Background: an optimization exercise with open tools, aiming at small area, a short achievable clock period and few clock cycles per item. Do not read the settings as production practice. Only simulation tests tie the RTL to the original design; equivalence was not proved. Not every run is shown, and edits may drop behaviour that the tests do not exercise.

## flow/design.v in outline (module list and top-level ports)
// module svm_cordic_rom: 139 lines
// module svm_emul: 416 lines
// module svm_sqsum: 556 lines
// module svm_ecorr: 953 lines
// module svm_mac: 436 lines
// module svm_axi_wrapper: 285 lines
module svm_axi_wrapper #(
    parameter WIDTH     = 16,
    parameter N_FEATURES = 4,
    parameter N_SV      = 31,
    parameter C_S_AXIS_TDATA_WIDTH = 32,
    parameter C_M_AXIS_TDATA_WIDTH = 32
)(
    input  wire axi_clk,
    input  wire axi_reset_n,
    input  wire [C_S_AXIS_TDATA_WIDTH-1:0] s_axis_tdata,
    input  wire                            s_axis_tvalid,
    output wire                            s_axis_tready,
    input  wire                            s_axis_tlast,
    output wire [C_M_AXIS_TDATA_WIDTH-1:0] m_axis_tdata,
    output reg                             m_axis_tvalid,
    input  wire                            m_axis_tready,
    output reg                             m_axis_tlast
);
  // ...
==> flow/run.sh <==
#!/bin/bash
# synth_recipe.tcl (not shown) runs the flow's synth.tcl, then flattens the netlist and writes it again
# the make line also repeats each setting of config.mk as NAME=value (left out here)
make -C /OpenROAD-flow-scripts/flow DESIGN_CONFIG=/design/flow/config.mk WORK_HOME=/design/flow/orfs CLKGATE_MAP_FILE= SYNTH_SCRIPT=/design/flow/synth_recipe.tcl finish
==> flow/config.mk <==
export PLATFORM = sky130hd
export DESIGN_NAME = svm_axi_wrapper
export DESIGN_NICKNAME = svm_axi_wrapper
export VERILOG_FILES = /design/flow/design.v
export SDC_FILE = /design/flow/constraint.sdc
export NUM_CORES = 4
export LEC_CHECK = 0
export ABC_AREA = 1
export CAP_MARGIN = 20
export CORE_MARGIN = 2
export CORE_UTILIZATION = 40
export SETUP_SLACK_MARGIN = 3.0
export SLEW_MARGIN = 20
==> flow/constraint.sdc <==
create_clock -name core_clock -period 12.0 [get_ports {axi_clk}]
set_input_delay 2.4000 -clock core_clock [delete_from_list [all_inputs] [get_ports {axi_clk}]]
set_output_delay 2.4000 -clock core_clock [all_outputs]
set_load 0.01 [all_outputs]
Run 1, a small window of the routed layout:
Scale bar: 10 um. Window x 78 to 108, y 78 to 108 um. Cells in gray, sequential cells in the stronger gray; small squares are vias.
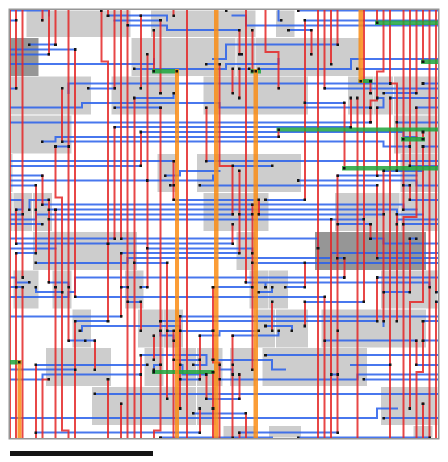
legend:
  met4:
    color: orange
  met3:
    color: green
  met2:
    color: red
  met1:
    color: blue
most frequent: fa_1 (13), nor2_1 (7)
sequential cells in the window: 1
cells with their middle in the window: 43

Run 1, worst path highlighted:
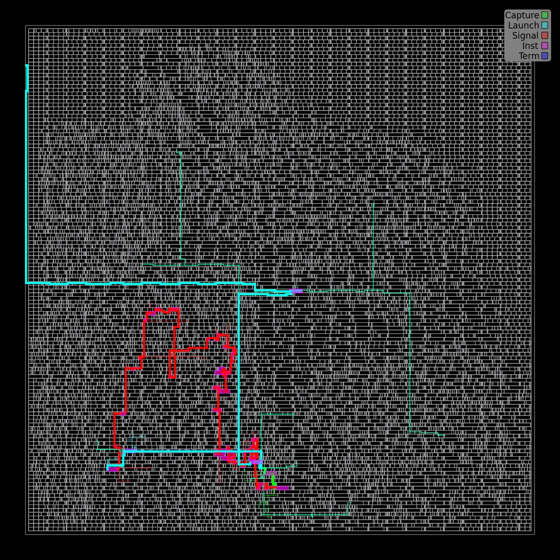
final core utilization: 44.08%
final setup TNS: 0 ns
worst setup slack after layout: 3.591 ns
min Tclk post-route: 8.409 ns
final std cells w/o fill: 8,343

Run 1, routed clock nets over the placement:
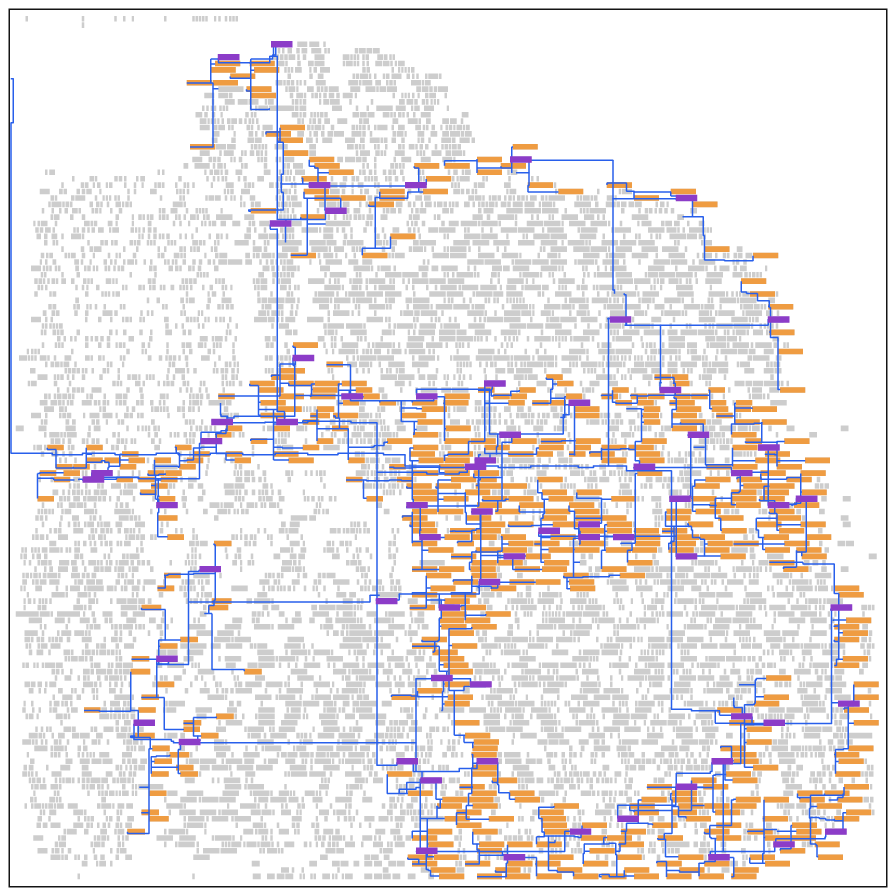
legend:
  clock wires:
    color: blue
    length: 7,690 um
  flip-flops:
    color: orange
    count: 525
  cells driving clock nets:
    color: purple
    count: 66
routed clock nets: 67

Run 1, gate families picked out:
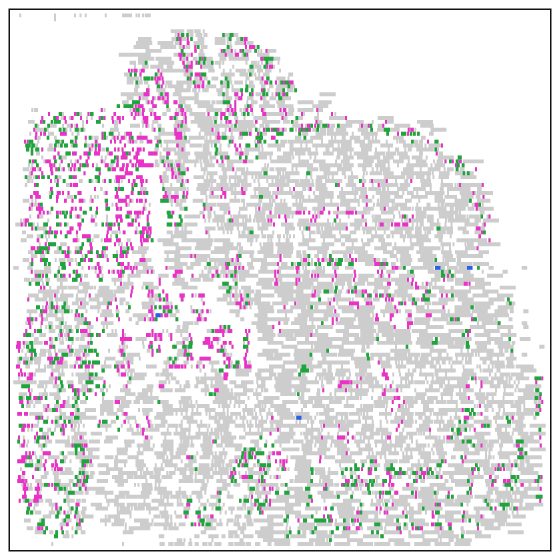
legend:
  NAND gates:
    color: magenta
    cells: 1,442
    where: spread over the die
  multiplexers:
    color: blue
    cells: 4
  inverting AOI/OAI gates:
    color: green
    cells: 881
    where: spread over the die

==> results.sh, run 1 <==
export IMPL_io_buffers=41
export IMPL_diodes=0
export IMPL_signal_buffers=125
export IMPL_synth_edf_count=408
export IMPL_nNetsFinal=7558
export IMPL_synthXorXnorAreaFrac_pct=4.230
export IMPL_met1_usage_pct=32.06
export IMPL_globalplace_congestion=0.9975
export IMPL_final_cell_mix="inv_1 (1,320), nand2_1 (1,129), nor2_1 (613)"
export IMPL_seq_cell_share_pct=24.63
export IMPL_endpoint_kind="flip-flop"
export IMPL_cts_root_buf="clkbuf_16"
export IMPL_synthAdderAreaFrac_pct=31.06
export IMPL_syn_inst=6482
export IMPL_seqCellArea_sq_um=14650
export IMPL_drive_gt1_share_pct=5.928
export IMPL_ios=72
export IMPL_drt_iter0_markers=3375
export IMPL_hold_slack_ns=0.3973
export IMPL_area_dominant_class="multi-input gates"
export IMPL_cts_tree="done"
export IMPL_finClkSkew_ns=0.03783
export IMPL_grtUsageMet2_pct=40.55
export IMPL_fin_crit_sh_pct=70.07
export IMPL_synth_area_per_cell_sq_um=8.369
export IMPL_path_buf_inv=11
export IMPL_dieHeight_um=372.3
export IMPL_seq_cells=525
export IMPL_nonClkBufAreaFrac_pct=1.838
export IMPL_synth_top_cell_by_area="edfxtp_1"
export IMPL_clock_area_share_pct=4.040
export IMPL_post_dp_cell_area_sq_um=56600
export IMPL_hpwl_mm=132.8
export IMPL_setup_viol=0
export IMPL_start_kind="flip-flop"
export IMPL_synth_top_cell_area_share_pct=22.59
export IMPL_synth_simple_area_share_pct=16.91
export IMPL_clockBufferCount=80
export IMPL_cts_max_path_buffers=3
export IMPL_max_stage_delay_ns=0.48
export IMPL_ys_flop_type="edfxtp_1"
export IMPL_crit_required_ns=12.42
export IMPL_drcViolationCount=0
export IMPL_hold_class="reg -> reg"
export IMPL_synthTopCellsByArea="edfxtp_1 (23%), fa_1 (21%), ha_1 (10%), inv_1 (9.2%), nand2_1 (7.8%)"
export IMPL_rsz0062_at_grt="false"
export IMPL_multi_input_area_sq_um=33980
export IMPL_async_flop_share_pct=0
export IMPL_inverters_excl_clock=1359
export IMPL_maxSlewViolCount=0
export IMPL_num_multi_input_gates=4432
export IMPL_critPathMaxFanout=5
export IMPL_netlist_area_sq_um=54250
export IMPL_routed_via_count=43470
export IMPL_relSlewSlack_pct=30.18
export IMPL_grt_util_all_layers_pct=24.30
export IMPL_grt_antenna_before_repair=3
export IMPL_die_x_um=372.3
export IMPL_first_pass_iters=6
export IMPL_nWellTaps=1781
export IMPL_grt_overflow_total=0
export IMPL_synth_commonest_cells="inv_1 (1,334), nand2_1 (1,132), nor2_1 (631)"
export IMPL_cpMostUsedCell="nand2_1"
export IMPL_path_delay_family="adder cells"
export IMPL_path_class="reg -> reg"
export IMPL_core_area_sq_um=135000
export IMPL_status="no timing/DRC/antenna violations"
export IMPL_ys_seq_area_share_pct=26.90
export IMPL_r2r_slack_ns=3.59
export IMPL_cts_htree_levels=3
export IMPL_synth_compound_area_share_pct=9.726
export IMPL_synth_mux_area_share_pct=0.07381
export IMPL_path_depth=52
export IMPL_synth_seq_cells=525
export IMPL_dp_cells=8197
export IMPL_synth_most_common_cell="inv_1"
export IMPL_grt_pass1_vias=43830
export IMPL_yosys_warnings=3
export IMPL_wl_mm=167.4
export IMPL_multi_input_area_share_pct=57.13
export IMPL_wl_per_cell_um=20.07
export IMPL_highest_signal_layer="met5"
export IMPL_met2_wirelength_mm=78.94
export IMPL_synth_top_family_by_area="adder cells"
export IMPL_fmax_mhz=118.9
export IMPL_syn2layout_area_growth_pct=9.660
export IMPL_hold_violations=0
export IMPL_r2r_cells=52
export IMPL_clkLatencyLatePin_ns=0.67
export IMPL_grt_pass1_wl_mm=258.0
export IMPL_grt_max_degree=64
Testbench counts for the RTL of run 1, summed over its fixed seeds: cycles 24,912, samples 256.
## Run 2: what changed since run 1
--- a/flow/config.mk
+++ b/flow/config.mk
@@ -9,5 +9,4 @@
 export CAP_MARGIN = 20
 export CORE_MARGIN = 2
 export CORE_UTILIZATION = 40
-export SETUP_SLACK_MARGIN = 3.0
 export SLEW_MARGIN = 20
Run 2, worst path highlighted:
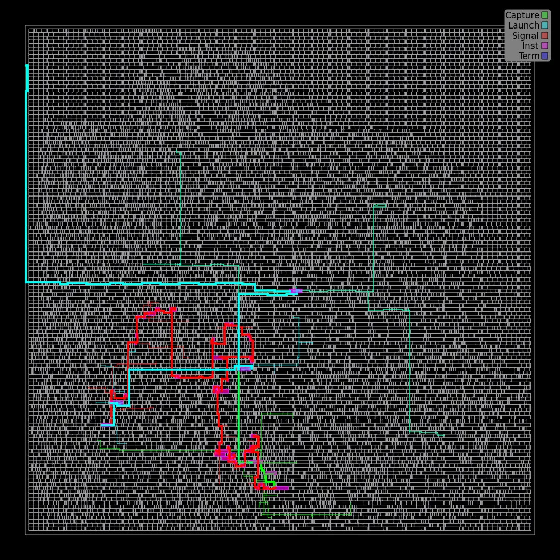
final std cells w/o fill: 8,320
min Tclk post-route: 10.01 ns
final core utilization: 43.76%
worst setup slack after layout: 1.990 ns

==> run 2 against run 1 <==
Flip-flop and latch count unchanged. Critical endpoint unchanged. Largest cell class unchanged. Register-to-register slack got worse by 1.6 ns. Die area unchanged. Highest routed layer unchanged. Critical path depth decreased by 2. Critical path type unchanged.
==> results.sh, run 2 <==
export IMPL_max_stage_delay_ns=0.56
export IMPL_path_class="reg -> reg"
export IMPL_fmax_mhz=99.90
export IMPL_seqCellArea_sq_um=14600
export IMPL_met2_wirelength_mm=78.62
export IMPL_multi_input_area_sq_um=33810
export IMPL_relSlewSlack_pct=30.62
export IMPL_ios=72
export IMPL_grt_max_degree=64
export IMPL_cts_max_path_buffers=3
export IMPL_setup_tns_ns=0
export IMPL_status="no timing/DRC/antenna violations"
export IMPL_synth_compound_area_share_pct=9.726
export IMPL_post_cts_resized=0
export IMPL_diodes=0
export IMPL_setup_viol=0
export IMPL_drive_gt1_share_pct=4.481
export IMPL_final_cell_mix="inv_1 (1,334), nand2_1 (1,132), nor2_1 (620)"
export IMPL_grt_overflow_total=0
export IMPL_grtUsageMet2_pct=40.53
export IMPL_clkSinkCount=525
export IMPL_seq_cell_share_pct=24.72
export IMPL_r2r_slack_ns=1.99
export IMPL_cts_root_buf="clkbuf_16"
export IMPL_core_area_sq_um=135000
export IMPL_synthAdderAreaFrac_pct=31.06
export IMPL_cts_tree="done"
export IMPL_hold_class="reg -> reg"
export IMPL_first_pass_iters=6
export IMPL_area_dominant_class="multi-input gates"
export IMPL_drt_iter0_markers=3454
export IMPL_drcViolationCount=0
export IMPL_syn_inst=6482
export IMPL_die_x_um=372.3
export IMPL_grt_antenna_before_repair=3
export IMPL_hold_violations=0
export IMPL_met1_usage_pct=31.99
export IMPL_path_delay_family="adder cells"
export IMPL_netlist_area_sq_um=54250
export IMPL_async_flop_share_pct=0
export IMPL_synth_mux_area_share_pct=0.07381
export IMPL_maxSlewViolCount=0
export IMPL_post_dp_cell_area_sq_um=56600
export IMPL_hold_slack_ns=0.3990
export IMPL_grt_pass1_vias=43740
export IMPL_synth_simple_area_share_pct=16.91
export IMPL_grt_pass1_wl_mm=257.4
export IMPL_rsz0062_at_grt="false"
export IMPL_synth_most_common_cell="inv_1"
export IMPL_start_kind="flip-flop"
export IMPL_ys_seq_area_share_pct=26.90
export IMPL_nNetsFinal=7535
export IMPL_multi_input_area_share_pct=57.26
export IMPL_inverters_excl_clock=1358
export IMPL_critPathMaxFanout=6
export IMPL_path_buf_inv=13
export IMPL_synthTopCellsByArea="edfxtp_1 (23%), fa_1 (21%), ha_1 (10%), inv_1 (9.2%), nand2_1 (7.8%)"
export IMPL_synth_area_per_cell_sq_um=8.369
export IMPL_crit_required_ns=12.42
export IMPL_signal_buffers=103
export IMPL_yosys_warnings=3
export IMPL_num_multi_input_gates=4432
export IMPL_fin_crit_sh_pct=83.42
export IMPL_seq_cells=525
export IMPL_syn2layout_area_growth_pct=8.868
export IMPL_wl_mm=166.5
export IMPL_endpoint_kind="flip-flop"
export IMPL_cpMostUsedCell="inv_1"
export IMPL_r2r_cells=50
export IMPL_hpwl_mm=132.8
export IMPL_dp_cells=8197
export IMPL_clock_area_share_pct=4.070
export IMPL_synth_edf_count=408
export IMPL_synth_top_cell_by_area="edfxtp_1"
export IMPL_synth_seq_cells=525
Run 2, routed clock nets over the placement:
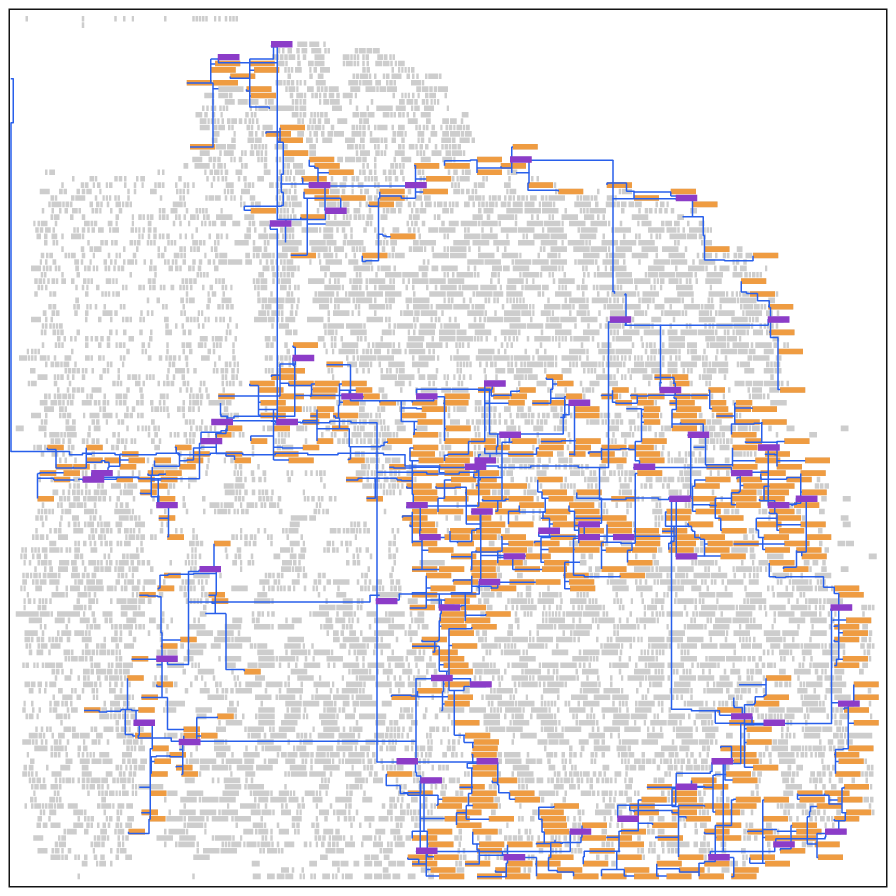
legend:
  clock wires:
    color: blue
    length: 7,730 um
  flip-flops:
    color: orange
    count: 525
  cells driving clock nets:
    color: purple
    count: 66
routed clock nets: 67

## Run 3: what changed since run 2
--- a/flow/config.mk
+++ b/flow/config.mk
@@ -8,5 +8,7 @@
 export ABC_AREA = 1
 export CAP_MARGIN = 20
 export CORE_MARGIN = 2
-export CORE_UTILIZATION = 40
+export CORE_UTILIZATION = 60
+export PLACE_DENSITY = 0.75
+export SETUP_SLACK_MARGIN = 3.0
 export SLEW_MARGIN = 20
Run 3, worst path highlighted:
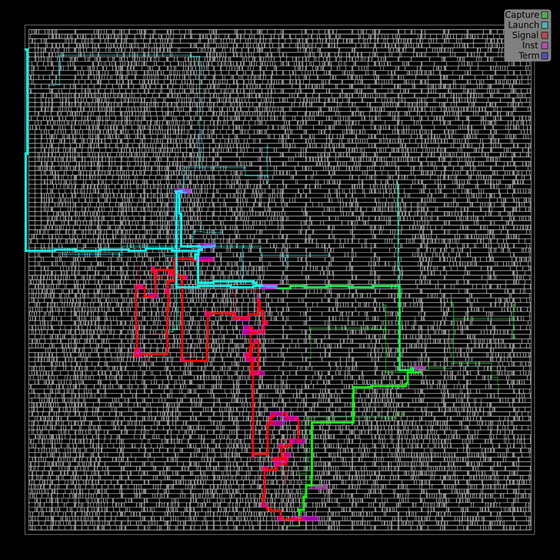
final core utilization: 64.82%
min Tclk post-route: 8.472 ns
worst setup slack after layout: 3.528 ns
final std cells w/o fill: 7,720

==> run 3 against run 2 <==
Critical path type unchanged. Setup slack gained 1.5 ns. Synthesized cell count is the same. Hold slack lost 0.020 ns. Largest cell class unchanged. Cell count shrank 7.2%. Critical path depth grew 2. Count of clock-buffer cells in the layout shrank 11. Non-clock buffer count grew 10. Wire length is essentially flat. Still clean. Sequential share of layout area grew 0.42 points.
==> results.sh, run 3 <==
export IMPL_r2r_slack_ns=3.53
export IMPL_synth_area_per_cell_sq_um=8.369
export IMPL_globalplace_congestion=1.017
export IMPL_status="no timing/DRC/antenna violations"
export IMPL_cts_max_path_buffers=3
export IMPL_hold_depth=0
export IMPL_synth_compound_area_share_pct=9.726
export IMPL_clk_pin_slew_worst_paths_ns=0.07
export IMPL_core_area_sq_um=89870
export IMPL_dieArea_sq_um=92830
export IMPL_path_delay_family="adder cells"
export IMPL_synthAdderAreaFrac_pct=31.06
export IMPL_busiest_layer="met2"
export IMPL_io_buffers=41
export IMPL_synth_edf_count=408
export IMPL_hold_slack_ns=0.3791
export IMPL_cts_tree="done"
export IMPL_nFillCells=7739
export IMPL_start_kind="flip-flop"
export IMPL_syn_inst=6482
export IMPL_post_dp_cell_area_sq_um=55750
export IMPL_syn2layout_area_growth_pct=7.388
export IMPL_wl_mm=166.5
export IMPL_wl_per_cell_um=21.56
export IMPL_nWellTaps=1176
export IMPL_synth_cell_types=74
export IMPL_area_dominant_class="multi-input gates"
export IMPL_synthXorXnorAreaFrac_pct=4.230
export IMPL_rsz0062_at_grt="true"
export IMPL_die_x_um=304.7
export IMPL_critPathSlowestCell="edfxtp_1"
export IMPL_dp_slack_ns=1.986
export IMPL_async_flop_share_pct=0
export IMPL_synth_simple_area_share_pct=16.91
export IMPL_synth_commonest_cells="inv_1 (1,334), nand2_1 (1,132), nor2_1 (631)"
export IMPL_hpwl_mm=131.6
export IMPL_setup_tns_ns=0
export IMPL_cts_htree_levels=2
export IMPL_clkLatencyLatePin_ns=0.67
export IMPL_grt_pass1_vias=44290
export IMPL_ios=72
export IMPL_dieHeight_um=304.7
export IMPL_synth_top_cell_area_share_pct=22.59
export IMPL_seqCellArea_sq_um=14650
export IMPL_num_multi_input_gates=4432
export IMPL_use_met3_pct=4.916
export IMPL_nNetsFinal=7538
export IMPL_cap_violations=0
export IMPL_clock_area_share_pct=3.469
export IMPL_finClkSkew_ns=0.04936
export IMPL_seq_cell_share_pct=25.14
export IMPL_wl_met3_mm=13.54
export IMPL_final_cell_mix="inv_1 (1,319), nand2_1 (1,128), nor2_1 (614)"
export IMPL_max_stage_delay_ns=0.51
export IMPL_synth_most_common_cell="inv_1"
export IMPL_drt_iter0_markers=4207
export IMPL_signal_buffers=113
export IMPL_final_common_cell="inv_1"
export IMPL_drive_gt1_share_pct=5.597
export IMPL_yosys_warnings=3
export IMPL_antenna_left=0
export IMPL_grt_max_degree=66
export IMPL_hold_violations=0
export IMPL_synth_mux_area_share_pct=0.07381
export IMPL_nonClkBufAreaFrac_pct=1.688
export IMPL_fin_area_sq_um=58250
export IMPL_tightestPinTransition_ns=1.045
export IMPL_path_buf_inv=12
export IMPL_synth_top_family_by_area="adder cells"
export IMPL_relSlewSlack_pct=30.16
export IMPL_synth_seq_cells=525
export IMPL_path_depth=52
export IMPL_clkSinkCount=525
export IMPL_path_class="reg -> reg"
export IMPL_grt_antenna_before_repair=11
export IMPL_diodes=5
export IMPL_ys_seq_area_share_pct=26.90
export IMPL_grt_overflow_total=0
export IMPL_grt_util_all_layers_pct=35.85
export IMPL_hold_buffers=0
export IMPL_grtUsageMet2_pct=59.67
export IMPL_core_rowCount=110
export IMPL_start_util_pct=60.36
export IMPL_multi_input_area_sq_um=33990
export IMPL_first_pass_iters=6
export IMPL_synthTopCellsByArea="edfxtp_1 (23%), fa_1 (21%), ha_1 (10%), inv_1 (9.2%), nand2_1 (7.8%)"
export IMPL_setup_viol=0
export IMPL_r2r_cells=52
export IMPL_post_cts_resized=31
export IMPL_hold_class="reg -> reg"
export IMPL_drcViolationCount=0
export IMPL_critPathMaxFanout=4
export IMPL_cts_setup_buffers=7
export IMPL_multi_input_area_share_pct=58.35
export IMPL_routed_via_count=44250
export IMPL_vias_per_cell=5.732
export IMPL_cts_root_buf="clkbuf_16"
export IMPL_crit_required_ns=12.42
export IMPL_fin_crit_sh_pct=70.60
export IMPL_fmax_mhz=118.0
export IMPL_wl_met1_mm=66.22
export IMPL_critical_path_arrival_ns=8.89
export IMPL_clockBufferCount=69
export IMPL_ys_flop_type="edfxtp_1"
export IMPL_netlist_area_sq_um=54250
export IMPL_dp_cells=7580
export IMPL_cts_buffers=58
export IMPL_synth_top_cell_by_area="edfxtp_1"
export IMPL_met1_usage_pct=47.58
export IMPL_inverters_excl_clock=1359
export IMPL_met2_wirelength_mm=78.84
export IMPL_highest_signal_layer="met5"
export IMPL_endpoint_kind="flip-flop"
export IMPL_seq_cells=525
export IMPL_grt_pass1_wl_mm=255.2
export IMPL_maxSlewViolCount=0
Run 3, signal wires by layer:
Scale bar: 100 um.
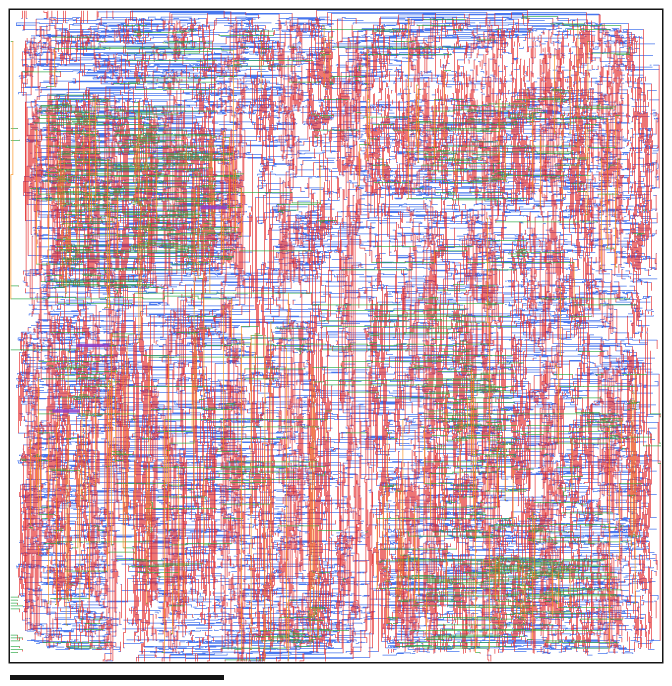
legend:
  met3:
    color: green
    wire_length: 13,500 um
  met4:
    color: orange
    wire_length: 7,820 um
  met1:
    color: blue
    wire_length: 66.2 mm
  met2:
    color: red
    wire_length: 78.8 mm
  met5:
    color: purple
    wire_length: 35.9 um

--- run 4: outline of the changes from run 3 ---
flow/design.v: 2786 -> 2566 lines; modules unchanged: 4
  svm_emul: edited, 416 -> 189 lines
  svm_axi_wrapper: edited, 285 -> 292 lines
==> module svm_emul as of run 4 <==
module svm_emul (
    input  wire [16:0] s,
    input  wire [5:0]  c,
    output wire [30:0] p
);
    wire t0 = s[0] ^ s[2] ^ s[4];
    wire t1 = (s[0] & s[2]) | (s[0] & s[4]) | (s[2] & s[4]);
    wire t2 = s[0] ^ s[1] ^ s[3];
    wire t3 = (s[0] & s[1]) | (s[0] & s[3]) | (s[1] & s[3]);
    wire t4 = s[5] ^ ~s[14] ^ c[0];
    wire t5 = (s[5] & ~s[14]) | (s[5] & c[0]) | (~s[14] & c[0]);
    wire t6 = s[1] ^ s[2] ^ s[4];
    wire t7 = (s[1] & s[2]) | (s[1] & s[4]) | (s[2] & s[4]);
    wire t8 = s[6] ^ ~s[15] ^ c[1];
    wire t9 = (s[6] & ~s[15]) | (s[6] & c[1]) | (~s[15] & c[1]);
    wire t10 = c[2] ^ c[4];
    wire t11 = c[2] & c[4];
    wire t12 = s[2] ^ s[3] ^ s[5];
    wire t13 = (s[2] & s[3]) | (s[2] & s[5]) | (s[3] & s[5]);
    wire t14 = s[7] ^ s[16] ^ c[2];
    wire t15 = (s[7] & s[16]) | (s[7] & c[2]) | (s[16] & c[2]);
    wire t16 = c[3] ^ ~c[5] ^ 1'b1;
    wire t17 = (c[3] & ~c[5]) | (c[3] & 1'b1) | (~c[5] & 1'b1);
    wire t18 = s[3] ^ s[4] ^ s[6];
    wire t19 = (s[3] & s[4]) | (s[3] & s[6]) | (s[4] & s[6]);
    wire t20 = s[8] ^ c[3];
    wire t21 = s[8] & c[3];
    wire t22 = s[4] ^ s[5] ^ s[7];
    wire t23 = (s[4] & s[5]) | (s[4] & s[7]) | (s[5] & s[7]);
    wire t24 = s[0] ^ s[2] ^ ~s[11];
    wire t25 = (s[0] & s[2]) | (s[0] & ~s[11]) | (s[2] & ~s[11]);
    wire t26 = s[1] ^ s[3] ^ ~s[12];
    wire t27 = (s[1] & s[3]) | (s[1] & ~s[12]) | (s[3] & ~s[12]);
    wire t28 = c[1] ^ c[3];
    wire t29 = c[1] & c[3];
    wire t30 = t0 ^ ~s[13] ^ c[0];
    wire t31 = (t0 & ~s[13]) | (t0 & c[0]) | (~s[13] & c[0]);
    wire t32 = c[2] ^ c[4] ^ 1'b1;
    wire t33 = (c[2] & c[4]) | (c[2] & 1'b1) | (c[4] & 1'b1);
    wire t34 = t1 ^ t2 ^ t4;
    wire t35 = (t1 & t2) | (t1 & t4) | (t2 & t4);
    wire t36 = c[1] ^ c[3] ^ ~c[5];
    wire t37 = (c[1] & c[3]) | (c[1] & ~c[5]) | (c[3] & ~c[5]);
    wire t38 = t3 ^ t5 ^ t6;
    wire t39 = (t3 & t5) | (t3 & t6) | (t5 & t6);
    wire t40 = t8 ^ t10 ^ 1'b1;
    wire t41 = (t8 & t10) | (t8 & 1'b1) | (t10 & 1'b1);
    wire t42 = t7 ^ t9 ^ t11;
    wire t43 = (t7 & t9) | (t7 & t11) | (t9 & t11);
    wire t44 = t12 ^ t14 ^ t16;
    wire t45 = (t12 & t14) | (t12 & t16) | (t14 & t16);
    wire t46 = t13 ^ t15 ^ t17;
    wire t47 = (t13 & t15) | (t13 & t17) | (t15 & t17);
    wire t48 = t18 ^ t20 ^ c[4];
    wire t49 = (t18 & t20) | (t18 & c[4]) | (t20 & c[4]);
    wire t50 = t19 ^ t21 ^ t22;
    wire t51 = (t19 & t21) | (t19 & t22) | (t21 & t22);
    wire t52 = s[9] ^ c[4] ^ ~c[5];
    wire t53 = (s[9] & c[4]) | (s[9] & ~c[5]) | (c[4] & ~c[5]);
    wire t54 = t23 ^ s[5] ^ s[6];
    wire t55 = (t23 & s[5]) | (t23 & s[6]) | (s[5] & s[6]);
    wire t56 = s[8] ^ s[10] ^ ~c[5];
    wire t57 = (s[8] & s[10]) | (s[8] & ~c[5]) | (s[10] & ~c[5]);
    wire t58 = s[6] ^ s[7] ^ s[9];
    wire t59 = (s[6] & s[7]) | (s[6] & s[9]) | (s[7] & s[9]);
    wire t60 = s[11] ^ 1'b1;
    wire t61 = s[11] & 1'b1;
    wire t62 = s[7] ^ s[8] ^ s[10];
    wire t63 = (s[7] & s[8]) | (s[7] & s[10]) | (s[8] & s[10]);
    wire t64 = s[12] ^ 1'b1;
    wire t65 = s[12] & 1'b1;
    wire t66 = s[8] ^ s[9] ^ s[11];
    wire t67 = (s[8] & s[9]) | (s[8] & s[11]) | (s[9] & s[11]);
    wire t68 = s[13] ^ 1'b1;
    wire t69 = s[13] & 1'b1;
    wire t70 = s[9] ^ s[10] ^ s[12];
    wire t71 = (s[9] & s[10]) | (s[9] & s[12]) | (s[10] & s[12]);
    wire t72 = s[14] ^ 1'b1;
    wire t73 = s[14] & 1'b1;
    wire t74 = s[10] ^ s[11] ^ s[13];
    wire t75 = (s[10] & s[11]) | (s[10] & s[13]) | (s[11] & s[13]);
    wire t76 = s[15] ^ 1'b1;
    wire t77 = s[15] & 1'b1;
    wire t78 = s[11] ^ s[12] ^ s[14];
    wire t79 = (s[11] & s[12]) | (s[11] & s[14]) | (s[12] & s[14]);
    wire t80 = s[12] ^ s[13];
    wire t81 = s[12] & s[13];
    wire t82 = s[0] ^ ~s[9];
    wire t83 = s[0] & ~s[9];
    wire t84 = s[1] ^ ~s[10] ^ c[1];
    wire t85 = (s[1] & ~s[10]) | (s[1] & c[1]) | (~s[10] & c[1]);
    wire t86 = t24 ^ c[0] ^ c[2];
    wire t87 = (t24 & c[0]) | (t24 & c[2]) | (c[0] & c[2]);
    wire t88 = t25 ^ t26 ^ t28;
    wire t89 = (t25 & t26) | (t25 & t28) | (t26 & t28);
    wire t90 = t27 ^ t29 ^ t30;
    wire t91 = (t27 & t29) | (t27 & t30) | (t29 & t30);
    wire t92 = t31 ^ t33 ^ t34;
    wire t93 = (t31 & t33) | (t31 & t34) | (t33 & t34);
    wire t94 = t35 ^ t37 ^ t38;
    wire t95 = (t35 & t37) | (t35 & t38) | (t37 & t38);
    wire t96 = t39 ^ t41 ^ t42;
    wire t97 = (t39 & t41) | (t39 & t42) | (t41 & t42);
    wire t98 = t43 ^ t45 ^ t46;
    wire t99 = (t43 & t45) | (t43 & t46) | (t45 & t46);
    wire t100 = t47 ^ t49 ^ t50;
    wire t101 = (t47 & t49) | (t47 & t50) | (t49 & t50);
    wire t102 = t51 ^ t53 ^ t54;
    wire t103 = (t51 & t53) | (t51 & t54) | (t53 & t54);
    wire t104 = t55 ^ t57 ^ t58;
    wire t105 = (t55 & t57) | (t55 & t58) | (t57 & t58);
    wire t106 = t59 ^ t61 ^ t62;
    wire t107 = (t59 & t61) | (t59 & t62) | (t61 & t62);
    wire t108 = t63 ^ t65 ^ t66;
    wire t109 = (t63 & t65) | (t63 & t66) | (t65 & t66);
    wire t110 = t67 ^ t69 ^ t70;
    wire t111 = (t67 & t69) | (t67 & t70) | (t69 & t70);
    wire t112 = t71 ^ t73 ^ t74;
    wire t113 = (t71 & t73) | (t71 & t74) | (t73 & t74);
    wire t114 = t75 ^ t77 ^ t78;
    wire t115 = (t75 & t77) | (t75 & t78) | (t77 & t78);
    wire t116 = t79 ^ t80 ^ s[15];
    wire t117 = (t79 & t80) | (t79 & s[15]) | (t80 & s[15]);
    wire t118 = t81 ^ s[13] ^ s[14];
    wire t119 = (t81 & s[13]) | (t81 & s[14]) | (s[13] & s[14]);
    wire t120 = s[14] ^ s[15];
    wire t121 = s[14] & s[15];
    wire t122 = ~s[1] ^ ~c[1];
    wire t123 = ~s[1] & ~c[1];
    wire t124 = ~s[2] ^ ~c[2];
    wire t125 = ~s[2] & ~c[2];
    wire t126 = ~s[3] ^ ~c[3];
    wire t127 = ~s[3] & ~c[3];
    wire t128 = ~s[4] ^ ~c[4];
    wire t129 = ~s[4] & ~c[4];
    wire t130 = ~s[5] ^ c[5] ^ 1'b1;
    wire t131 = (~s[5] & c[5]) | (~s[5] & 1'b1) | (c[5] & 1'b1);
    wire t132 = ~s[6] ^ 1'b1;
    wire t133 = ~s[6] & 1'b1;
    wire t134 = ~s[7] ^ 1'b1;
    wire t135 = ~s[7] & 1'b1;
    wire t136 = ~s[8] ^ 1'b1;
    wire t137 = ~s[8] & 1'b1;
    wire t138 = t82 ^ c[0] ^ 1'b1;
    wire t139 = (t82 & c[0]) | (t82 & 1'b1) | (c[0] & 1'b1);
    wire t140 = t83 ^ t84 ^ 1'b1;
    wire t141 = (t83 & t84) | (t83 & 1'b1) | (t84 & 1'b1);
    wire t142 = t85 ^ t86 ^ 1'b1;
    wire t143 = (t85 & t86) | (t85 & 1'b1) | (t86 & 1'b1);
    wire t144 = t87 ^ t88 ^ 1'b1;
    wire t145 = (t87 & t88) | (t87 & 1'b1) | (t88 & 1'b1);
    wire t146 = t89 ^ t90 ^ t32;
    wire t147 = (t89 & t90) | (t89 & t32) | (t90 & t32);
    wire t148 = t91 ^ t92 ^ t36;
    wire t149 = (t91 & t92) | (t91 & t36) | (t92 & t36);
    wire t150 = t93 ^ t94 ^ t40;
    wire t151 = (t93 & t94) | (t93 & t40) | (t94 & t40);
    wire t152 = t95 ^ t96 ^ t44;
    wire t153 = (t95 & t96) | (t95 & t44) | (t96 & t44);
    wire t154 = t97 ^ t98 ^ t48;
    wire t155 = (t97 & t98) | (t97 & t48) | (t98 & t48);
    wire t156 = t99 ^ t100 ^ t52;
    wire t157 = (t99 & t100) | (t99 & t52) | (t100 & t52);
    wire t158 = t101 ^ t102 ^ t56;
    wire t159 = (t101 & t102) | (t101 & t56) | (t102 & t56);
    wire t160 = t103 ^ t104 ^ t60;
    wire t161 = (t103 & t104) | (t103 & t60) | (t104 & t60);
    wire t162 = t105 ^ t106 ^ t64;
    wire t163 = (t105 & t106) | (t105 & t64) | (t106 & t64);
    wire t164 = t107 ^ t108 ^ t68;
    wire t165 = (t107 & t108) | (t107 & t68) | (t108 & t68);
    wire t166 = t109 ^ t110 ^ t72;
    wire t167 = (t109 & t110) | (t109 & t72) | (t110 & t72);
    wire t168 = t111 ^ t112 ^ t76;
    wire t169 = (t111 & t112) | (t111 & t76) | (t112 & t76);
    wire t170 = t113 ^ t114 ^ ~s[16];
    wire t171 = (t113 & t114) | (t113 & ~s[16]) | (t114 & ~s[16]);
    wire t172 = t115 ^ t116 ^ 1'b1;
    wire t173 = (t115 & t116) | (t115 & 1'b1) | (t116 & 1'b1);
    wire t174 = t117 ^ t118 ^ ~s[16];
    wire t175 = (t117 & t118) | (t117 & ~s[16]) | (t118 & ~s[16]);
    wire t176 = t119 ^ t120 ^ 1'b1;
    wire t177 = (t119 & t120) | (t119 & 1'b1) | (t120 & 1'b1);
    wire t178 = t121 ^ s[15] ^ ~s[16];
    wire t179 = (t121 & s[15]) | (t121 & ~s[16]) | (s[15] & ~s[16]);
    wire [30:0] r0 = {t179, t177, t175, t173, t171, t169, t167, t165, t163, t161, t159, t157, t155, t153, t151, t149, t147, t145, t143, t141, t139, t137, t135, t133, t131, t129, t127, t125, t123, t122, ~s[0]};
    wire [30:0] r1 = {~s[16], t178, t176, t174, t172, t170, t168, t166, t164, t162, t160, t158, t156, t154, t152, t150, t148, t146, t144, t142, t140, t138, t136, t134, t132, t130, t128, t126, t124, 1'b1, ~c[0]};
    assign p = r0 + r1;
endmodule
--- a/flow/config.mk
+++ b/flow/config.mk
@@ -9,6 +9,5 @@
 export CAP_MARGIN = 20
 export CORE_MARGIN = 2
-export CORE_UTILIZATION = 60
-export PLACE_DENSITY = 0.75
-export SETUP_SLACK_MARGIN = 3.0
+export CORE_UTILIZATION = 40
+export SETUP_SLACK_MARGIN = 4.0
 export SLEW_MARGIN = 20
Run 4, routed clock nets over the placement:
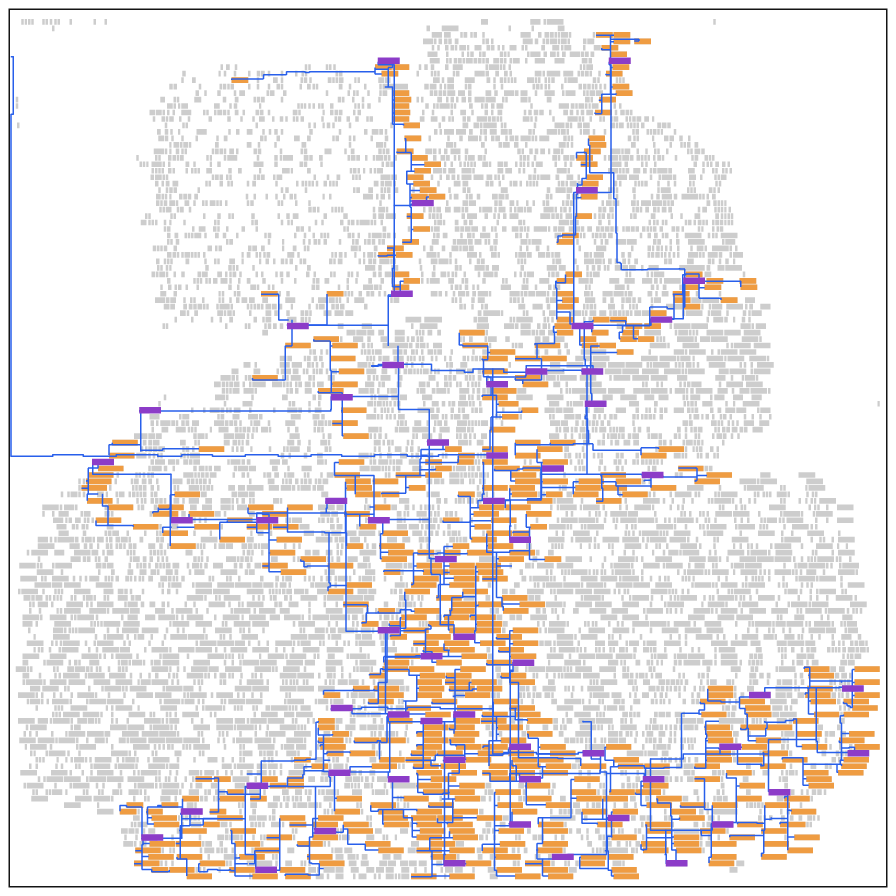
legend:
  clock wires:
    color: blue
    length: 7,590 um
  cells driving clock nets:
    color: purple
    count: 59
  flip-flops:
    color: orange
    count: 549
routed clock nets: 60

==> run 4 against run 3 <==
Hold slack got worse by 0.0022 ns. Count of clock-buffer cells in the layout increased by 4. Cell count increased by 6.6%. First-iteration DRC count decreased by 14%. Cell area decreased by 1.0%. Critical path type unchanged.
==> results.sh, run 4 <==
export IMPL_status="no timing/DRC/antenna violations"
export IMPL_synth_compound_area_share_pct=10.07
export IMPL_yosys_warnings=3
export IMPL_path_class="reg -> reg"
export IMPL_synth_simple_area_share_pct=17.87
export IMPL_stdcell_count=8230
export IMPL_highest_signal_layer="met4"
export IMPL_vias_per_cell=5.223
export IMPL_endpoint_kind="flip-flop"
export IMPL_io_buffers=41
export IMPL_max_stage_delay_ns=0.89
export IMPL_critPathSlowestCell="dfxtp_1"
export IMPL_clockBufferCount=73
export IMPL_area_dominant_class="multi-input gates"
export IMPL_path_delay_family="adder cells"
export IMPL_fin_util_pct=43.86
export IMPL_synth_edf_count=408
export IMPL_path_buf_inv=7
export IMPL_met2_wirelength_mm=74.23
export IMPL_grt_overflow_total=0
export IMPL_cap_violations=0
export IMPL_fin_area_sq_um=57670
export IMPL_synth_area_per_cell_sq_um=8.267
export IMPL_antenna_left=0
export IMPL_crit_required_ns=12.43
export IMPL_r2r_cells=25
export IMPL_hpwl_mm=121.3
export IMPL_post_dp_cell_area_sq_um=55260
export IMPL_rsz0062_at_grt="true"
export IMPL_maxSlewViolCount=0
export IMPL_multi_input_area_share_pct=56.28
export IMPL_hold_depth=0
export IMPL_synth_top_family_by_area="adder cells"
export IMPL_wl_met1_mm=66.88
export IMPL_grtUsageMet2_pct=38.53
export IMPL_hold_violations=0
export IMPL_wl_mm=156.3
export IMPL_post_cts_resized=3
export IMPL_cts_root_buf="clkbuf_16"
export IMPL_setup_viol=0
export IMPL_cts_max_path_buffers=3
export IMPL_critPathMaxFanout=16
export IMPL_wl_met3_mm=9.587
export IMPL_hold_buffers=0
export IMPL_fin_crit_sh_pct=62.52
export IMPL_grt_util_all_layers_pct=22.96
export IMPL_fin_crit_ns=7.502
export IMPL_met1_usage_pct=30.54
export IMPL_synth_seq_cells=549
export IMPL_nFillCells=13180
export IMPL_drive_gt1_share_pct=4.680
export IMPL_synth_top_cell_area_share_pct=23.10
export IMPL_final_common_cell="inv_1"
export IMPL_inverters_excl_clock=1273
export IMPL_start_kind="flip-flop"
export IMPL_synthAdderAreaFrac_pct=28.61
export IMPL_final_cell_mix="inv_1 (1,243), nand2_1 (1,165), nor2_1 (641)"
export IMPL_clock_area_share_pct=3.745
export IMPL_synthTopCellsByArea="edfxtp_1 (23%), fa_1 (19%), ha_1 (9.9%), inv_1 (8.8%), nand2_1 (8.3%)"
export IMPL_tightestPinTransition_ns=0.9239
export IMPL_nonClkBufAreaFrac_pct=1.699
export IMPL_hold_class="reg -> reg"
export IMPL_busiest_layer="met2"
export IMPL_seq_cell_share_pct=26.15
export IMPL_path_depth=25
export IMPL_synth_mux_area_share_pct=0.03775
export IMPL_synth_commonest_cells="inv_1 (1,250), nand2_1 (1,166), nor2_1 (650)"
export IMPL_seqCellArea_sq_um=15080
export IMPL_dieHeight_um=368.1
export IMPL_r2r_slack_ns=4.50
Testbench counts for the RTL of run 4, summed over its fixed seeds: cycles 24,920, samples 256.
Run 4, a small window of the routed layout:
Scale bar: 10 um. Window x 77 to 107, y 77 to 107 um. Cells in gray, sequential cells in the stronger gray; small squares are vias.
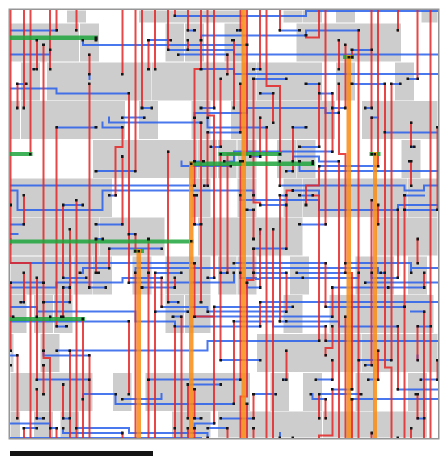
legend:
  met4:
    color: orange
  met3:
    color: green
  met2:
    color: red
  met1:
    color: blue
sequential cells in the window: 0
most frequent: inv_1 (21), fa_1 (21), nand2_1 (11)
cells with their middle in the window: 67

## Run 5: what changed since run 4
--- a/flow/config.mk
+++ b/flow/config.mk
@@ -9,5 +9,5 @@
 export CAP_MARGIN = 20
 export CORE_MARGIN = 2
 export CORE_UTILIZATION = 40
-export SETUP_SLACK_MARGIN = 4.0
+export SETUP_SLACK_MARGIN = 4.5
 export SLEW_MARGIN = 20
Run 5, routed clock nets over the placement:
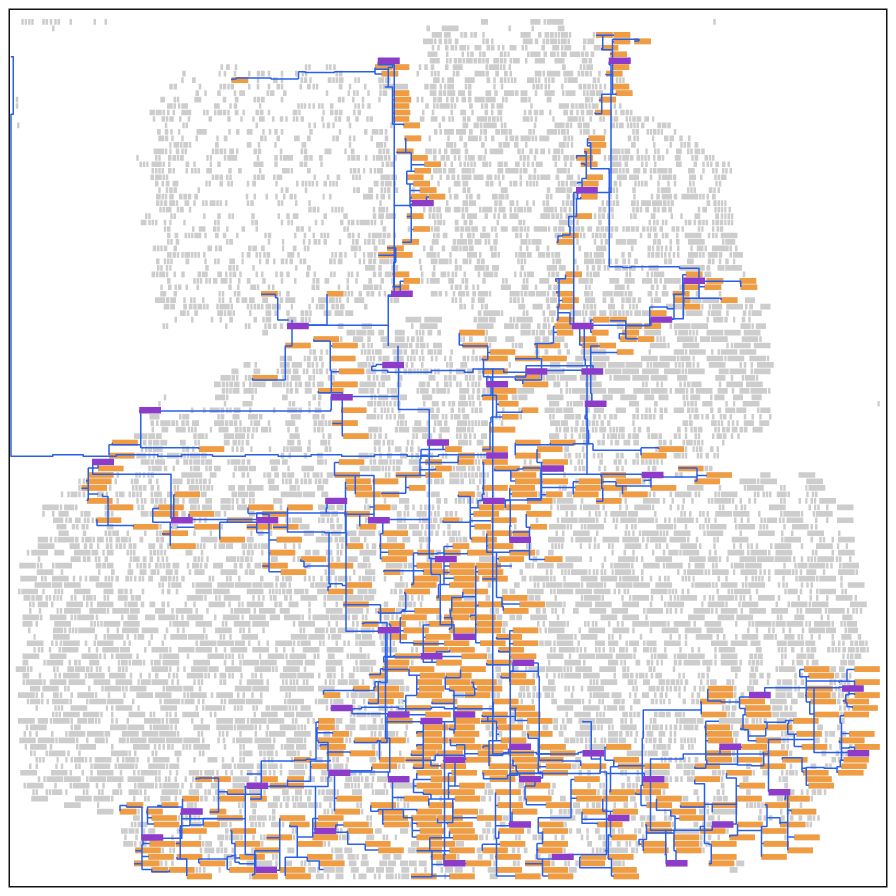
legend:
  cells driving clock nets:
    color: purple
    count: 59
  flip-flops:
    color: orange
    count: 549
  clock wires:
    color: blue
    length: 7,590 um
routed clock nets: 60

==> run 5 against run 4 <==
Still clean on timing, DRC and antenna. Synthesized cell count did not move. Clock skew is essentially flat. Die area unchanged. Hold slack got worse by 0.0024 ns.
==> results.sh, run 5 <==
export IMPL_status="no timing/DRC/antenna violations"
export IMPL_synth_seq_cells=549
export IMPL_dieArea_sq_um=135500
export IMPL_cap_violations=0
export IMPL_synth_edf_count=408
export IMPL_synth_simple_area_share_pct=17.87
export IMPL_clkLatencyLatePin_ns=0.68
export IMPL_vias_per_cell=5.241
export IMPL_hold_violations=0
export IMPL_rsz0062_at_grt="true"
export IMPL_met1_usage_pct=30.55
export IMPL_hold_depth=0
export IMPL_grt_util_all_layers_pct=22.99
export IMPL_hold_buffers=0
export IMPL_crit_required_ns=12.52
export IMPL_synth_cell_types=71
export IMPL_nonClkBufAreaFrac_pct=1.799
export IMPL_nWellTaps=1755
export IMPL_cts_max_path_buffers=3
export IMPL_clock_area_share_pct=3.731
export IMPL_fin_crit_sh_pct=59.62
export IMPL_highest_signal_layer="met4"
export IMPL_cts_root_buf="clkbuf_16"
export IMPL_clockBufferCount=73
export IMPL_multi_input_area_share_pct=56.28
export IMPL_post_dp_cell_area_sq_um=55260
export IMPL_synth_mux_area_share_pct=0.03775
export IMPL_grtUsageMet2_pct=38.60
export IMPL_setup_viol=0
export IMPL_fin_area_sq_um=57880
export IMPL_path_delay_family="simple AND/OR/NAND/NOR gates"
export IMPL_r2r_cells=37
export IMPL_busiest_layer="met2"
export IMPL_critPathMaxFanout=53
export IMPL_wl_met1_mm=66.27
export IMPL_synth_compound_area_share_pct=10.07
export IMPL_post_cts_resized=13
export IMPL_maxSlewViolCount=0
export IMPL_synthTopCellsByArea="edfxtp_1 (23%), fa_1 (19%), ha_1 (9.9%), inv_1 (8.8%), nand2_1 (8.3%)"
export IMPL_path_buf_inv=8
export IMPL_nFillCells=13160
export IMPL_endpoint_kind="flip-flop"
export IMPL_synth_area_per_cell_sq_um=8.267
export IMPL_r2r_slack_ns=4.85
export IMPL_antenna_left=0
export IMPL_synth_top_cell_area_share_pct=23.10
export IMPL_start_kind="flip-flop"
export IMPL_wl_met3_mm=9.991
export IMPL_final_common_cell="inv_1"
export IMPL_seqCellArea_sq_um=15090
export IMPL_dp_slack_ns=3.689
export IMPL_netlist_area_sq_um=53030
export IMPL_io_buffers=41
export IMPL_synth_top_family_by_area="adder cells"
export IMPL_grt_overflow_total=0
export IMPL_hold_class="reg -> reg"
export IMPL_drive_gt1_share_pct=5.168
export IMPL_hpwl_mm=121.3
export IMPL_synth_commonest_cells="inv_1 (1,250), nand2_1 (1,166), nor2_1 (650)"
export IMPL_syn_inst=6415
export IMPL_final_cell_mix="inv_1 (1,241), nand2_1 (1,165), nor2_1 (639)"
export IMPL_multi_input_area_sq_um=32580
export IMPL_seq_cell_share_pct=26.06
export IMPL_critPathSlowestCell="buf_6"
export IMPL_max_stage_delay_ns=0.41
export IMPL_yosys_warnings=3
export IMPL_tightestPinTransition_ns=0.9210
export IMPL_inverters_excl_clock=1274
export IMPL_drcViolationCount=0
export IMPL_synthAdderAreaFrac_pct=28.61
export IMPL_hold_slack_ns=0.3745
export IMPL_start_util_pct=40.34
export IMPL_met2_wirelength_mm=74.35
export IMPL_wl_mm=156.4
export IMPL_die_x_um=368.1
export IMPL_path_depth=37
export IMPL_signal_buffers=117
export IMPL_setup_tns_ns=0
export IMPL_path_class="reg -> reg"
export IMPL_dieHeight_um=368.1
export IMPL_area_dominant_class="multi-input gates"
Run 5, worst path highlighted:
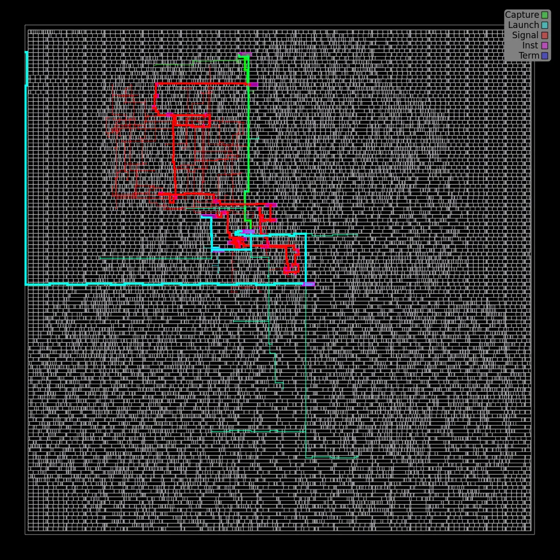
min Tclk post-route: 7.154 ns
worst setup slack after layout: 4.846 ns
final std cells w/o fill: 8,237
final core utilization: 44.03%

## Run 6: what changed since run 5
--- a/flow/config.mk
+++ b/flow/config.mk
@@ -9,5 +9,5 @@
 export CAP_MARGIN = 20
 export CORE_MARGIN = 2
 export CORE_UTILIZATION = 40
-export SETUP_SLACK_MARGIN = 4.5
+export SETUP_SLACK_MARGIN = 5.0
 export SLEW_MARGIN = 20
Run 6, worst path highlighted:
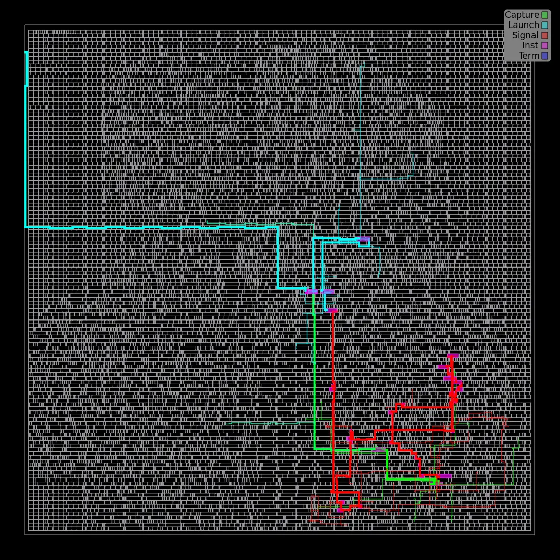
final std cells w/o fill: 8,293
min Tclk post-route: 6.671 ns
worst setup slack after layout: 5.329 ns
final core utilization: 44.64%

==> run 6 against run 5 <==
Still clean. Global-route usage rose by 0.12 points. Hold slack improved by 0.035 ns. Non-clock buffer count rose by 51. Cell area rose by 1.4%. Critical path depth fell by 11.
==> results.sh, run 6 <==
export IMPL_nFillCells=13090
export IMPL_cts_root_buf="clkbuf_16"
export IMPL_vias_per_cell=5.239
export IMPL_critPathSlowestCell="fa_1"
export IMPL_final_cell_mix="inv_1 (1,237), nand2_1 (1,160), nor2_1 (635)"
export IMPL_dieHeight_um=368.1
export IMPL_seq_cell_share_pct=25.72
export IMPL_signal_buffers=168
export IMPL_clkSinkCount=549
export IMPL_met1_usage_pct=30.60
export IMPL_clockBufferCount=77
export IMPL_path_class="reg -> reg"
export IMPL_synth_area_per_cell_sq_um=8.267
export IMPL_io_buffers=41
export IMPL_synthTopCellsByArea="edfxtp_1 (23%), fa_1 (19%), ha_1 (9.9%), inv_1 (8.8%), nand2_1 (8.3%)"
export IMPL_netlist_area_sq_um=53030
export IMPL_nonClkBufAreaFrac_pct=2.625
export IMPL_synth_seq_cells=549
export IMPL_endpoint_kind="flip-flop"
export IMPL_synth_simple_area_share_pct=17.87
export IMPL_path_delay_family="adder cells"
export IMPL_dieArea_sq_um=135500
export IMPL_rsz0062_at_grt="true"
export IMPL_highest_signal_layer="met4"
export IMPL_wl_met3_mm=10.88
export IMPL_fin_crit_sh_pct=55.59
export IMPL_clock_area_share_pct=3.469
export IMPL_tightestPinTransition_ns=0.9139
export IMPL_seqCellArea_sq_um=15090
export IMPL_nWellTaps=1755
export IMPL_dp_slack_ns=3.490
export IMPL_synth_cell_types=71
export IMPL_drcViolationCount=0
export IMPL_synth_top_cell_by_area="edfxtp_1"
export IMPL_status="no timing/DRC/antenna violations"
export IMPL_clk_pin_slew_worst_paths_ns=0.07
export IMPL_synth_compound_area_share_pct=10.07
export IMPL_synth_top_cell_area_share_pct=23.10
export IMPL_cap_violations=0
export IMPL_path_buf_inv=6
export IMPL_r2r_cells=26
export IMPL_busiest_layer="met2"
export IMPL_synth_mux_area_share_pct=0.03775
export IMPL_post_cts_resized=45
export IMPL_hold_class="reg -> reg"
export IMPL_start_util_pct=40.34
export IMPL_hpwl_mm=121.4
export IMPL_clkLatencyLatePin_ns=0.68
export IMPL_synth_top_family_by_area="adder cells"
export IMPL_grt_max_degree=62
export IMPL_crit_required_ns=12.47
export IMPL_synthAdderAreaFrac_pct=28.61
export IMPL_hold_slack_ns=0.4092
export IMPL_inverters_excl_clock=1273
export IMPL_wl_met1_mm=66.97
export IMPL_drive_gt1_share_pct=6.837
export IMPL_multi_input_area_sq_um=32950
export IMPL_antenna_left=0
export IMPL_fin_area_sq_um=58690
export IMPL_start_kind="flip-flop"
export IMPL_grtUsageMet2_pct=38.40
export IMPL_r2r_slack_ns=5.33
export IMPL_setup_tns_ns=0
export IMPL_wl_mm=159.3
export IMPL_max_stage_delay_ns=0.55
export IMPL_grt_overflow_total=0
export IMPL_maxSlewViolCount=0
export IMPL_path_depth=26
export IMPL_core_rowCount=133
export IMPL_cts_max_path_buffers=3
export IMPL_post_dp_cell_area_sq_um=55250
export IMPL_setup_viol=0
export IMPL_final_common_cell="inv_1"
export IMPL_die_x_um=368.1
Run 6, a small window of the routed layout:
Scale bar: 10 um. Window x 77 to 107, y 77 to 107 um. Cells in gray, sequential cells in the stronger gray; small squares are vias.
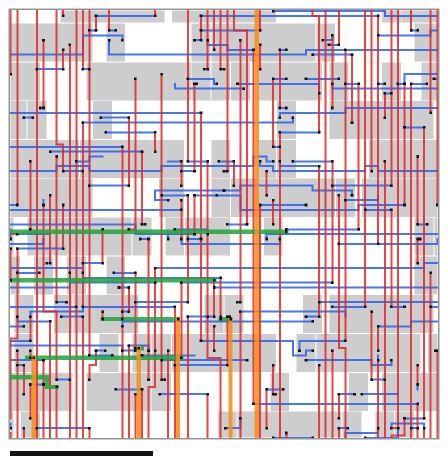
legend:
  met2:
    color: red
  met1:
    color: blue
  met3:
    color: green
  met4:
    color: orange
sequential cells in the window: 0
cells with their middle in the window: 65
most frequent: inv_1 (22), fa_1 (17)

## Run 7: what changed since run 6
--- a/flow/config.mk
+++ b/flow/config.mk
@@ -8,6 +8,7 @@
 export ABC_AREA = 1
 export CAP_MARGIN = 20
 export CORE_MARGIN = 2
-export CORE_UTILIZATION = 40
+export CORE_UTILIZATION = 60
+export PLACE_DENSITY = 0.75
 export SETUP_SLACK_MARGIN = 5.0
 export SLEW_MARGIN = 20
Run 7, routed clock nets over the placement:
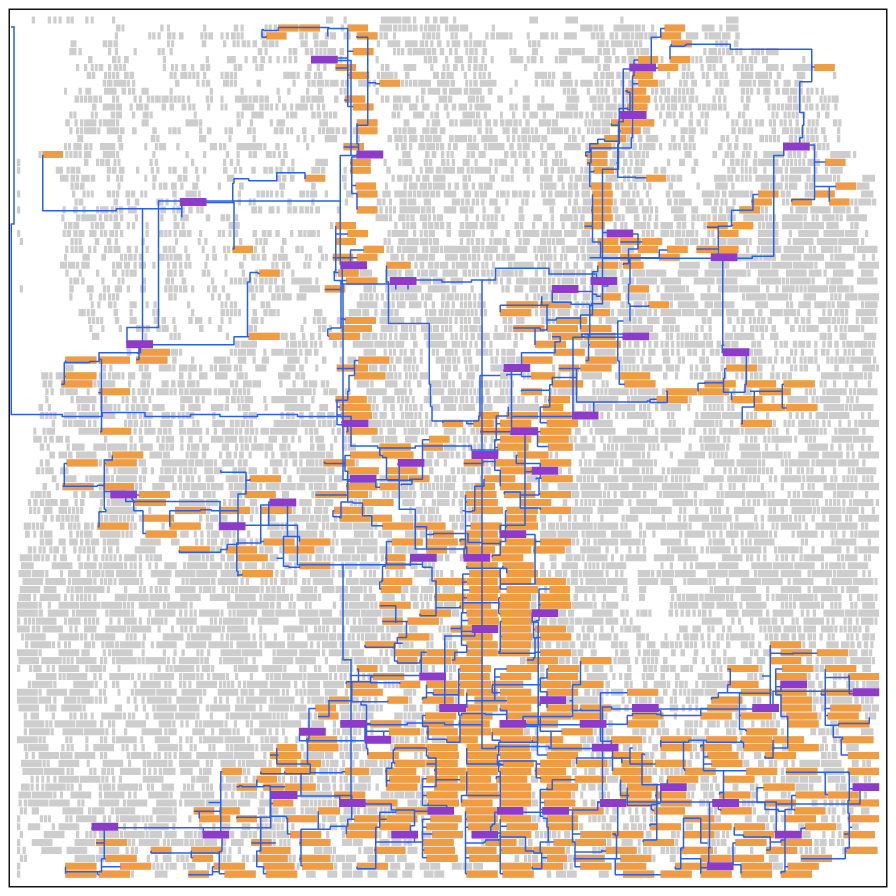
legend:
  cells driving clock nets:
    color: purple
    count: 59
  clock wires:
    color: blue
    length: 7,010 um
  flip-flops:
    color: orange
    count: 549
routed clock nets: 60

==> run 7 against run 6 <==
Still clean. Core utilization is 21 points higher. Flip-flop and latch count stayed put. Sequential share of layout area is 0.52 points higher. Critical path type unchanged. Critical endpoint is now Q[31]$_DFFE_PP_. Largest cell class unchanged. Highest routed layer unchanged.
==> results.sh, run 7 <==
export IMPL_cpMostUsedCell="inv_1"
export IMPL_fin_crit_ns=6.672
export IMPL_cts_max_path_buffers=3
export IMPL_dieArea_sq_um=90780
export IMPL_busiest_layer="met2"
export IMPL_first_pass_iters=8
export IMPL_grt_pass1_vias=43950
export IMPL_setup_viol=0
export IMPL_use_met3_pct=5.389
export IMPL_diodes=0
export IMPL_cts_root_buf="clkbuf_16"
export IMPL_cap_violations=0
export IMPL_synth_seq_cells=549
export IMPL_nonClkBufAreaFrac_pct=2.201
export IMPL_grt_pass1_wl_mm=241.2
export IMPL_synth_edf_count=408
export IMPL_hold_violations=0
export IMPL_nFillCells=7453
export IMPL_ys_flop_type="edfxtp_1"
export IMPL_dp_cells=7505
export IMPL_highest_signal_layer="met4"
export IMPL_path_buf_inv=7
export IMPL_fmax_mhz=149.9
export IMPL_synth_commonest_cells="inv_1 (1,250), nand2_1 (1,166), nor2_1 (650)"
export IMPL_r2r_slack_ns=5.33
export IMPL_endpoint_kind="flip-flop"
export IMPL_critPathSlowestCell="fa_1"
export IMPL_synth_mux_area_share_pct=0.03775
export IMPL_drive_gt1_share_pct=6.317
export IMPL_synth_cell_types=71
export IMPL_dieHeight_um=301.3
export IMPL_signal_buffers=143
export IMPL_grt_util_all_layers_pct=34.25
export IMPL_relSlewSlack_pct=30.41
export IMPL_post_cts_resized=44
export IMPL_path_depth=25
export IMPL_status="no timing/DRC/antenna violations"
export IMPL_clkSinkCount=549
export IMPL_clock_area_share_pct=3.458
export IMPL_fin_area_sq_um=57530
export IMPL_fin_crit_sh_pct=55.60
export IMPL_tightestPinTransition_ns=1.041
export IMPL_dp_slack_ns=3.862
export IMPL_path_class="reg -> reg"
export IMPL_ios=72
export IMPL_start_kind="flip-flop"
export IMPL_nWellTaps=1165
export IMPL_synth_area_per_cell_sq_um=8.267
export IMPL_nNetsFinal=7409
export IMPL_yosys_warnings=3
export IMPL_setup_tns_ns=0
export IMPL_seqCellArea_sq_um=15100
export IMPL_wl_per_cell_um=20.20
export IMPL_fin_ws_ns=5.328
export IMPL_finClkSkew_ns=0.04415
export IMPL_globalplace_congestion=1.014
export IMPL_met1_usage_pct=45.73
export IMPL_rsz0062_at_grt="true"
export IMPL_hold_class="reg -> reg"
export IMPL_start_util_pct=60.29
export IMPL_synth_top_family_by_area="adder cells"
export IMPL_critical_path_arrival_ns=7.06
export IMPL_vias_per_cell=5.738
export IMPL_cts_htree_levels=2
export IMPL_antenna_left=0
export IMPL_wl_met3_mm=13.20
export IMPL_core_area_sq_um=87970
export IMPL_seq_cells=549
export IMPL_synth_top_cell_by_area="edfxtp_1"
export IMPL_hold_slack_ns=0.3897
export IMPL_inverters_excl_clock=1274
export IMPL_stdcell_count=7671
export IMPL_syn2layout_area_growth_pct=8.480
export IMPL_clkLatencyLatePin_ns=0.65
export IMPL_hold_depth=0
export IMPL_area_dominant_class="multi-input gates"
export IMPL_final_cell_mix="inv_1 (1,237), nand2_1 (1,164), nor2_1 (634)"
export IMPL_synth_most_common_cell="inv_1"
export IMPL_hpwl_mm=118.8
export IMPL_drcViolationCount=0
export IMPL_io_buffers=41
export IMPL_seq_cell_share_pct=26.24
export IMPL_wl_mm=154.9
export IMPL_max_stage_delay_ns=0.54
export IMPL_syn_inst=6415
export IMPL_drt_iter0_markers=4220
export IMPL_cts_buffers=59
export IMPL_grtUsageMet2_pct=55.15
export IMPL_grt_antenna_before_repair=2
export IMPL_multi_input_area_share_pct=57.14
export IMPL_final_common_cell="inv_1"
export IMPL_hold_buffers=0
export IMPL_r2r_cells=25
export IMPL_wl_met1_mm=62.22
export IMPL_post_dp_cell_area_sq_um=54490
export IMPL_cts_setup_buffers=15
export IMPL_grt_max_degree=60
export IMPL_grt_overflow_total=0
export IMPL_netlist_area_sq_um=53030
export IMPL_fin_util_pct=65.40
export IMPL_core_rowCount=109
export IMPL_num_multi_input_gates=4430
export IMPL_die_x_um=301.3
export IMPL_synth_simple_area_share_pct=17.87
export IMPL_synthTopCellsByArea="edfxtp_1 (23%), fa_1 (19%), ha_1 (9.9%), inv_1 (8.8%), nand2_1 (8.3%)"
export IMPL_maxSlewViolCount=0
export IMPL_synth_top_cell_area_share_pct=23.10
export IMPL_routed_via_count=44020
export IMPL_multi_input_area_sq_um=32870
export IMPL_synth_compound_area_share_pct=10.07
export IMPL_synthAdderAreaFrac_pct=28.61
export IMPL_async_flop_share_pct=0
export IMPL_synthXorXnorAreaFrac_pct=4.228
export IMPL_cts_tree="done"
export IMPL_met2_wirelength_mm=71.49
export IMPL_critPathMaxFanout=16
export IMPL_path_delay_family="adder cells"
export IMPL_ys_seq_area_share_pct=28.43
export IMPL_crit_required_ns=12.38
export IMPL_clockBufferCount=68
export IMPL_clk_pin_slew_worst_paths_ns=0.07
Run 7, a small window of the routed layout:
Scale bar: 10 um. Window x 60 to 90, y 60 to 90 um. Cells in gray, sequential cells in the stronger gray; small squares are vias.
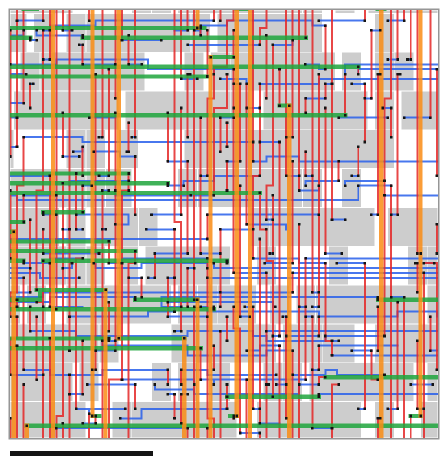
legend:
  met3:
    color: green
  met1:
    color: blue
  met2:
    color: red
  met4:
    color: orange
sequential cells in the window: 0
most frequent: inv_1 (26), fa_1 (22), nor2_1 (15)
cells with their middle in the window: 77

## Run 8: what changed since run 7
==> flow/flow/run.sh (new file) <==
#!/bin/bash
# Standard layout (standard.sh, standard synthesis unchanged) with a
# larger setup-slack target for ORFS's timing repair. make's full output goes
# to flow_make.log in the work folder.
set -euo pipefail
bash standard.sh SETUP_SLACK_MARGIN=7 finish > flow_make.log 2>&1
==> flow/standard.sh (new file) <==
#!/bin/bash
# synth_recipe.tcl (not shown) runs the flow's synth.tcl, then flattens the netlist and writes it again
# the make line also repeats each setting of config.mk as NAME=value (left out here)
make -C /OpenROAD-flow-scripts/flow DESIGN_CONFIG=/design/flow/config.mk WORK_HOME=/design/flow/orfs CLKGATE_MAP_FILE= SYNTH_SCRIPT=/design/flow/synth_recipe.tcl "${@:-finish}"
--- a/flow/config.mk
+++ b/flow/config.mk
@@ -8,7 +8,6 @@
 export ABC_AREA = 1
 export CAP_MARGIN = 20
 export CORE_MARGIN = 2
-export CORE_UTILIZATION = 60
-export PLACE_DENSITY = 0.75
+export CORE_UTILIZATION = 40
 export SETUP_SLACK_MARGIN = 5.0
 export SLEW_MARGIN = 20
removed: flow/run.sh
Run 8, a small window of the routed layout:
Scale bar: 10 um. Window x 77 to 107, y 77 to 107 um. Cells in gray, sequential cells in the stronger gray; small squares are vias.
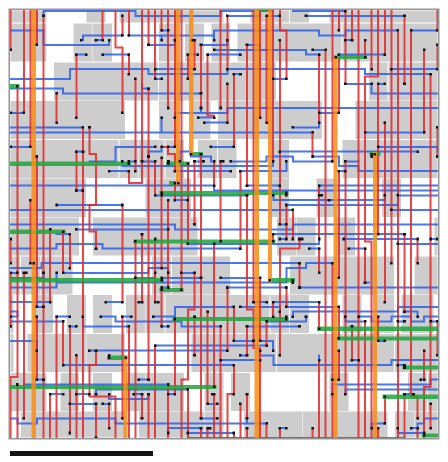
legend:
  met4:
    color: orange
  met2:
    color: red
  met1:
    color: blue
  met3:
    color: green
cells with their middle in the window: 69
sequential cells in the window: 0
most frequent: inv_1 (16), nor2_1 (14), fa_1 (10)

==> run 8 against run 7 <==
Still clean on timing, DRC and antenna. Sequential share of layout area decreased by 4.7 points. Via count rose by 7.1%. Hold slack worse by 0.0032 ns. Wire length up 16%. Count of clock-buffer cells in the layout grew 13. Synthesized area stayed put. Cell area up 22%. Synthesized cell count did not move.
==> results.sh, run 8 <==
export IMPL_cts_buffers=61
export IMPL_cts_max_path_buffers=3
export IMPL_busiest_layer="met2"
export IMPL_drcViolationCount=0
export IMPL_synth_commonest_cells="inv_1 (1,250), nand2_1 (1,166), nor2_1 (650)"
export IMPL_start_util_pct=40.34
export IMPL_cts_tree="done"
export IMPL_grt_pass1_vias=46480
export IMPL_first_pass_iters=8
export IMPL_inverters_excl_clock=1280
export IMPL_grt_util_all_layers_pct=25.60
export IMPL_multi_input_area_share_pct=54.97
export IMPL_antenna_left=0
export IMPL_synth_simple_area_share_pct=17.87
export IMPL_hold_violations=0
export IMPL_max_stage_delay_ns=0.42
export IMPL_rsz0062_at_grt="true"
export IMPL_vias_per_cell=5.322
export IMPL_hold_slack_ns=0.3865
export IMPL_use_met3_pct=3.336
export IMPL_io_buffers=41
export IMPL_area_dominant_class="multi-input gates"
export IMPL_core_rowCount=133
export IMPL_async_flop_share_pct=0
export IMPL_path_depth=40
export IMPL_post_dp_cell_area_sq_um=56810
export IMPL_drt_iter0_markers=4057
export IMPL_fmax_mhz=159.8
export IMPL_routed_via_count=47140
export IMPL_dp_cells=8092
export IMPL_yosys_warnings=3
export IMPL_status="no timing/DRC/antenna violations"
export IMPL_cts_root_buf="clkbuf_16"
export IMPL_path_delay_family="simple AND/OR/NAND/NOR gates"
export IMPL_grt_antenna_before_repair=3
export IMPL_fin_area_sq_um=70220
export IMPL_wl_mm=179.5
export IMPL_netlist_area_sq_um=53030
export IMPL_synth_top_cell_by_area="edfxtp_1"
export IMPL_wl_per_cell_um=20.27
export IMPL_seq_cell_share_pct=21.54
export IMPL_nonClkBufAreaFrac_pct=10.13
export IMPL_nFillCells=11800
export IMPL_relSlewSlack_pct=37.21
export IMPL_synth_seq_cells=549
export IMPL_num_multi_input_gates=4431
export IMPL_multi_input_area_sq_um=38600
export IMPL_synthTopCellsByArea="edfxtp_1 (23%), fa_1 (19%), ha_1 (9.9%), inv_1 (8.8%), nand2_1 (8.3%)"
export IMPL_start_kind="flip-flop"
export IMPL_dieArea_sq_um=135500
export IMPL_setup_tns_ns=0
export IMPL_die_x_um=368.1
export IMPL_synth_most_common_cell="inv_1"
export IMPL_final_common_cell="inv_1"
export IMPL_drive_gt1_share_pct=29.15
export IMPL_synth_mux_area_share_pct=0.03775
export IMPL_post_cts_resized=720
export IMPL_dieHeight_um=368.1
export IMPL_grt_overflow_total=0
export IMPL_globalplace_congestion=0.9576
export IMPL_cts_htree_levels=2
export IMPL_core_area_sq_um=131500
export IMPL_synth_compound_area_share_pct=10.07
export IMPL_fin_crit_sh_pct=52.16
export IMPL_synth_area_per_cell_sq_um=8.267
export IMPL_grtUsageMet2_pct=42.87
export IMPL_endpoint_kind="flip-flop"
export IMPL_ys_flop_type="edfxtp_1"
export IMPL_seq_cells=549
export IMPL_wl_met3_mm=11.90
export IMPL_syn_inst=6415
export IMPL_final_cell_mix="inv_1 (1,052), nand2_1 (983), nor2_1 (523)"
export IMPL_met2_wirelength_mm=86.27
export IMPL_ys_seq_area_share_pct=28.43
export IMPL_cts_setup_buffers=423
export IMPL_synth_cell_types=71
export IMPL_clkSinkCount=549
export IMPL_syn2layout_area_growth_pct=32.42
export IMPL_signal_buffers=726
export IMPL_synth_top_family_by_area="adder cells"
Run 8, signal wires by layer:
Scale bar: 100 um.
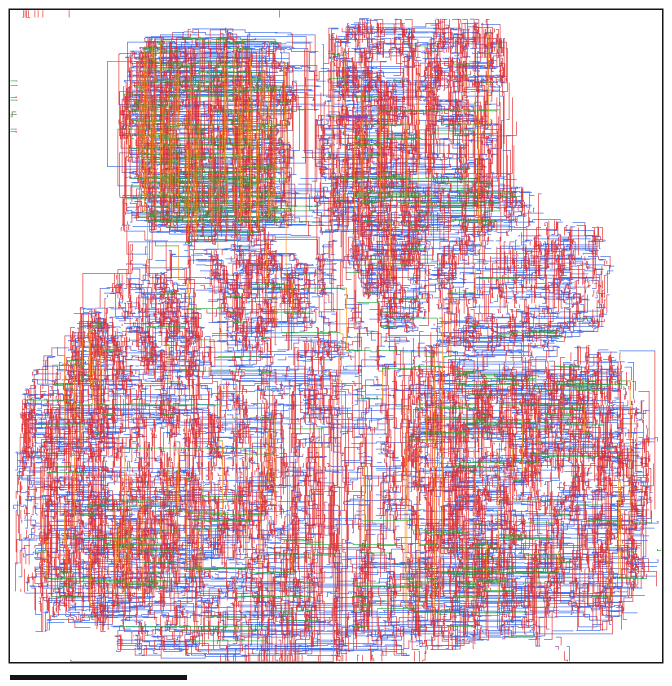
legend:
  met2:
    color: red
    wire_length: 86.3 mm
  met1:
    color: blue
    wire_length: 72.5 mm
  met4:
    color: orange
    wire_length: 8,910 um
  met5:
    color: purple
    wire_length: 13.8 um
  met3:
    color: green
    wire_length: 11,900 um

## Run 9: what changed since run 8
--- a/flow/design.v
+++ b/flow/design.v
@@ -332,8 +332,8 @@
     input  wire [31:0] c,
     output wire [31:0] y
 );
-    wire [14:0] av = a[14:0] ^ {15{a[15]}};
-    wire [14:0] bv = b[14:0] ^ {15{b[15]}};
+    wire [14:0] av = a[14:0];
+    wire [14:0] bv = b[14:0];
     wire t0 = (av[0] & av[9]) ^ (av[1] & av[8]) ^ (av[2] & av[7]);
     wire t1 = ((av[0] & av[9]) & (av[1] & av[8])) | ((av[0] & av[9]) & (av[2] & av[7])) | ((av[1] & av[8]) & (av[2] & av[7]));
     wire t2 = (av[0] & av[10]) ^ (av[1] & av[9]);
@@ -2304,13 +2304,11 @@
     reg signed [15:0] rho0, rho1, rho2;
     reg [31:0] A1, A2;
     reg [31:0] A3;
-    reg [4:0]  T1, T2, T3;   
-    reg        tl1, tl2, tl3;  
+    reg        tlp;          
     reg [31:0] W;            
     reg        wv;           
     reg        wsec;         
     reg        dv, zgo, z2, c1, c2, c3, ek, ek2, m0, m1, vt;
-    wire [1:0] grp = (svi < 5'd7) ? 2'd0 : (svi < 5'd20) ? 2'd1 : 2'd2;
     wire       mv_next;
     always @(posedge axi_clk) begin
         if (rst) begin
@@ -2367,13 +2365,12 @@
                 endcase
             end else if (wp == 2'd2) begin
                 A1  <= s_axis_tdata;
-                T1  <= {svi == 5'd30, svi == 5'd7, svi == 5'd0, grp};
-                tl1 <= tl_acc | s_axis_tlast;
+                if (svi == 5'd30) tlp <= tl_acc | s_axis_tlast;
             end
         end
     end
     always @(posedge axi_clk) begin
-        W    <= {d_hi, d_lo};
+        W    <= {d_hi[15], d_hi[14:0] ^ {15{d_hi[15]}}, d_lo[15], d_lo[14:0] ^ {15{d_lo[15]}}};
         wsec <= wp[0];
     end
     wire last_next = hs ? pre_last : at_last;
@@ -2392,12 +2389,25 @@
     wire        zmin = (zt == 16'h8000);
     wire        zlo  = zsat | ($signed(zt) >= 16'sd4608) | zmin;
     wire        zhi  = ~zsat & ($signed(zt) < -16'sd4560) & ~zmin;
-    wire               s0 = zt[15] | (zt == 16'd0);
-    wire signed [17:0] p1 = {zt[14:0], 3'b000} + (s0 ? 18'sd17999 : -18'sd18001);
-    wire               s1 = p1[17];
-    wire signed [17:0] p2 = p1 + (s1 ? 18'sd8369 : -18'sd8369);
-    wire               s2 = p2[17];
-    wire signed [17:0] p3 = p2 + (s2 ? 18'sd4118 : -18'sd4118);
+    wire signed [15:0] ts = zt;
+    wire               s0 = ts[15] | (ts == 16'sd0);
+    wire               s1 = s0 ? (ts <= -16'sd2250) : (ts <= 16'sd2250);
+    wire               s2 = s0 ? (s1 ? (ts <= -16'sd3297) : (ts <= -16'sd1204))
+                               : (s1 ? (ts <= 16'sd1203)  : (ts <= 16'sd3296));
+    reg  signed [17:0] pc3;
+    always @(*) begin
+        case ({s0, s1, s2})
+            3'b000:  pc3 = -18'sd30488;
+            3'b001:  pc3 = -18'sd22252;
+            3'b010:  pc3 = -18'sd13750;
+            3'b011:  pc3 = -18'sd5514;
+            3'b100:  pc3 = 18'sd5512;
+            3'b101:  pc3 = 18'sd13748;
+            3'b110:  pc3 = 18'sd22250;
+            default: pc3 = 18'sd30486;
+        endcase
+    end
+    wire signed [17:0] p3 = {zt[14:0], 3'b000} + pc3;
     reg  [17:0] Zp;
     reg  [2:0]  Zs3;
     reg         Zlo1, Zhi1;
@@ -2410,9 +2420,9 @@
         end
     end
     wire               s3 = Zp[17];
-    wire signed [17:0] p4 = Zp + (s3 ? 18'sd2051 : -18'sd2051);
-    wire               s4 = p4[17];
-    wire signed [17:0] zu = ~p4 + (s4 ? -18'sd4 : 18'sd4098);
+    wire               s4 = s3 ? ($signed(Zp) < -18'sd2051) : ($signed(Zp) < 18'sd2051);
+    wire signed [17:0] zu = ~Zp + (s3 ? (s4 ? -18'sd2055 : 18'sd2047)
+                                      : (s4 ? 18'sd2047 : 18'sd6149));
     wire        u_neg = zu[17];
     wire        u_big = ~zu[17] & (zu[16:12] != 5'd0);
     wire [7:0]  stop  = u_neg ? 8'h00 : u_big ? 8'hff : zu[11:4];
@@ -2439,6 +2449,10 @@
         RY <= ry;
         if (z2) begin
             Zs  <= {stop[5:0], stail};
+        end else begin
+            Zs  <= {Zs[6:0], 2'b00};     
+        end
+        if (z2) begin
             Zlo <= Zlo1;
             Zhi <= Zhi1;
         end
@@ -2465,8 +2479,8 @@
     endfunction
     wire [3:0] sh0 = c1 ? 4'd7 : c2 ? 4'd9  : 4'd11;
     wire [3:0] sh1 = c1 ? 4'd8 : c2 ? 4'd10 : 4'd12;
-    wire g0 = c1 ? Zs[8] : c2 ? Zs[6] : Zs[4];
-    wire g1 = c1 ? Zs[7] : c2 ? Zs[5] : Zs[3];
+    wire g0 = Zs[8];
+    wire g1 = Zs[7];
     wire [30:0] it0 = citer(xi0, yi0, g0, sh0);
     wire [30:0] it1 = citer(it0[30:16], it0[15:0], g1, sh1);
     always @(posedge axi_clk) begin
@@ -2475,7 +2489,7 @@
         if (c3) begin
             Xlo <= Zlo;
             Xhi <= Zhi;
-            Xs  <= Zs[2:0];
+            Xs  <= Zs[6:4];
         end
     end
     wire [5:0] ec;
@@ -2507,24 +2521,28 @@
             ek2 <= ek;
             m0 <= ek2;
             m1 <= m0;
-            vt <= m1 & T3[4];
+            vt <= m1 & (pj == 5'd30);
         end
     end
     always @(posedge axi_clk) begin
         if (c1) begin
             A2  <= A1;
-            T2  <= T1;
-            tl2 <= tl1;
         end
         if (ek) begin
             A3  <= A2;
-            T3  <= T2;
-            tl3 <= tl2;
+        end else if (m0) begin
+            A3[15:0] <= A3[31:16];       
         end
     end
     reg [31:0] acc01, acc02, acc12;
-    wire [4:0]  tg    = T3;
-    wire [15:0] ma    = m0 ? A3[15:0] : A3[31:16];
+    reg  [4:0]  pj;
+    always @(posedge axi_clk) begin
+        if (rst)                   pj <= 5'd0;
+        else if (m1)               pj <= (pj == 5'd30) ? 5'd0 : pj + 5'd1;
+    end
+    wire [1:0]  grp   = (pj < 5'd7) ? 2'd0 : (pj < 5'd20) ? 2'd1 : 2'd2;
+    wire [4:0]  tg    = {pj == 5'd30, pj == 5'd7, pj == 5'd0, grp};
+    wire [15:0] ma    = A3[15:0];
     wire sel01 = m0 & (tg[1:0] != 2'd2);
     wire sel12 = m1 & (tg[1:0] != 2'd0);
     wire sel02 = ~sel01 & ~sel12;
@@ -2559,7 +2577,7 @@
         end
         if (vt) begin
             cls          <= vcls;
-            m_axis_tlast <= tl3;
+            m_axis_tlast <= tlp;
         end
     end
     assign m_axis_tdata = {30'd0, cls};
==> flow/run.sh (new file) <==
#!/bin/bash
# synth_recipe.tcl (not shown) runs the flow's synth.tcl, then flattens the netlist and writes it again
# the make line also repeats each setting of config.mk as NAME=value (left out here)
make -C /OpenROAD-flow-scripts/flow DESIGN_CONFIG=/design/flow/config.mk WORK_HOME=/design/flow/orfs CLKGATE_MAP_FILE= SYNTH_SCRIPT=/design/flow/synth_recipe.tcl finish
removed: flow/flow/run.sh
removed: flow/standard.sh
Run 9, routed clock nets over the placement:
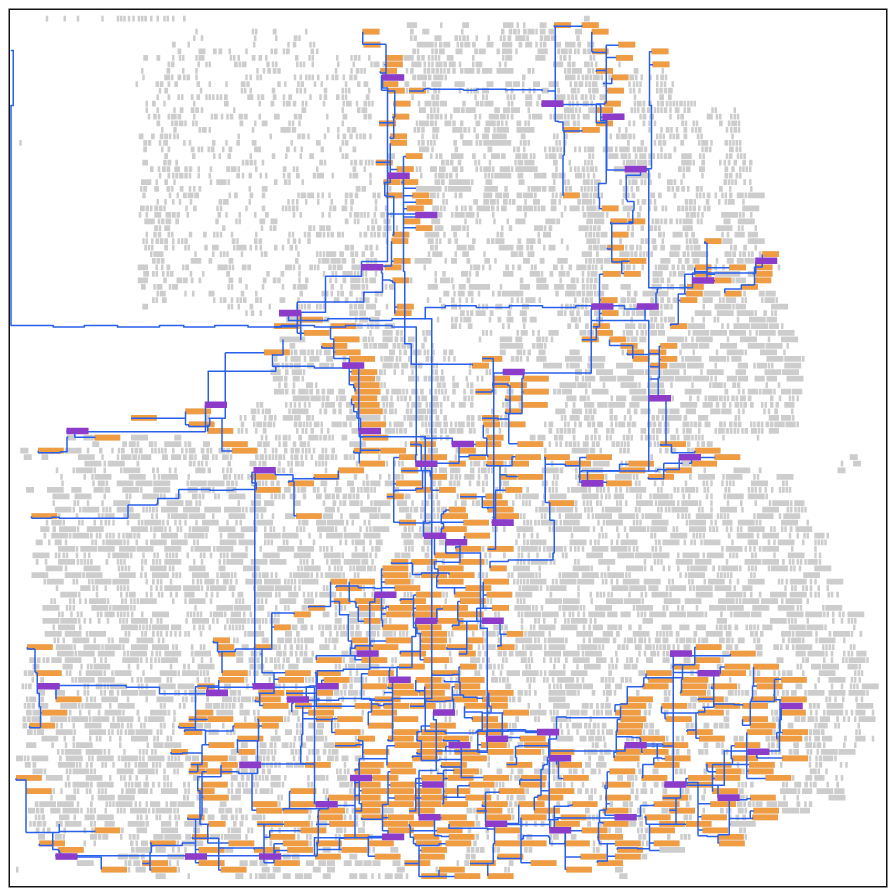
legend:
  flip-flops:
    color: orange
    count: 537
  clock wires:
    color: blue
    length: 7,900 um
  cells driving clock nets:
    color: purple
    count: 60
routed clock nets: 61

==> run 9 against run 8 <==
Still clean on timing, DRC and antenna. Critical path depth rose by 3. Sequential share of layout area is 4.2 points higher. Setup slack lost 0.47 ns. Count of clock-buffer cells in the layout fell by 4. Non-clock buffer count fell by 607. Synthesized cell count is 0.12% higher. Register-to-register slack got worse by 0.47 ns. Hold slack lost 0.0092 ns. Critical endpoint is now YY[15]$_DFF_P_.
==> results.sh, run 9 <==
export IMPL_status="no timing/DRC/antenna violations"
export IMPL_cts_setup_buffers=5
export IMPL_busiest_layer="met2"
export IMPL_drive_gt1_share_pct=4.682
export IMPL_final_cell_mix="nand2_1 (1,553), inv_1 (1,371), fa_1 (496)"
export IMPL_grt_antenna_before_repair=3
export IMPL_hpwl_mm=116.0
export IMPL_multi_input_area_sq_um=31310
export IMPL_dp_cells=8047
export IMPL_cpMostUsedCell="nand2_1"
export IMPL_cts_htree_levels=2
export IMPL_cts_tree="done"
export IMPL_routed_via_count=41820
export IMPL_dieHeight_um=363.9
export IMPL_fin_crit_sh_pct=56.05
export IMPL_use_met3_pct=2.476
export IMPL_synth_mux_area_share_pct=0.03863
export IMPL_path_delay_family="compound AO/OA/AOI/OAI gates"
export IMPL_nonClkBufAreaFrac_pct=1.982
export IMPL_globalplace_congestion=0.9534
export IMPL_cts_root_buf="clkbuf_16"
export IMPL_syn2layout_area_growth_pct=9.121
export IMPL_core_rowCount=132
export IMPL_final_common_cell="nand2_1"
export IMPL_die_x_um=363.9
export IMPL_grtUsageMet2_pct=38.49
export IMPL_io_buffers=41
export IMPL_synth_most_common_cell="nand2_1"
export IMPL_met2_wirelength_mm=71.74
export IMPL_fmax_mhz=148.7
export IMPL_synth_top_cell_by_area="edfxtp_1"
export IMPL_dieArea_sq_um=132500
export IMPL_setup_viol=0
export IMPL_hold_slack_ns=0.3774
export IMPL_nFillCells=12860
export IMPL_wl_per_cell_um=18.65
export IMPL_drcViolationCount=0
export IMPL_synth_seq_cells=537
export IMPL_async_flop_share_pct=0
export IMPL_synth_top_family_by_area="adder cells"
export IMPL_synthTopCellsByArea="edfxtp_1 (22%), fa_1 (19%), nand2_1 (11%), inv_1 (10%), ha_1 (8.3%)"
export IMPL_ys_seq_area_share_pct=28.12
export IMPL_rsz0062_at_grt="true"
export IMPL_antenna_left=0
export IMPL_seq_cell_share_pct=25.79
export IMPL_num_multi_input_gates=4279
export IMPL_grt_overflow_total=0
export IMPL_inverters_excl_clock=1401
export IMPL_post_dp_cell_area_sq_um=53880
export IMPL_drt_iter0_markers=3363
export IMPL_endpoint_kind="flip-flop"
export IMPL_wl_met3_mm=8.823
export IMPL_max_stage_delay_ns=0.38
export IMPL_synth_cell_types=72
export IMPL_synth_simple_area_share_pct=17.79
export IMPL_cap_violations=0
export IMPL_post_cts_resized=16
export IMPL_first_pass_iters=6
export IMPL_synth_compound_area_share_pct=9.966
export IMPL_seq_cells=537
export IMPL_synth_area_per_cell_sq_um=8.069
export IMPL_multi_input_area_share_pct=55.36
export IMPL_start_util_pct=40.18
export IMPL_clkSinkCount=537
export IMPL_relSlewSlack_pct=26.41
export IMPL_wl_mm=152.8
export IMPL_start_kind="flip-flop"
export IMPL_signal_buffers=119
export IMPL_yosys_warnings=3
Testbench counts for the RTL of run 9, summed over its fixed seeds: cycles 24,920, samples 256.
Run 9, signal wires by layer:
Scale bar: 100 um.
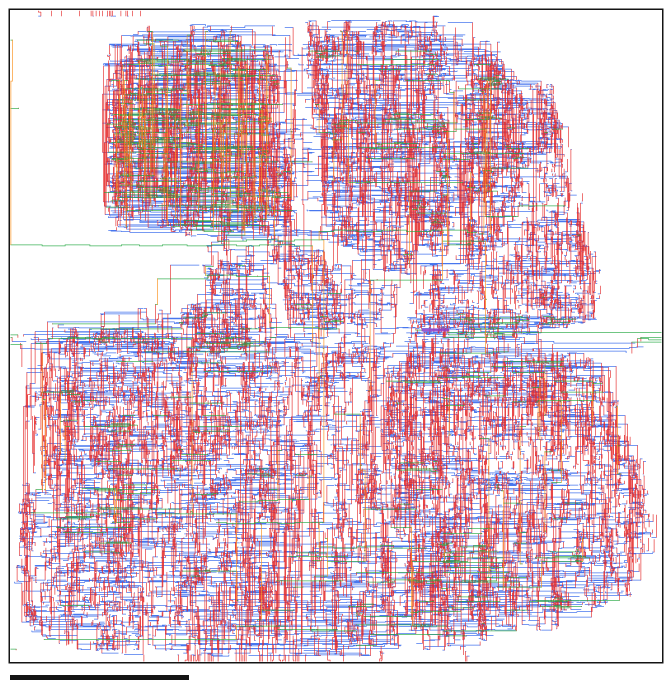
legend:
  met4:
    color: orange
    wire_length: 4,770 um
  met5:
    color: purple
    wire_length: 13.8 um
  met2:
    color: red
    wire_length: 71.7 mm
  met1:
    color: blue
    wire_length: 67.4 mm
  met3:
    color: green
    wire_length: 8,820 um

## Run 10: what changed since run 9
--- a/flow/design.v
+++ b/flow/design.v
@@ -2473,8 +2473,8 @@
         begin
             xs = xi >> sh;
             ys = yi >>> sh;
-            if (sg) citer = {xi + ys[14:0], yi + {1'b0, xs}};
-            else    citer = {xi - ys[14:0], yi - {1'b0, xs}};
+            citer = {xi + (ys[14:0] ^ {15{~sg}}) + {14'd0, ~sg},
+                     yi + ({1'b0, xs} ^ {16{~sg}}) + {15'd0, ~sg}};
         end
     endfunction
     wire [3:0] sh0 = c1 ? 4'd7 : c2 ? 4'd9  : 4'd11;
@@ -2521,7 +2521,7 @@
             ek2 <= ek;
             m0 <= ek2;
             m1 <= m0;
-            vt <= m1 & (pj == 5'd30);
+            vt <= m1 & tg[4];
         end
     end
     always @(posedge axi_clk) begin
@@ -2536,28 +2536,39 @@
     end
     reg [31:0] acc01, acc02, acc12;
     reg  [4:0]  pj;
+    reg  [4:0]  tg;
+    wire [4:0]  pj_n  = (pj == 5'd30) ? 5'd0 : pj + 5'd1;
     always @(posedge axi_clk) begin
-        if (rst)                   pj <= 5'd0;
-        else if (m1)               pj <= (pj == 5'd30) ? 5'd0 : pj + 5'd1;
+        if (rst) begin
+            pj <= 5'd0;
+            tg <= 5'b00100;
+        end else if (m1) begin
+            pj <= pj_n;
+            tg <= {pj_n == 5'd30, pj_n == 5'd7, pj_n == 5'd0,
+                   (pj_n < 5'd7) ? 2'd0 : (pj_n < 5'd20) ? 2'd1 : 2'd2};
+        end
     end
-    wire [1:0]  grp   = (pj < 5'd7) ? 2'd0 : (pj < 5'd20) ? 2'd1 : 2'd2;
-    wire [4:0]  tg    = {pj == 5'd30, pj == 5'd7, pj == 5'd0, grp};
     wire [15:0] ma    = A3[15:0];
-    wire sel01 = m0 & (tg[1:0] != 2'd2);
-    wire sel12 = m1 & (tg[1:0] != 2'd0);
-    wire sel02 = ~sel01 & ~sel12;
-    wire init  = tg[2] | (m1 & tg[3]);
-    wire signed [15:0] rsel = sel01 ? rho0 : sel02 ? rho1 : rho2;
-    wire [31:0] accsel = sel01 ? acc01 : sel02 ? acc02 : acc12;
+    reg  sel01, sel02, sel12, init;
+    always @(posedge axi_clk) begin
+        if (rst) begin
+            sel01 <= 1'b0; sel02 <= 1'b0; sel12 <= 1'b0; init <= 1'b0;
+        end else begin
+            sel01 <= ek2 & (tg[1:0] != 2'd2);
+            sel02 <= (ek2 & (tg[1:0] == 2'd2)) | (m0 & (tg[1:0] == 2'd0));
+            sel12 <= m0 & (tg[1:0] != 2'd0);
+            init  <= (ek2 & tg[2]) | (m0 & (tg[2] | tg[3]));
+        end
+    end
+    wire signed [15:0] rsel = ({16{sel01}} & rho0) | ({16{sel02}} & rho1) | ({16{sel12}} & rho2);
+    wire [31:0] accsel = ({32{sel01}} & acc01) | ({32{sel02}} & acc02) | ({32{sel12}} & acc12);
     wire [31:0] opa = init ? {~{{4{rsel[15]}}, rsel}, 12'hfff} : accsel;
     wire [31:0] asum;
     svm_mac u_mac (.a(ma), .k(K), .c(opa), .ci(init), .y(asum));
     always @(posedge axi_clk) begin
-        if (m0 | m1) begin
-            if (sel01) acc01 <= asum;
-            if (sel02) acc02 <= asum;
-            if (sel12) acc12 <= asum;
-        end
+        if (sel01) acc01 <= asum;
+        if (sel02) acc02 <= asum;
+        if (sel12) acc12 <= asum;
     end
     reg  [1:0] cls;
     wire p01 = ~acc01[31] & (|acc01[30:0]);
Run 10, gate families picked out:
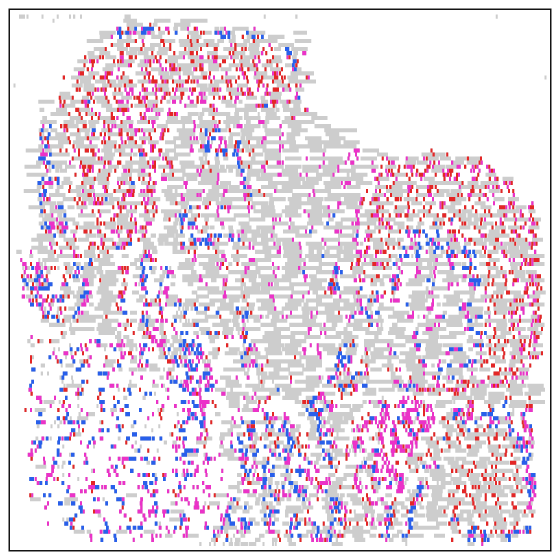
legend:
  inverters:
    color: red
    cells: 1,394
    where: spread over the die
  NAND gates:
    color: magenta
    cells: 1,844
    where: spread over the die
  inverting AOI/OAI gates:
    color: blue
    cells: 765

==> run 10 against run 9 <==
Hold slack improved by 0.039 ns. Critical endpoint is now RX[7]$_DFF_P_. Count of clock-buffer cells in the layout did not move. Cell area fell by 1.7%. Sequential share of layout area rose by 0.77 points. Critical path type unchanged.
==> results.sh, run 10 <==
export IMPL_die_x_um=362.1
export IMPL_globalplace_congestion=0.9640
export IMPL_synthTopCellsByArea="edfxtp_1 (22%), fa_1 (19%), nand2_1 (11%), inv_1 (10%), ha_1 (8.1%)"
export IMPL_synth_edf_count=382
export IMPL_inverters_excl_clock=1394
export IMPL_cts_htree_levels=2
export IMPL_ios=72
export IMPL_ys_seq_area_share_pct=28.76
export IMPL_clockBufferCount=77
export IMPL_fin_area_sq_um=55600
export IMPL_wl_met3_mm=8.821
export IMPL_hold_depth=0
export IMPL_synth_area_per_cell_sq_um=8.127
export IMPL_drt_iter0_markers=3169
export IMPL_grt_max_degree=57
export IMPL_status="no timing/DRC/antenna violations"
export IMPL_multi_input_area_share_pct=54.89
export IMPL_use_met3_pct=3.489
export IMPL_relSlewSlack_pct=25.72
export IMPL_syn2layout_area_growth_pct=8.386
export IMPL_seq_cells=546
export IMPL_grt_pass1_wl_mm=247.2
export IMPL_path_delay_family="simple AND/OR/NAND/NOR gates"
export IMPL_start_util_pct=40.28
export IMPL_start_kind="flip-flop"
export IMPL_crit_required_ns=12.59
export IMPL_async_flop_share_pct=0
export IMPL_vias_per_cell=5.120
export IMPL_yosys_warnings=3
export IMPL_fmax_mhz=150.1
export IMPL_synth_compound_area_share_pct=9.167
export IMPL_multi_input_area_sq_um=30520
export IMPL_dp_slack_ns=4.223
export IMPL_synthXorXnorAreaFrac_pct=4.654
export IMPL_finClkSkew_ns=0.03850
export IMPL_core_rowCount=131
export IMPL_synth_simple_area_share_pct=17.66
export IMPL_num_multi_input_gates=4171
export IMPL_syn_inst=6312
export IMPL_fin_crit_sh_pct=55.51
export IMPL_synth_top_cell_area_share_pct=22.36
export IMPL_hold_class="reg -> reg"
export IMPL_clkLatencyLatePin_ns=0.68
export IMPL_wl_met1_mm=71.56
export IMPL_critPathMaxFanout=51
export IMPL_clkSinkCount=546
export IMPL_post_cts_resized=9
export IMPL_path_buf_inv=10
export IMPL_first_pass_iters=6
export IMPL_grt_antenna_before_repair=21
export IMPL_io_buffers=41
export IMPL_cpMostUsedCell="nand2_1"
export IMPL_rsz0062_at_grt="true"
export IMPL_hpwl_mm=124.0
export IMPL_drcViolationCount=0
export IMPL_path_class="reg -> reg"
export IMPL_synth_cell_types=67
export IMPL_hold_violations=0
export IMPL_grt_overflow_total=0
export IMPL_synth_top_cell_by_area="edfxtp_1"
export IMPL_cts_root_buf="clkbuf_16"
export IMPL_cts_tree="done"
export IMPL_antenna_left=0
export IMPL_synth_seq_cells=546
export IMPL_synth_most_common_cell="nand2_1"
export IMPL_setup_viol=0
export IMPL_grtUsageMet2_pct=39.50
export IMPL_drive_gt1_share_pct=4.078
export IMPL_cap_violations=0
export IMPL_met2_wirelength_mm=73.30
export IMPL_nWellTaps=1662
export IMPL_dieArea_sq_um=131100
export IMPL_wl_mm=160.1
export IMPL_wl_per_cell_um=20.02
export IMPL_dieHeight_um=362.1
export IMPL_final_cell_mix="nand2_1 (1,527), inv_1 (1,369), fa_1 (497)"
export IMPL_seq_cell_share_pct=26.56
export IMPL_grt_pass1_vias=41170
export IMPL_routed_via_count=40960
export IMPL_cts_setup_buffers=1
export IMPL_max_stage_delay_ns=0.40
export IMPL_synth_mux_area_share_pct=0.03903
export IMPL_signal_buffers=101
export IMPL_setup_tns_ns=0
export IMPL_post_dp_cell_area_sq_um=53250
export IMPL_maxSlewViolCount=0
export IMPL_nonClkBufAreaFrac_pct=1.614
export IMPL_nFillCells=12700
export IMPL_tightestPinTransition_ns=1.110
export IMPL_synth_top_family_by_area="adder cells"
export IMPL_hold_slack_ns=0.4159
export IMPL_busiest_layer="met2"
export IMPL_dp_cells=7856
export IMPL_endpoint_kind="flip-flop"
export IMPL_area_dominant_class="multi-input gates"
export IMPL_final_common_cell="nand2_1"
Testbench counts for the RTL of run 10, summed over its fixed seeds: cycles 24,920, samples 256.
Run 10, worst path highlighted:
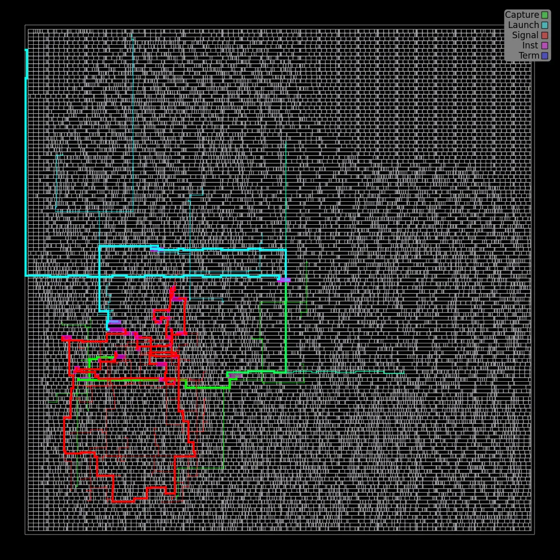
final std cells w/o fill: 8,000
min Tclk post-route: 6.661 ns
final core utilization: 43.65%
worst setup slack after layout: 5.339 ns

## Run 11: what changed since run 10
==> flow/flow/run.sh (new file) <==
#!/bin/bash
# Standard layout (standard.sh, standard synthesis unchanged) with a
# larger setup-slack target for ORFS's timing repair. make's full output goes
# to flow_make.log in the work folder.
set -euo pipefail
bash standard.sh SETUP_SLACK_MARGIN=7 finish > flow_make.log 2>&1
==> flow/standard.sh (new file) <==
#!/bin/bash
# synth_recipe.tcl (not shown) runs the flow's synth.tcl, then flattens the netlist and writes it again
# the make line also repeats each setting of config.mk as NAME=value (left out here)
make -C /OpenROAD-flow-scripts/flow DESIGN_CONFIG=/design/flow/config.mk WORK_HOME=/design/flow/orfs CLKGATE_MAP_FILE= SYNTH_SCRIPT=/design/flow/synth_recipe.tcl "${@:-finish}"
removed: flow/run.sh
Run 11, a small window of the routed layout:
Scale bar: 10 um. Window x 76 to 106, y 76 to 106 um. Cells in gray, sequential cells in the stronger gray; small squares are vias.
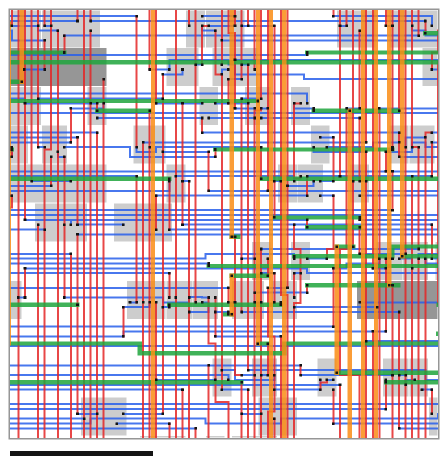
legend:
  met2:
    color: red
  met3:
    color: green
  met1:
    color: blue
  met4:
    color: orange
most frequent: nand2_1 (12), o21ai_0 (5), nand3_1 (4)
sequential cells in the window: 2
cells with their middle in the window: 43

==> run 11 against run 10 <==
Cell area increased by 15%. Still clean on timing, DRC and antenna. Core utilization increased by 6.5 points. Count of clock-buffer cells in the layout increased by 10. Flip-flop and latch count unchanged. Critical path type unchanged. Sequential share of layout area decreased by 3.2 points. Die area unchanged. Hold slack improved by 0.0017 ns. Register-to-register slack improved by 1.1 ns. Via count increased by 7.4%. Wire length increased by 8.5%.
==> results.sh, run 11 <==
export IMPL_fin_area_sq_um=63910
export IMPL_die_x_um=362.1
export IMPL_antenna_left=0
export IMPL_synth_top_family_by_area="adder cells"
export IMPL_path_buf_inv=6
export IMPL_cts_setup_buffers=293
export IMPL_diodes=14
export IMPL_finClkSkew_ns=0.02617
export IMPL_io_buffers=41
export IMPL_crit_chain="buf_6, nand2_4, inv_2, fa_1, inv_1, fa_1, inv_2, fa_2, fa_1, fa_1, inv_2, fa_1, inv_2, ha_4, a21oi_4, o21ai_4, a21oi_4, nor2_2, a211oi_2, o31ai_4, nand2_2, o311ai_4, xor2_2"
export IMPL_dp_slack_ns=4.551
export IMPL_seq_cell_share_pct=23.32
export IMPL_nonClkBufAreaFrac_pct=8.307
export IMPL_grt_pass1_vias=43500
export IMPL_syn_inst=6312
export IMPL_dp_cells=7852
export IMPL_clockBufferCount=87
export IMPL_post_cts_resized=582
export IMPL_ios=72
export IMPL_cpMostUsedCell="fa_1"
export IMPL_synth_seq_cells=546
export IMPL_highest_signal_layer="met5"
export IMPL_grt_antenna_before_repair=33
export IMPL_clkSinkCount=546
export IMPL_post_dp_cell_area_sq_um=53860
export IMPL_multi_input_area_sq_um=33920
export IMPL_fin_crit_ns=5.583
export IMPL_wl_per_cell_um=20.51
export IMPL_inverters_excl_clock=1396
export IMPL_synth_simple_area_share_pct=17.66
export IMPL_max_stage_delay_ns=0.53
export IMPL_synth_mux_area_share_pct=0.03903
export IMPL_grtUsageMet2_pct=41.46
export IMPL_nWellTaps=1662
export IMPL_synthXorXnorAreaFrac_pct=4.654
export IMPL_dieHeight_um=362.1
export IMPL_clkLatencyLatePin_ns=0.64
export IMPL_rsz0062_at_grt="true"
export IMPL_synth_top_cell_by_area="edfxtp_1"
export IMPL_synth_edf_count=382
export IMPL_synth_top_cell_area_share_pct=22.36
export IMPL_stdcell_count=8472
export IMPL_yosys_warnings=3
export IMPL_core_rowCount=131
export IMPL_hold_violations=0
export IMPL_tightestPinTransition_ns=1.143
export IMPL_setup_viol=0
export IMPL_num_multi_input_gates=4172
export IMPL_synth_cell_types=67
export IMPL_r2r_slack_ns=6.42
export IMPL_critPathMaxFanout=3
export IMPL_hpwl_mm=124.4
export IMPL_synthTopCellsByArea="edfxtp_1 (22%), fa_1 (19%), nand2_1 (11%), inv_1 (10%), ha_1 (8.1%)"
export IMPL_synth_area_per_cell_sq_um=8.127
export IMPL_busiest_layer="met2"
export IMPL_cts_tree="done"
export IMPL_path_class="reg -> reg"
export IMPL_routed_via_count=44000
export IMPL_nFillCells=11990
export IMPL_fmax_mhz=179.1
export IMPL_grt_pass1_wl_mm=259.8
export IMPL_use_met3_pct=3.774
export IMPL_met2_wirelength_mm=80.15
export IMPL_drt_iter0_markers=3963
export IMPL_final_common_cell="nand2_1"
export IMPL_hold_slack_ns=0.4175
export IMPL_async_flop_share_pct=0
export IMPL_start_util_pct=40.28
export IMPL_critical_path_arrival_ns=5.94
export IMPL_synth_most_common_cell="nand2_1"
export IMPL_area_dominant_class="multi-input gates"
export IMPL_grt_max_degree=70
export IMPL_final_cell_mix="nand2_1 (1,407), inv_1 (1,268), fa_1 (455)"
export IMPL_hold_class="reg -> reg"
export IMPL_status="no timing/DRC/antenna violations"
export IMPL_endpoint_kind="flip-flop"
export IMPL_maxSlewViolCount=0
export IMPL_fin_crit_sh_pct=46.52
export IMPL_ys_seq_area_share_pct=28.76
export IMPL_path_delay_family="adder cells"
export IMPL_crit_required_ns=12.35
export IMPL_relSlewSlack_pct=23.81
export IMPL_nNetsFinal=7610
export IMPL_syn2layout_area_growth_pct=24.58
export IMPL_first_pass_iters=6
export IMPL_signal_buffers=560
export IMPL_drcViolationCount=0
export IMPL_fin_ws_ns=6.417
export IMPL_core_area_sq_um=127400
export IMPL_start_kind="flip-flop"
export IMPL_wl_mm=173.8
export IMPL_synth_commonest_cells="nand2_1 (1,530), inv_1 (1,372), fa_1 (497)"
export IMPL_hold_depth=0
export IMPL_wl_met1_mm=74.62
export IMPL_synth_compound_area_share_pct=9.167
export IMPL_cts_root_buf="clkbuf_16"
export IMPL_globalplace_congestion=0.9401
export IMPL_multi_input_area_share_pct=53.07
export IMPL_drive_gt1_share_pct=20.66
export IMPL_wl_met3_mm=11.35
export IMPL_vias_per_cell=5.194
export IMPL_fin_util_pct=50.18
export IMPL_cts_htree_levels=3
export IMPL_cap_violations=0
export IMPL_grt_overflow_total=0
Run 11, gate families picked out:
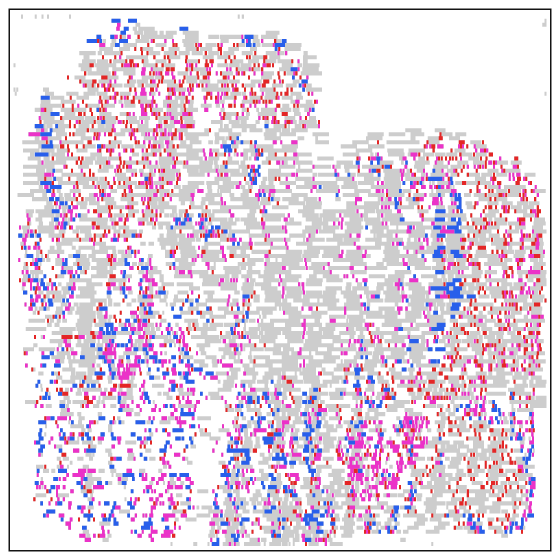
legend:
  inverting AOI/OAI gates:
    color: blue
    cells: 765
    where: spread over the die
  inverters:
    color: red
    cells: 1,396
    where: spread over the die
  NAND gates:
    color: magenta
    cells: 1,845
    where: spread over the die

## Run 12: what changed since run 11
==> flow/flow/run.sh (replaced) <==
#!/bin/bash
# Standard layout (standard.sh, standard synthesis unchanged) with a
# larger setup-slack target for ORFS's timing repair. make's full output goes
# to flow_make.log in the work folder.
set -euo pipefail
bash standard.sh SETUP_SLACK_MARGIN=6.5 finish > flow_make.log 2>&1
Run 12, gate families picked out:
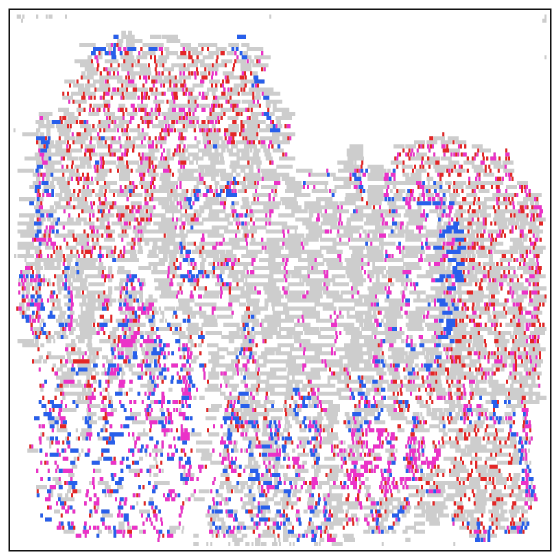
legend:
  inverting AOI/OAI gates:
    color: blue
    cells: 765
  NAND gates:
    color: magenta
    cells: 1,845
    where: spread over the die
  inverters:
    color: red
    cells: 1,395
    where: spread over the die

==> run 12 against run 11 <==
Core utilization is 2.5 points lower. Hold slack worse by 0.0036 ns. Register-to-register slack better by 0.02 ns. Clock skew is 0.012 ns higher. Synthesized cell count stayed put. Count of clock-buffer cells in the layout is 13 lower. Die area stayed put. Setup slack better by 0.019 ns. Cell area is 4.9% lower. Cell count is 2.1% lower. Critical endpoint is now RX[5]$_DFF_P_. Largest cell class unchanged.
==> results.sh, run 12 <==
export IMPL_status="no timing/DRC/antenna violations"
export IMPL_cts_root_buf="clkbuf_16"
export IMPL_dp_slack_ns=4.735
export IMPL_signal_buffers=392
export IMPL_wl_met3_mm=12.11
export IMPL_synthTopCellsByArea="edfxtp_1 (22%), fa_1 (19%), nand2_1 (11%), inv_1 (10%), ha_1 (8.1%)"
export IMPL_cts_buffers=61
export IMPL_max_stage_delay_ns=0.40
export IMPL_hold_slack_ns=0.4140
export IMPL_synth_area_per_cell_sq_um=8.127
export IMPL_clkSinkCount=546
export IMPL_fmax_mhz=179.7
export IMPL_r2r_slack_ns=6.44
export IMPL_ys_seq_area_share_pct=28.76
export IMPL_syn2layout_area_growth_pct=18.44
export IMPL_synthXorXnorAreaFrac_pct=4.654
export IMPL_ios=72
export IMPL_multi_input_area_share_pct=53.88
export IMPL_nNetsFinal=7436
export IMPL_drcViolationCount=0
export IMPL_syn_inst=6312
export IMPL_fin_area_sq_um=60750
export IMPL_hpwl_mm=120.9
export IMPL_setup_viol=0
export IMPL_setup_tns_ns=0
export IMPL_grt_max_degree=77
export IMPL_fin_crit_ns=5.564
export IMPL_stdcell_count=8297
export IMPL_final_cell_mix="nand2_1 (1,456), inv_1 (1,294), fa_1 (464)"
export IMPL_routed_via_count=42960
export IMPL_seq_cells=546
export IMPL_fin_util_pct=47.70
export IMPL_ys_flop_type="edfxtp_1"
export IMPL_die_x_um=362.1
export IMPL_globalplace_congestion=0.9785
export IMPL_first_pass_iters=6
export IMPL_hold_class="reg -> reg"
export IMPL_post_dp_cell_area_sq_um=53430
export IMPL_path_buf_inv=6
export IMPL_finClkSkew_ns=0.03847
export IMPL_synth_top_family_by_area="adder cells"
export IMPL_cap_violations=0
export IMPL_maxSlewViolCount=0
export IMPL_synth_simple_area_share_pct=17.66
export IMPL_cts_htree_levels=2
export IMPL_synth_commonest_cells="nand2_1 (1,530), inv_1 (1,372), fa_1 (497)"
export IMPL_diodes=16
export IMPL_num_multi_input_gates=4172
export IMPL_fin_crit_sh_pct=46.37
export IMPL_antenna_left=0
export IMPL_rsz0062_at_grt="true"
export IMPL_critPathMaxFanout=6
export IMPL_r2r_cells=34
export IMPL_final_common_cell="nand2_1"
export IMPL_grt_antenna_before_repair=22
export IMPL_core_rowCount=131
export IMPL_drive_gt1_share_pct=15.12
export IMPL_async_flop_share_pct=0
export IMPL_cts_max_path_buffers=3
export IMPL_endpoint_kind="flip-flop"
export IMPL_drt_iter0_markers=3687
export IMPL_yosys_warnings=3
export IMPL_seq_cell_share_pct=24.45
export IMPL_nonClkBufAreaFrac_pct=5.983
export IMPL_synth_edf_count=382
export IMPL_dieHeight_um=362.1
export IMPL_seqCellArea_sq_um=14850
export IMPL_start_kind="flip-flop"
export IMPL_hold_buffers=0
export IMPL_start_util_pct=40.28
export IMPL_clockBufferCount=74
export IMPL_inverters_excl_clock=1395
export IMPL_netlist_area_sq_um=51300
export IMPL_critical_path_arrival_ns=6.21
export IMPL_tightestPinTransition_ns=1.117
export IMPL_grt_overflow_total=0
export IMPL_vias_per_cell=5.177
export IMPL_nFillCells=12200
export IMPL_crit_required_ns=12.64
export IMPL_synth_top_cell_by_area="edfxtp_1"
export IMPL_clk_pin_slew_worst_paths_ns=0.07
export IMPL_synth_cell_types=67
export IMPL_wl_per_cell_um=20.06
export IMPL_met2_wirelength_mm=76.14
export IMPL_hold_violations=0
export IMPL_fin_ws_ns=6.436
export IMPL_clkLatencyLatePin_ns=0.69
export IMPL_cts_setup_buffers=147
export IMPL_wl_met1_mm=71.23
export IMPL_io_buffers=41
export IMPL_dieArea_sq_um=131100
export IMPL_hold_depth=0
export IMPL_path_delay_family="simple AND/OR/NAND/NOR gates"
export IMPL_cpMostUsedCell="nand3_2"
export IMPL_core_area_sq_um=127400
export IMPL_multi_input_area_sq_um=32730
export IMPL_wl_mm=166.4
export IMPL_met1_usage_pct=33.84
export IMPL_grtUsageMet2_pct=39.58
export IMPL_highest_signal_layer="met5"
export IMPL_synthAdderAreaFrac_pct=27.54
export IMPL_relSlewSlack_pct=24.81
export IMPL_synth_compound_area_share_pct=9.167
export IMPL_post_cts_resized=247
export IMPL_grt_pass1_vias=42030
export IMPL_area_dominant_class="multi-input gates"
export IMPL_synth_most_common_cell="nand2_1"
export IMPL_synth_top_cell_area_share_pct=22.36
export IMPL_cts_tree="done"
export IMPL_dp_cells=7858
export IMPL_use_met3_pct=3.602
export IMPL_synth_seq_cells=546
export IMPL_path_depth=34
export IMPL_clock_area_share_pct=3.404
export IMPL_critPathSlowestCell="nor2_1"
export IMPL_busiest_layer="met2"
export IMPL_nWellTaps=1662
export IMPL_synth_mux_area_share_pct=0.03903
export IMPL_path_class="reg -> reg"
export IMPL_grt_util_all_layers_pct=24.80
export IMPL_grt_pass1_wl_mm=250.0
Run 12, a small window of the routed layout:
Scale bar: 10 um. Window x 76 to 106, y 76 to 106 um. Cells in gray, sequential cells in the stronger gray; small squares are vias.
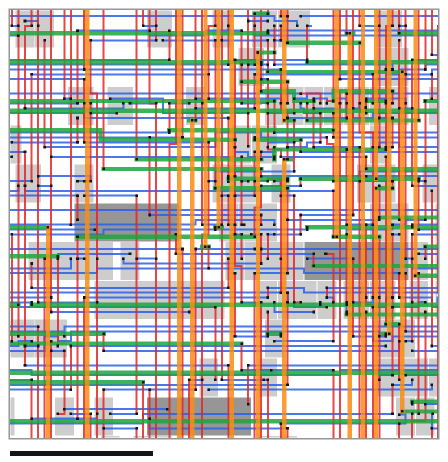
legend:
  met3:
    color: green
  met4:
    color: orange
  met1:
    color: blue
  met2:
    color: red
most frequent: nand2_1 (23), o21ai_0 (6)
sequential cells in the window: 3
cells with their middle in the window: 59

## Run 13: what changed since run 12
==> flow/flow/run.sh (replaced) <==
#!/bin/bash
# Standard layout (standard.sh, standard synthesis unchanged) with a
# larger setup-slack target for ORFS's timing repair. make's full output goes
# to flow_make.log in the work folder.
set -euo pipefail
bash standard.sh SETUP_SLACK_MARGIN=5.5 finish > flow_make.log 2>&1
Run 13, a small window of the routed layout:
Scale bar: 10 um. Window x 76 to 106, y 76 to 106 um. Cells in gray, sequential cells in the stronger gray; small squares are vias.
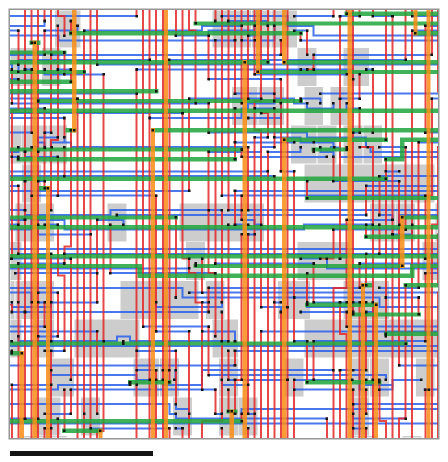
legend:
  met2:
    color: red
  met4:
    color: orange
  met3:
    color: green
  met1:
    color: blue
sequential cells in the window: 0
cells with their middle in the window: 57
most frequent: nand2_1 (17), nor2_1 (13), o21ai_0 (5)

==> run 13 against run 12 <==
Cell area is 7.1% lower. Die area stayed put. Wire length is 3.4% lower. Flip-flop and latch count stayed put. Critical path type unchanged. Critical endpoint is now RY[1]$_DFF_P_.
==> results.sh, run 13 <==
export IMPL_maxSlewViolCount=0
export IMPL_synthTopCellsByArea="edfxtp_1 (22%), fa_1 (19%), nand2_1 (11%), inv_1 (10%), ha_1 (8.1%)"
export IMPL_seq_cells=546
export IMPL_endpoint_kind="flip-flop"
export IMPL_dp_cells=7857
export IMPL_vias_per_cell=5.169
export IMPL_cts_setup_buffers=8
export IMPL_post_dp_cell_area_sq_um=53260
export IMPL_path_buf_inv=10
export IMPL_ys_flop_type="edfxtp_1"
export IMPL_met1_usage_pct=32.86
export IMPL_synthXorXnorAreaFrac_pct=4.654
export IMPL_clkSinkCount=546
export IMPL_highest_signal_layer="met5"
export IMPL_dieArea_sq_um=131100
export IMPL_syn_inst=6312
export IMPL_critPathSlowestCell="fa_1"
export IMPL_area_dominant_class="multi-input gates"
export IMPL_nNetsFinal=7191
export IMPL_num_multi_input_gates=4172
export IMPL_first_pass_iters=5
export IMPL_async_flop_share_pct=0
export IMPL_cpMostUsedCell="inv_1"
export IMPL_clockBufferCount=91
export IMPL_rsz0062_at_grt="true"
export IMPL_hold_violations=0
export IMPL_synth_cell_types=67
export IMPL_netlist_area_sq_um=51300
export IMPL_hold_slack_ns=0.3947
export IMPL_use_met3_pct=4.484
export IMPL_synth_most_common_cell="nand2_1"
export IMPL_yosys_warnings=3
export IMPL_cts_buffers=67
export IMPL_synth_top_cell_by_area="edfxtp_1"
export IMPL_cap_violations=0
export IMPL_drcViolationCount=0
export IMPL_met2_wirelength_mm=73.08
export IMPL_hold_class="reg -> reg"
export IMPL_dieHeight_um=362.1
export IMPL_fmax_mhz=162.0
export IMPL_hold_buffers=0
export IMPL_cts_max_path_buffers=3
export IMPL_nFillCells=12680
export IMPL_signal_buffers=142
export IMPL_critical_path_arrival_ns=6.80
export IMPL_seq_cell_share_pct=26.23
export IMPL_clkLatencyLatePin_ns=0.69
export IMPL_fin_crit_ns=6.174
export IMPL_dp_slack_ns=4.570
export IMPL_start_util_pct=40.28
export IMPL_synth_mux_area_share_pct=0.03903
export IMPL_hpwl_mm=121.7
export IMPL_critPathMaxFanout=12
export IMPL_synth_commonest_cells="nand2_1 (1,530), inv_1 (1,372), fa_1 (497)"
export IMPL_nonClkBufAreaFrac_pct=2.348
export IMPL_core_rowCount=131
export IMPL_hold_depth=0
export IMPL_max_stage_delay_ns=0.41
export IMPL_ys_seq_area_share_pct=28.76
export IMPL_grtUsageMet2_pct=39.47
export IMPL_post_cts_resized=28
export IMPL_synth_top_family_by_area="adder cells"
export IMPL_status="no timing/DRC/antenna violations"
export IMPL_nWellTaps=1662
export IMPL_grt_overflow_total=0
export IMPL_finClkSkew_ns=0.06371
export IMPL_wl_met1_mm=70.12
export IMPL_synthAdderAreaFrac_pct=27.54
export IMPL_final_cell_mix="nand2_1 (1,525), inv_1 (1,363), fa_1 (497)"
export IMPL_clk_pin_slew_worst_paths_ns=0.07
export IMPL_tightestPinTransition_ns=1.075
export IMPL_final_common_cell="nand2_1"
export IMPL_grt_pass1_vias=41130
export IMPL_busiest_layer="met2"
export IMPL_synth_seq_cells=546
export IMPL_wl_met3_mm=10.55
export IMPL_ios=72
export IMPL_fin_util_pct=44.31
export IMPL_start_kind="flip-flop"
export IMPL_r2r_slack_ns=5.83
export IMPL_routed_via_count=41640
export IMPL_synth_simple_area_share_pct=17.66
export IMPL_clock_area_share_pct=4.065
export IMPL_cts_tree="done"
export IMPL_antenna_left=0
export IMPL_stdcell_count=8055
export IMPL_relSlewSlack_pct=28.16
export IMPL_grt_antenna_before_repair=29
export IMPL_grt_pass1_wl_mm=247.4
export IMPL_path_depth=37
export IMPL_seqCellArea_sq_um=14800
export IMPL_globalplace_congestion=1.002
export IMPL_cts_root_buf="clkbuf_16"
export IMPL_wl_per_cell_um=19.97
export IMPL_setup_viol=0
export IMPL_core_area_sq_um=127400
export IMPL_syn2layout_area_growth_pct=10.00
export IMPL_io_buffers=41
export IMPL_wl_mm=160.8
export IMPL_synth_top_cell_area_share_pct=22.36
export IMPL_synth_compound_area_share_pct=9.167
export IMPL_fin_area_sq_um=56430
export IMPL_fin_ws_ns=5.826
export IMPL_drt_iter0_markers=3444
export IMPL_crit_required_ns=12.63
export IMPL_multi_input_area_sq_um=30630
export IMPL_diodes=15
export IMPL_cts_htree_levels=3
export IMPL_synth_edf_count=382
export IMPL_setup_tns_ns=0
export IMPL_die_x_um=362.1
Run 13, routed clock nets over the placement:
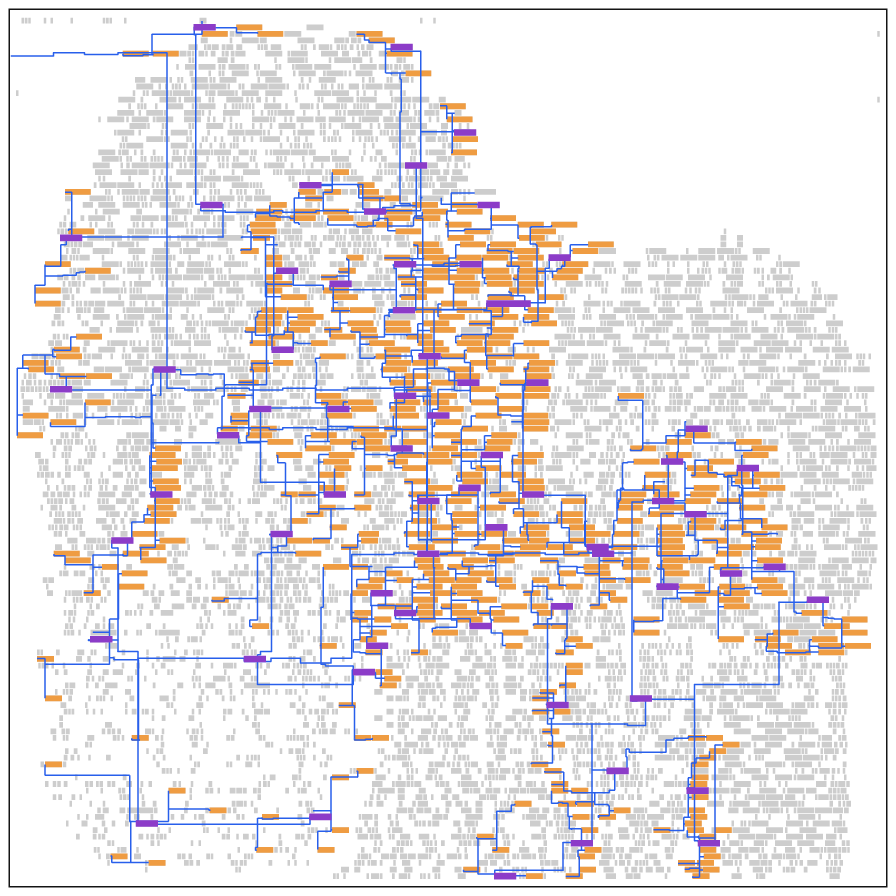
legend:
  cells driving clock nets:
    color: purple
    count: 67
  flip-flops:
    color: orange
    count: 546
  clock wires:
    color: blue
    length: 8,510 um
routed clock nets: 68

==> separate check: timing with driven ports <==
The flow's constraints put no driver on any port. The routed layouts listed below were extracted and timed again, unchanged, in two steps.
Step 1: set_driving_cell puts a clkbuf_16 on axi_clk and a buf_2 on each other input, an assumption about the parent block.
Step 2 also shifts input and output timing later by t, the mid clock arrival at the registers, as if the neighbouring blocks saw the same clock.
Slacks: ideal ports / drivers / drivers and shift; pairs: ideal ports / drivers.
run | t (ns) | slack for setup (ns) | cell pins on the clock port's net
run 1 | 0.720 | 3.591 / 3.591 / 3.591 | 1
run 2 | 0.720 | 1.990 / 1.990 / 1.990 | 1
run 3 | 0.705 | 3.528 / 3.528 / 3.528 | 1
run 4 | 0.725 | 4.498 / 4.498 / 4.498 | 1
run 5 | 0.725 | 4.846 / 4.846 / 4.846 | 1
run 6 | 0.726 | 5.329 / 5.329 / 5.329 | 1
run 7 | 0.700 | 5.328 / 5.328 / 5.328 | 1
run 8 | 0.724 | 5.741 / 5.741 / 5.741 | 1
run 9 | 0.732 | 5.274 / 5.274 / 5.274 | 1
run 10 | 0.735 | 5.339 / 5.339 / 5.339 | 1
run 11 | 0.703 | 6.417 / 6.417 / 6.417 | 1
run 12 | 0.747 | 6.436 / 6.436 / 5.945 | 1
run 13 | 0.732 | 5.826 / 5.826 / 5.802 | 1
After both steps setup and hold are still met in every run listed. For run 12, which loses most, drivers alone change the setup slack by 0.000 ns; drivers and shift together by -0.491 ns.
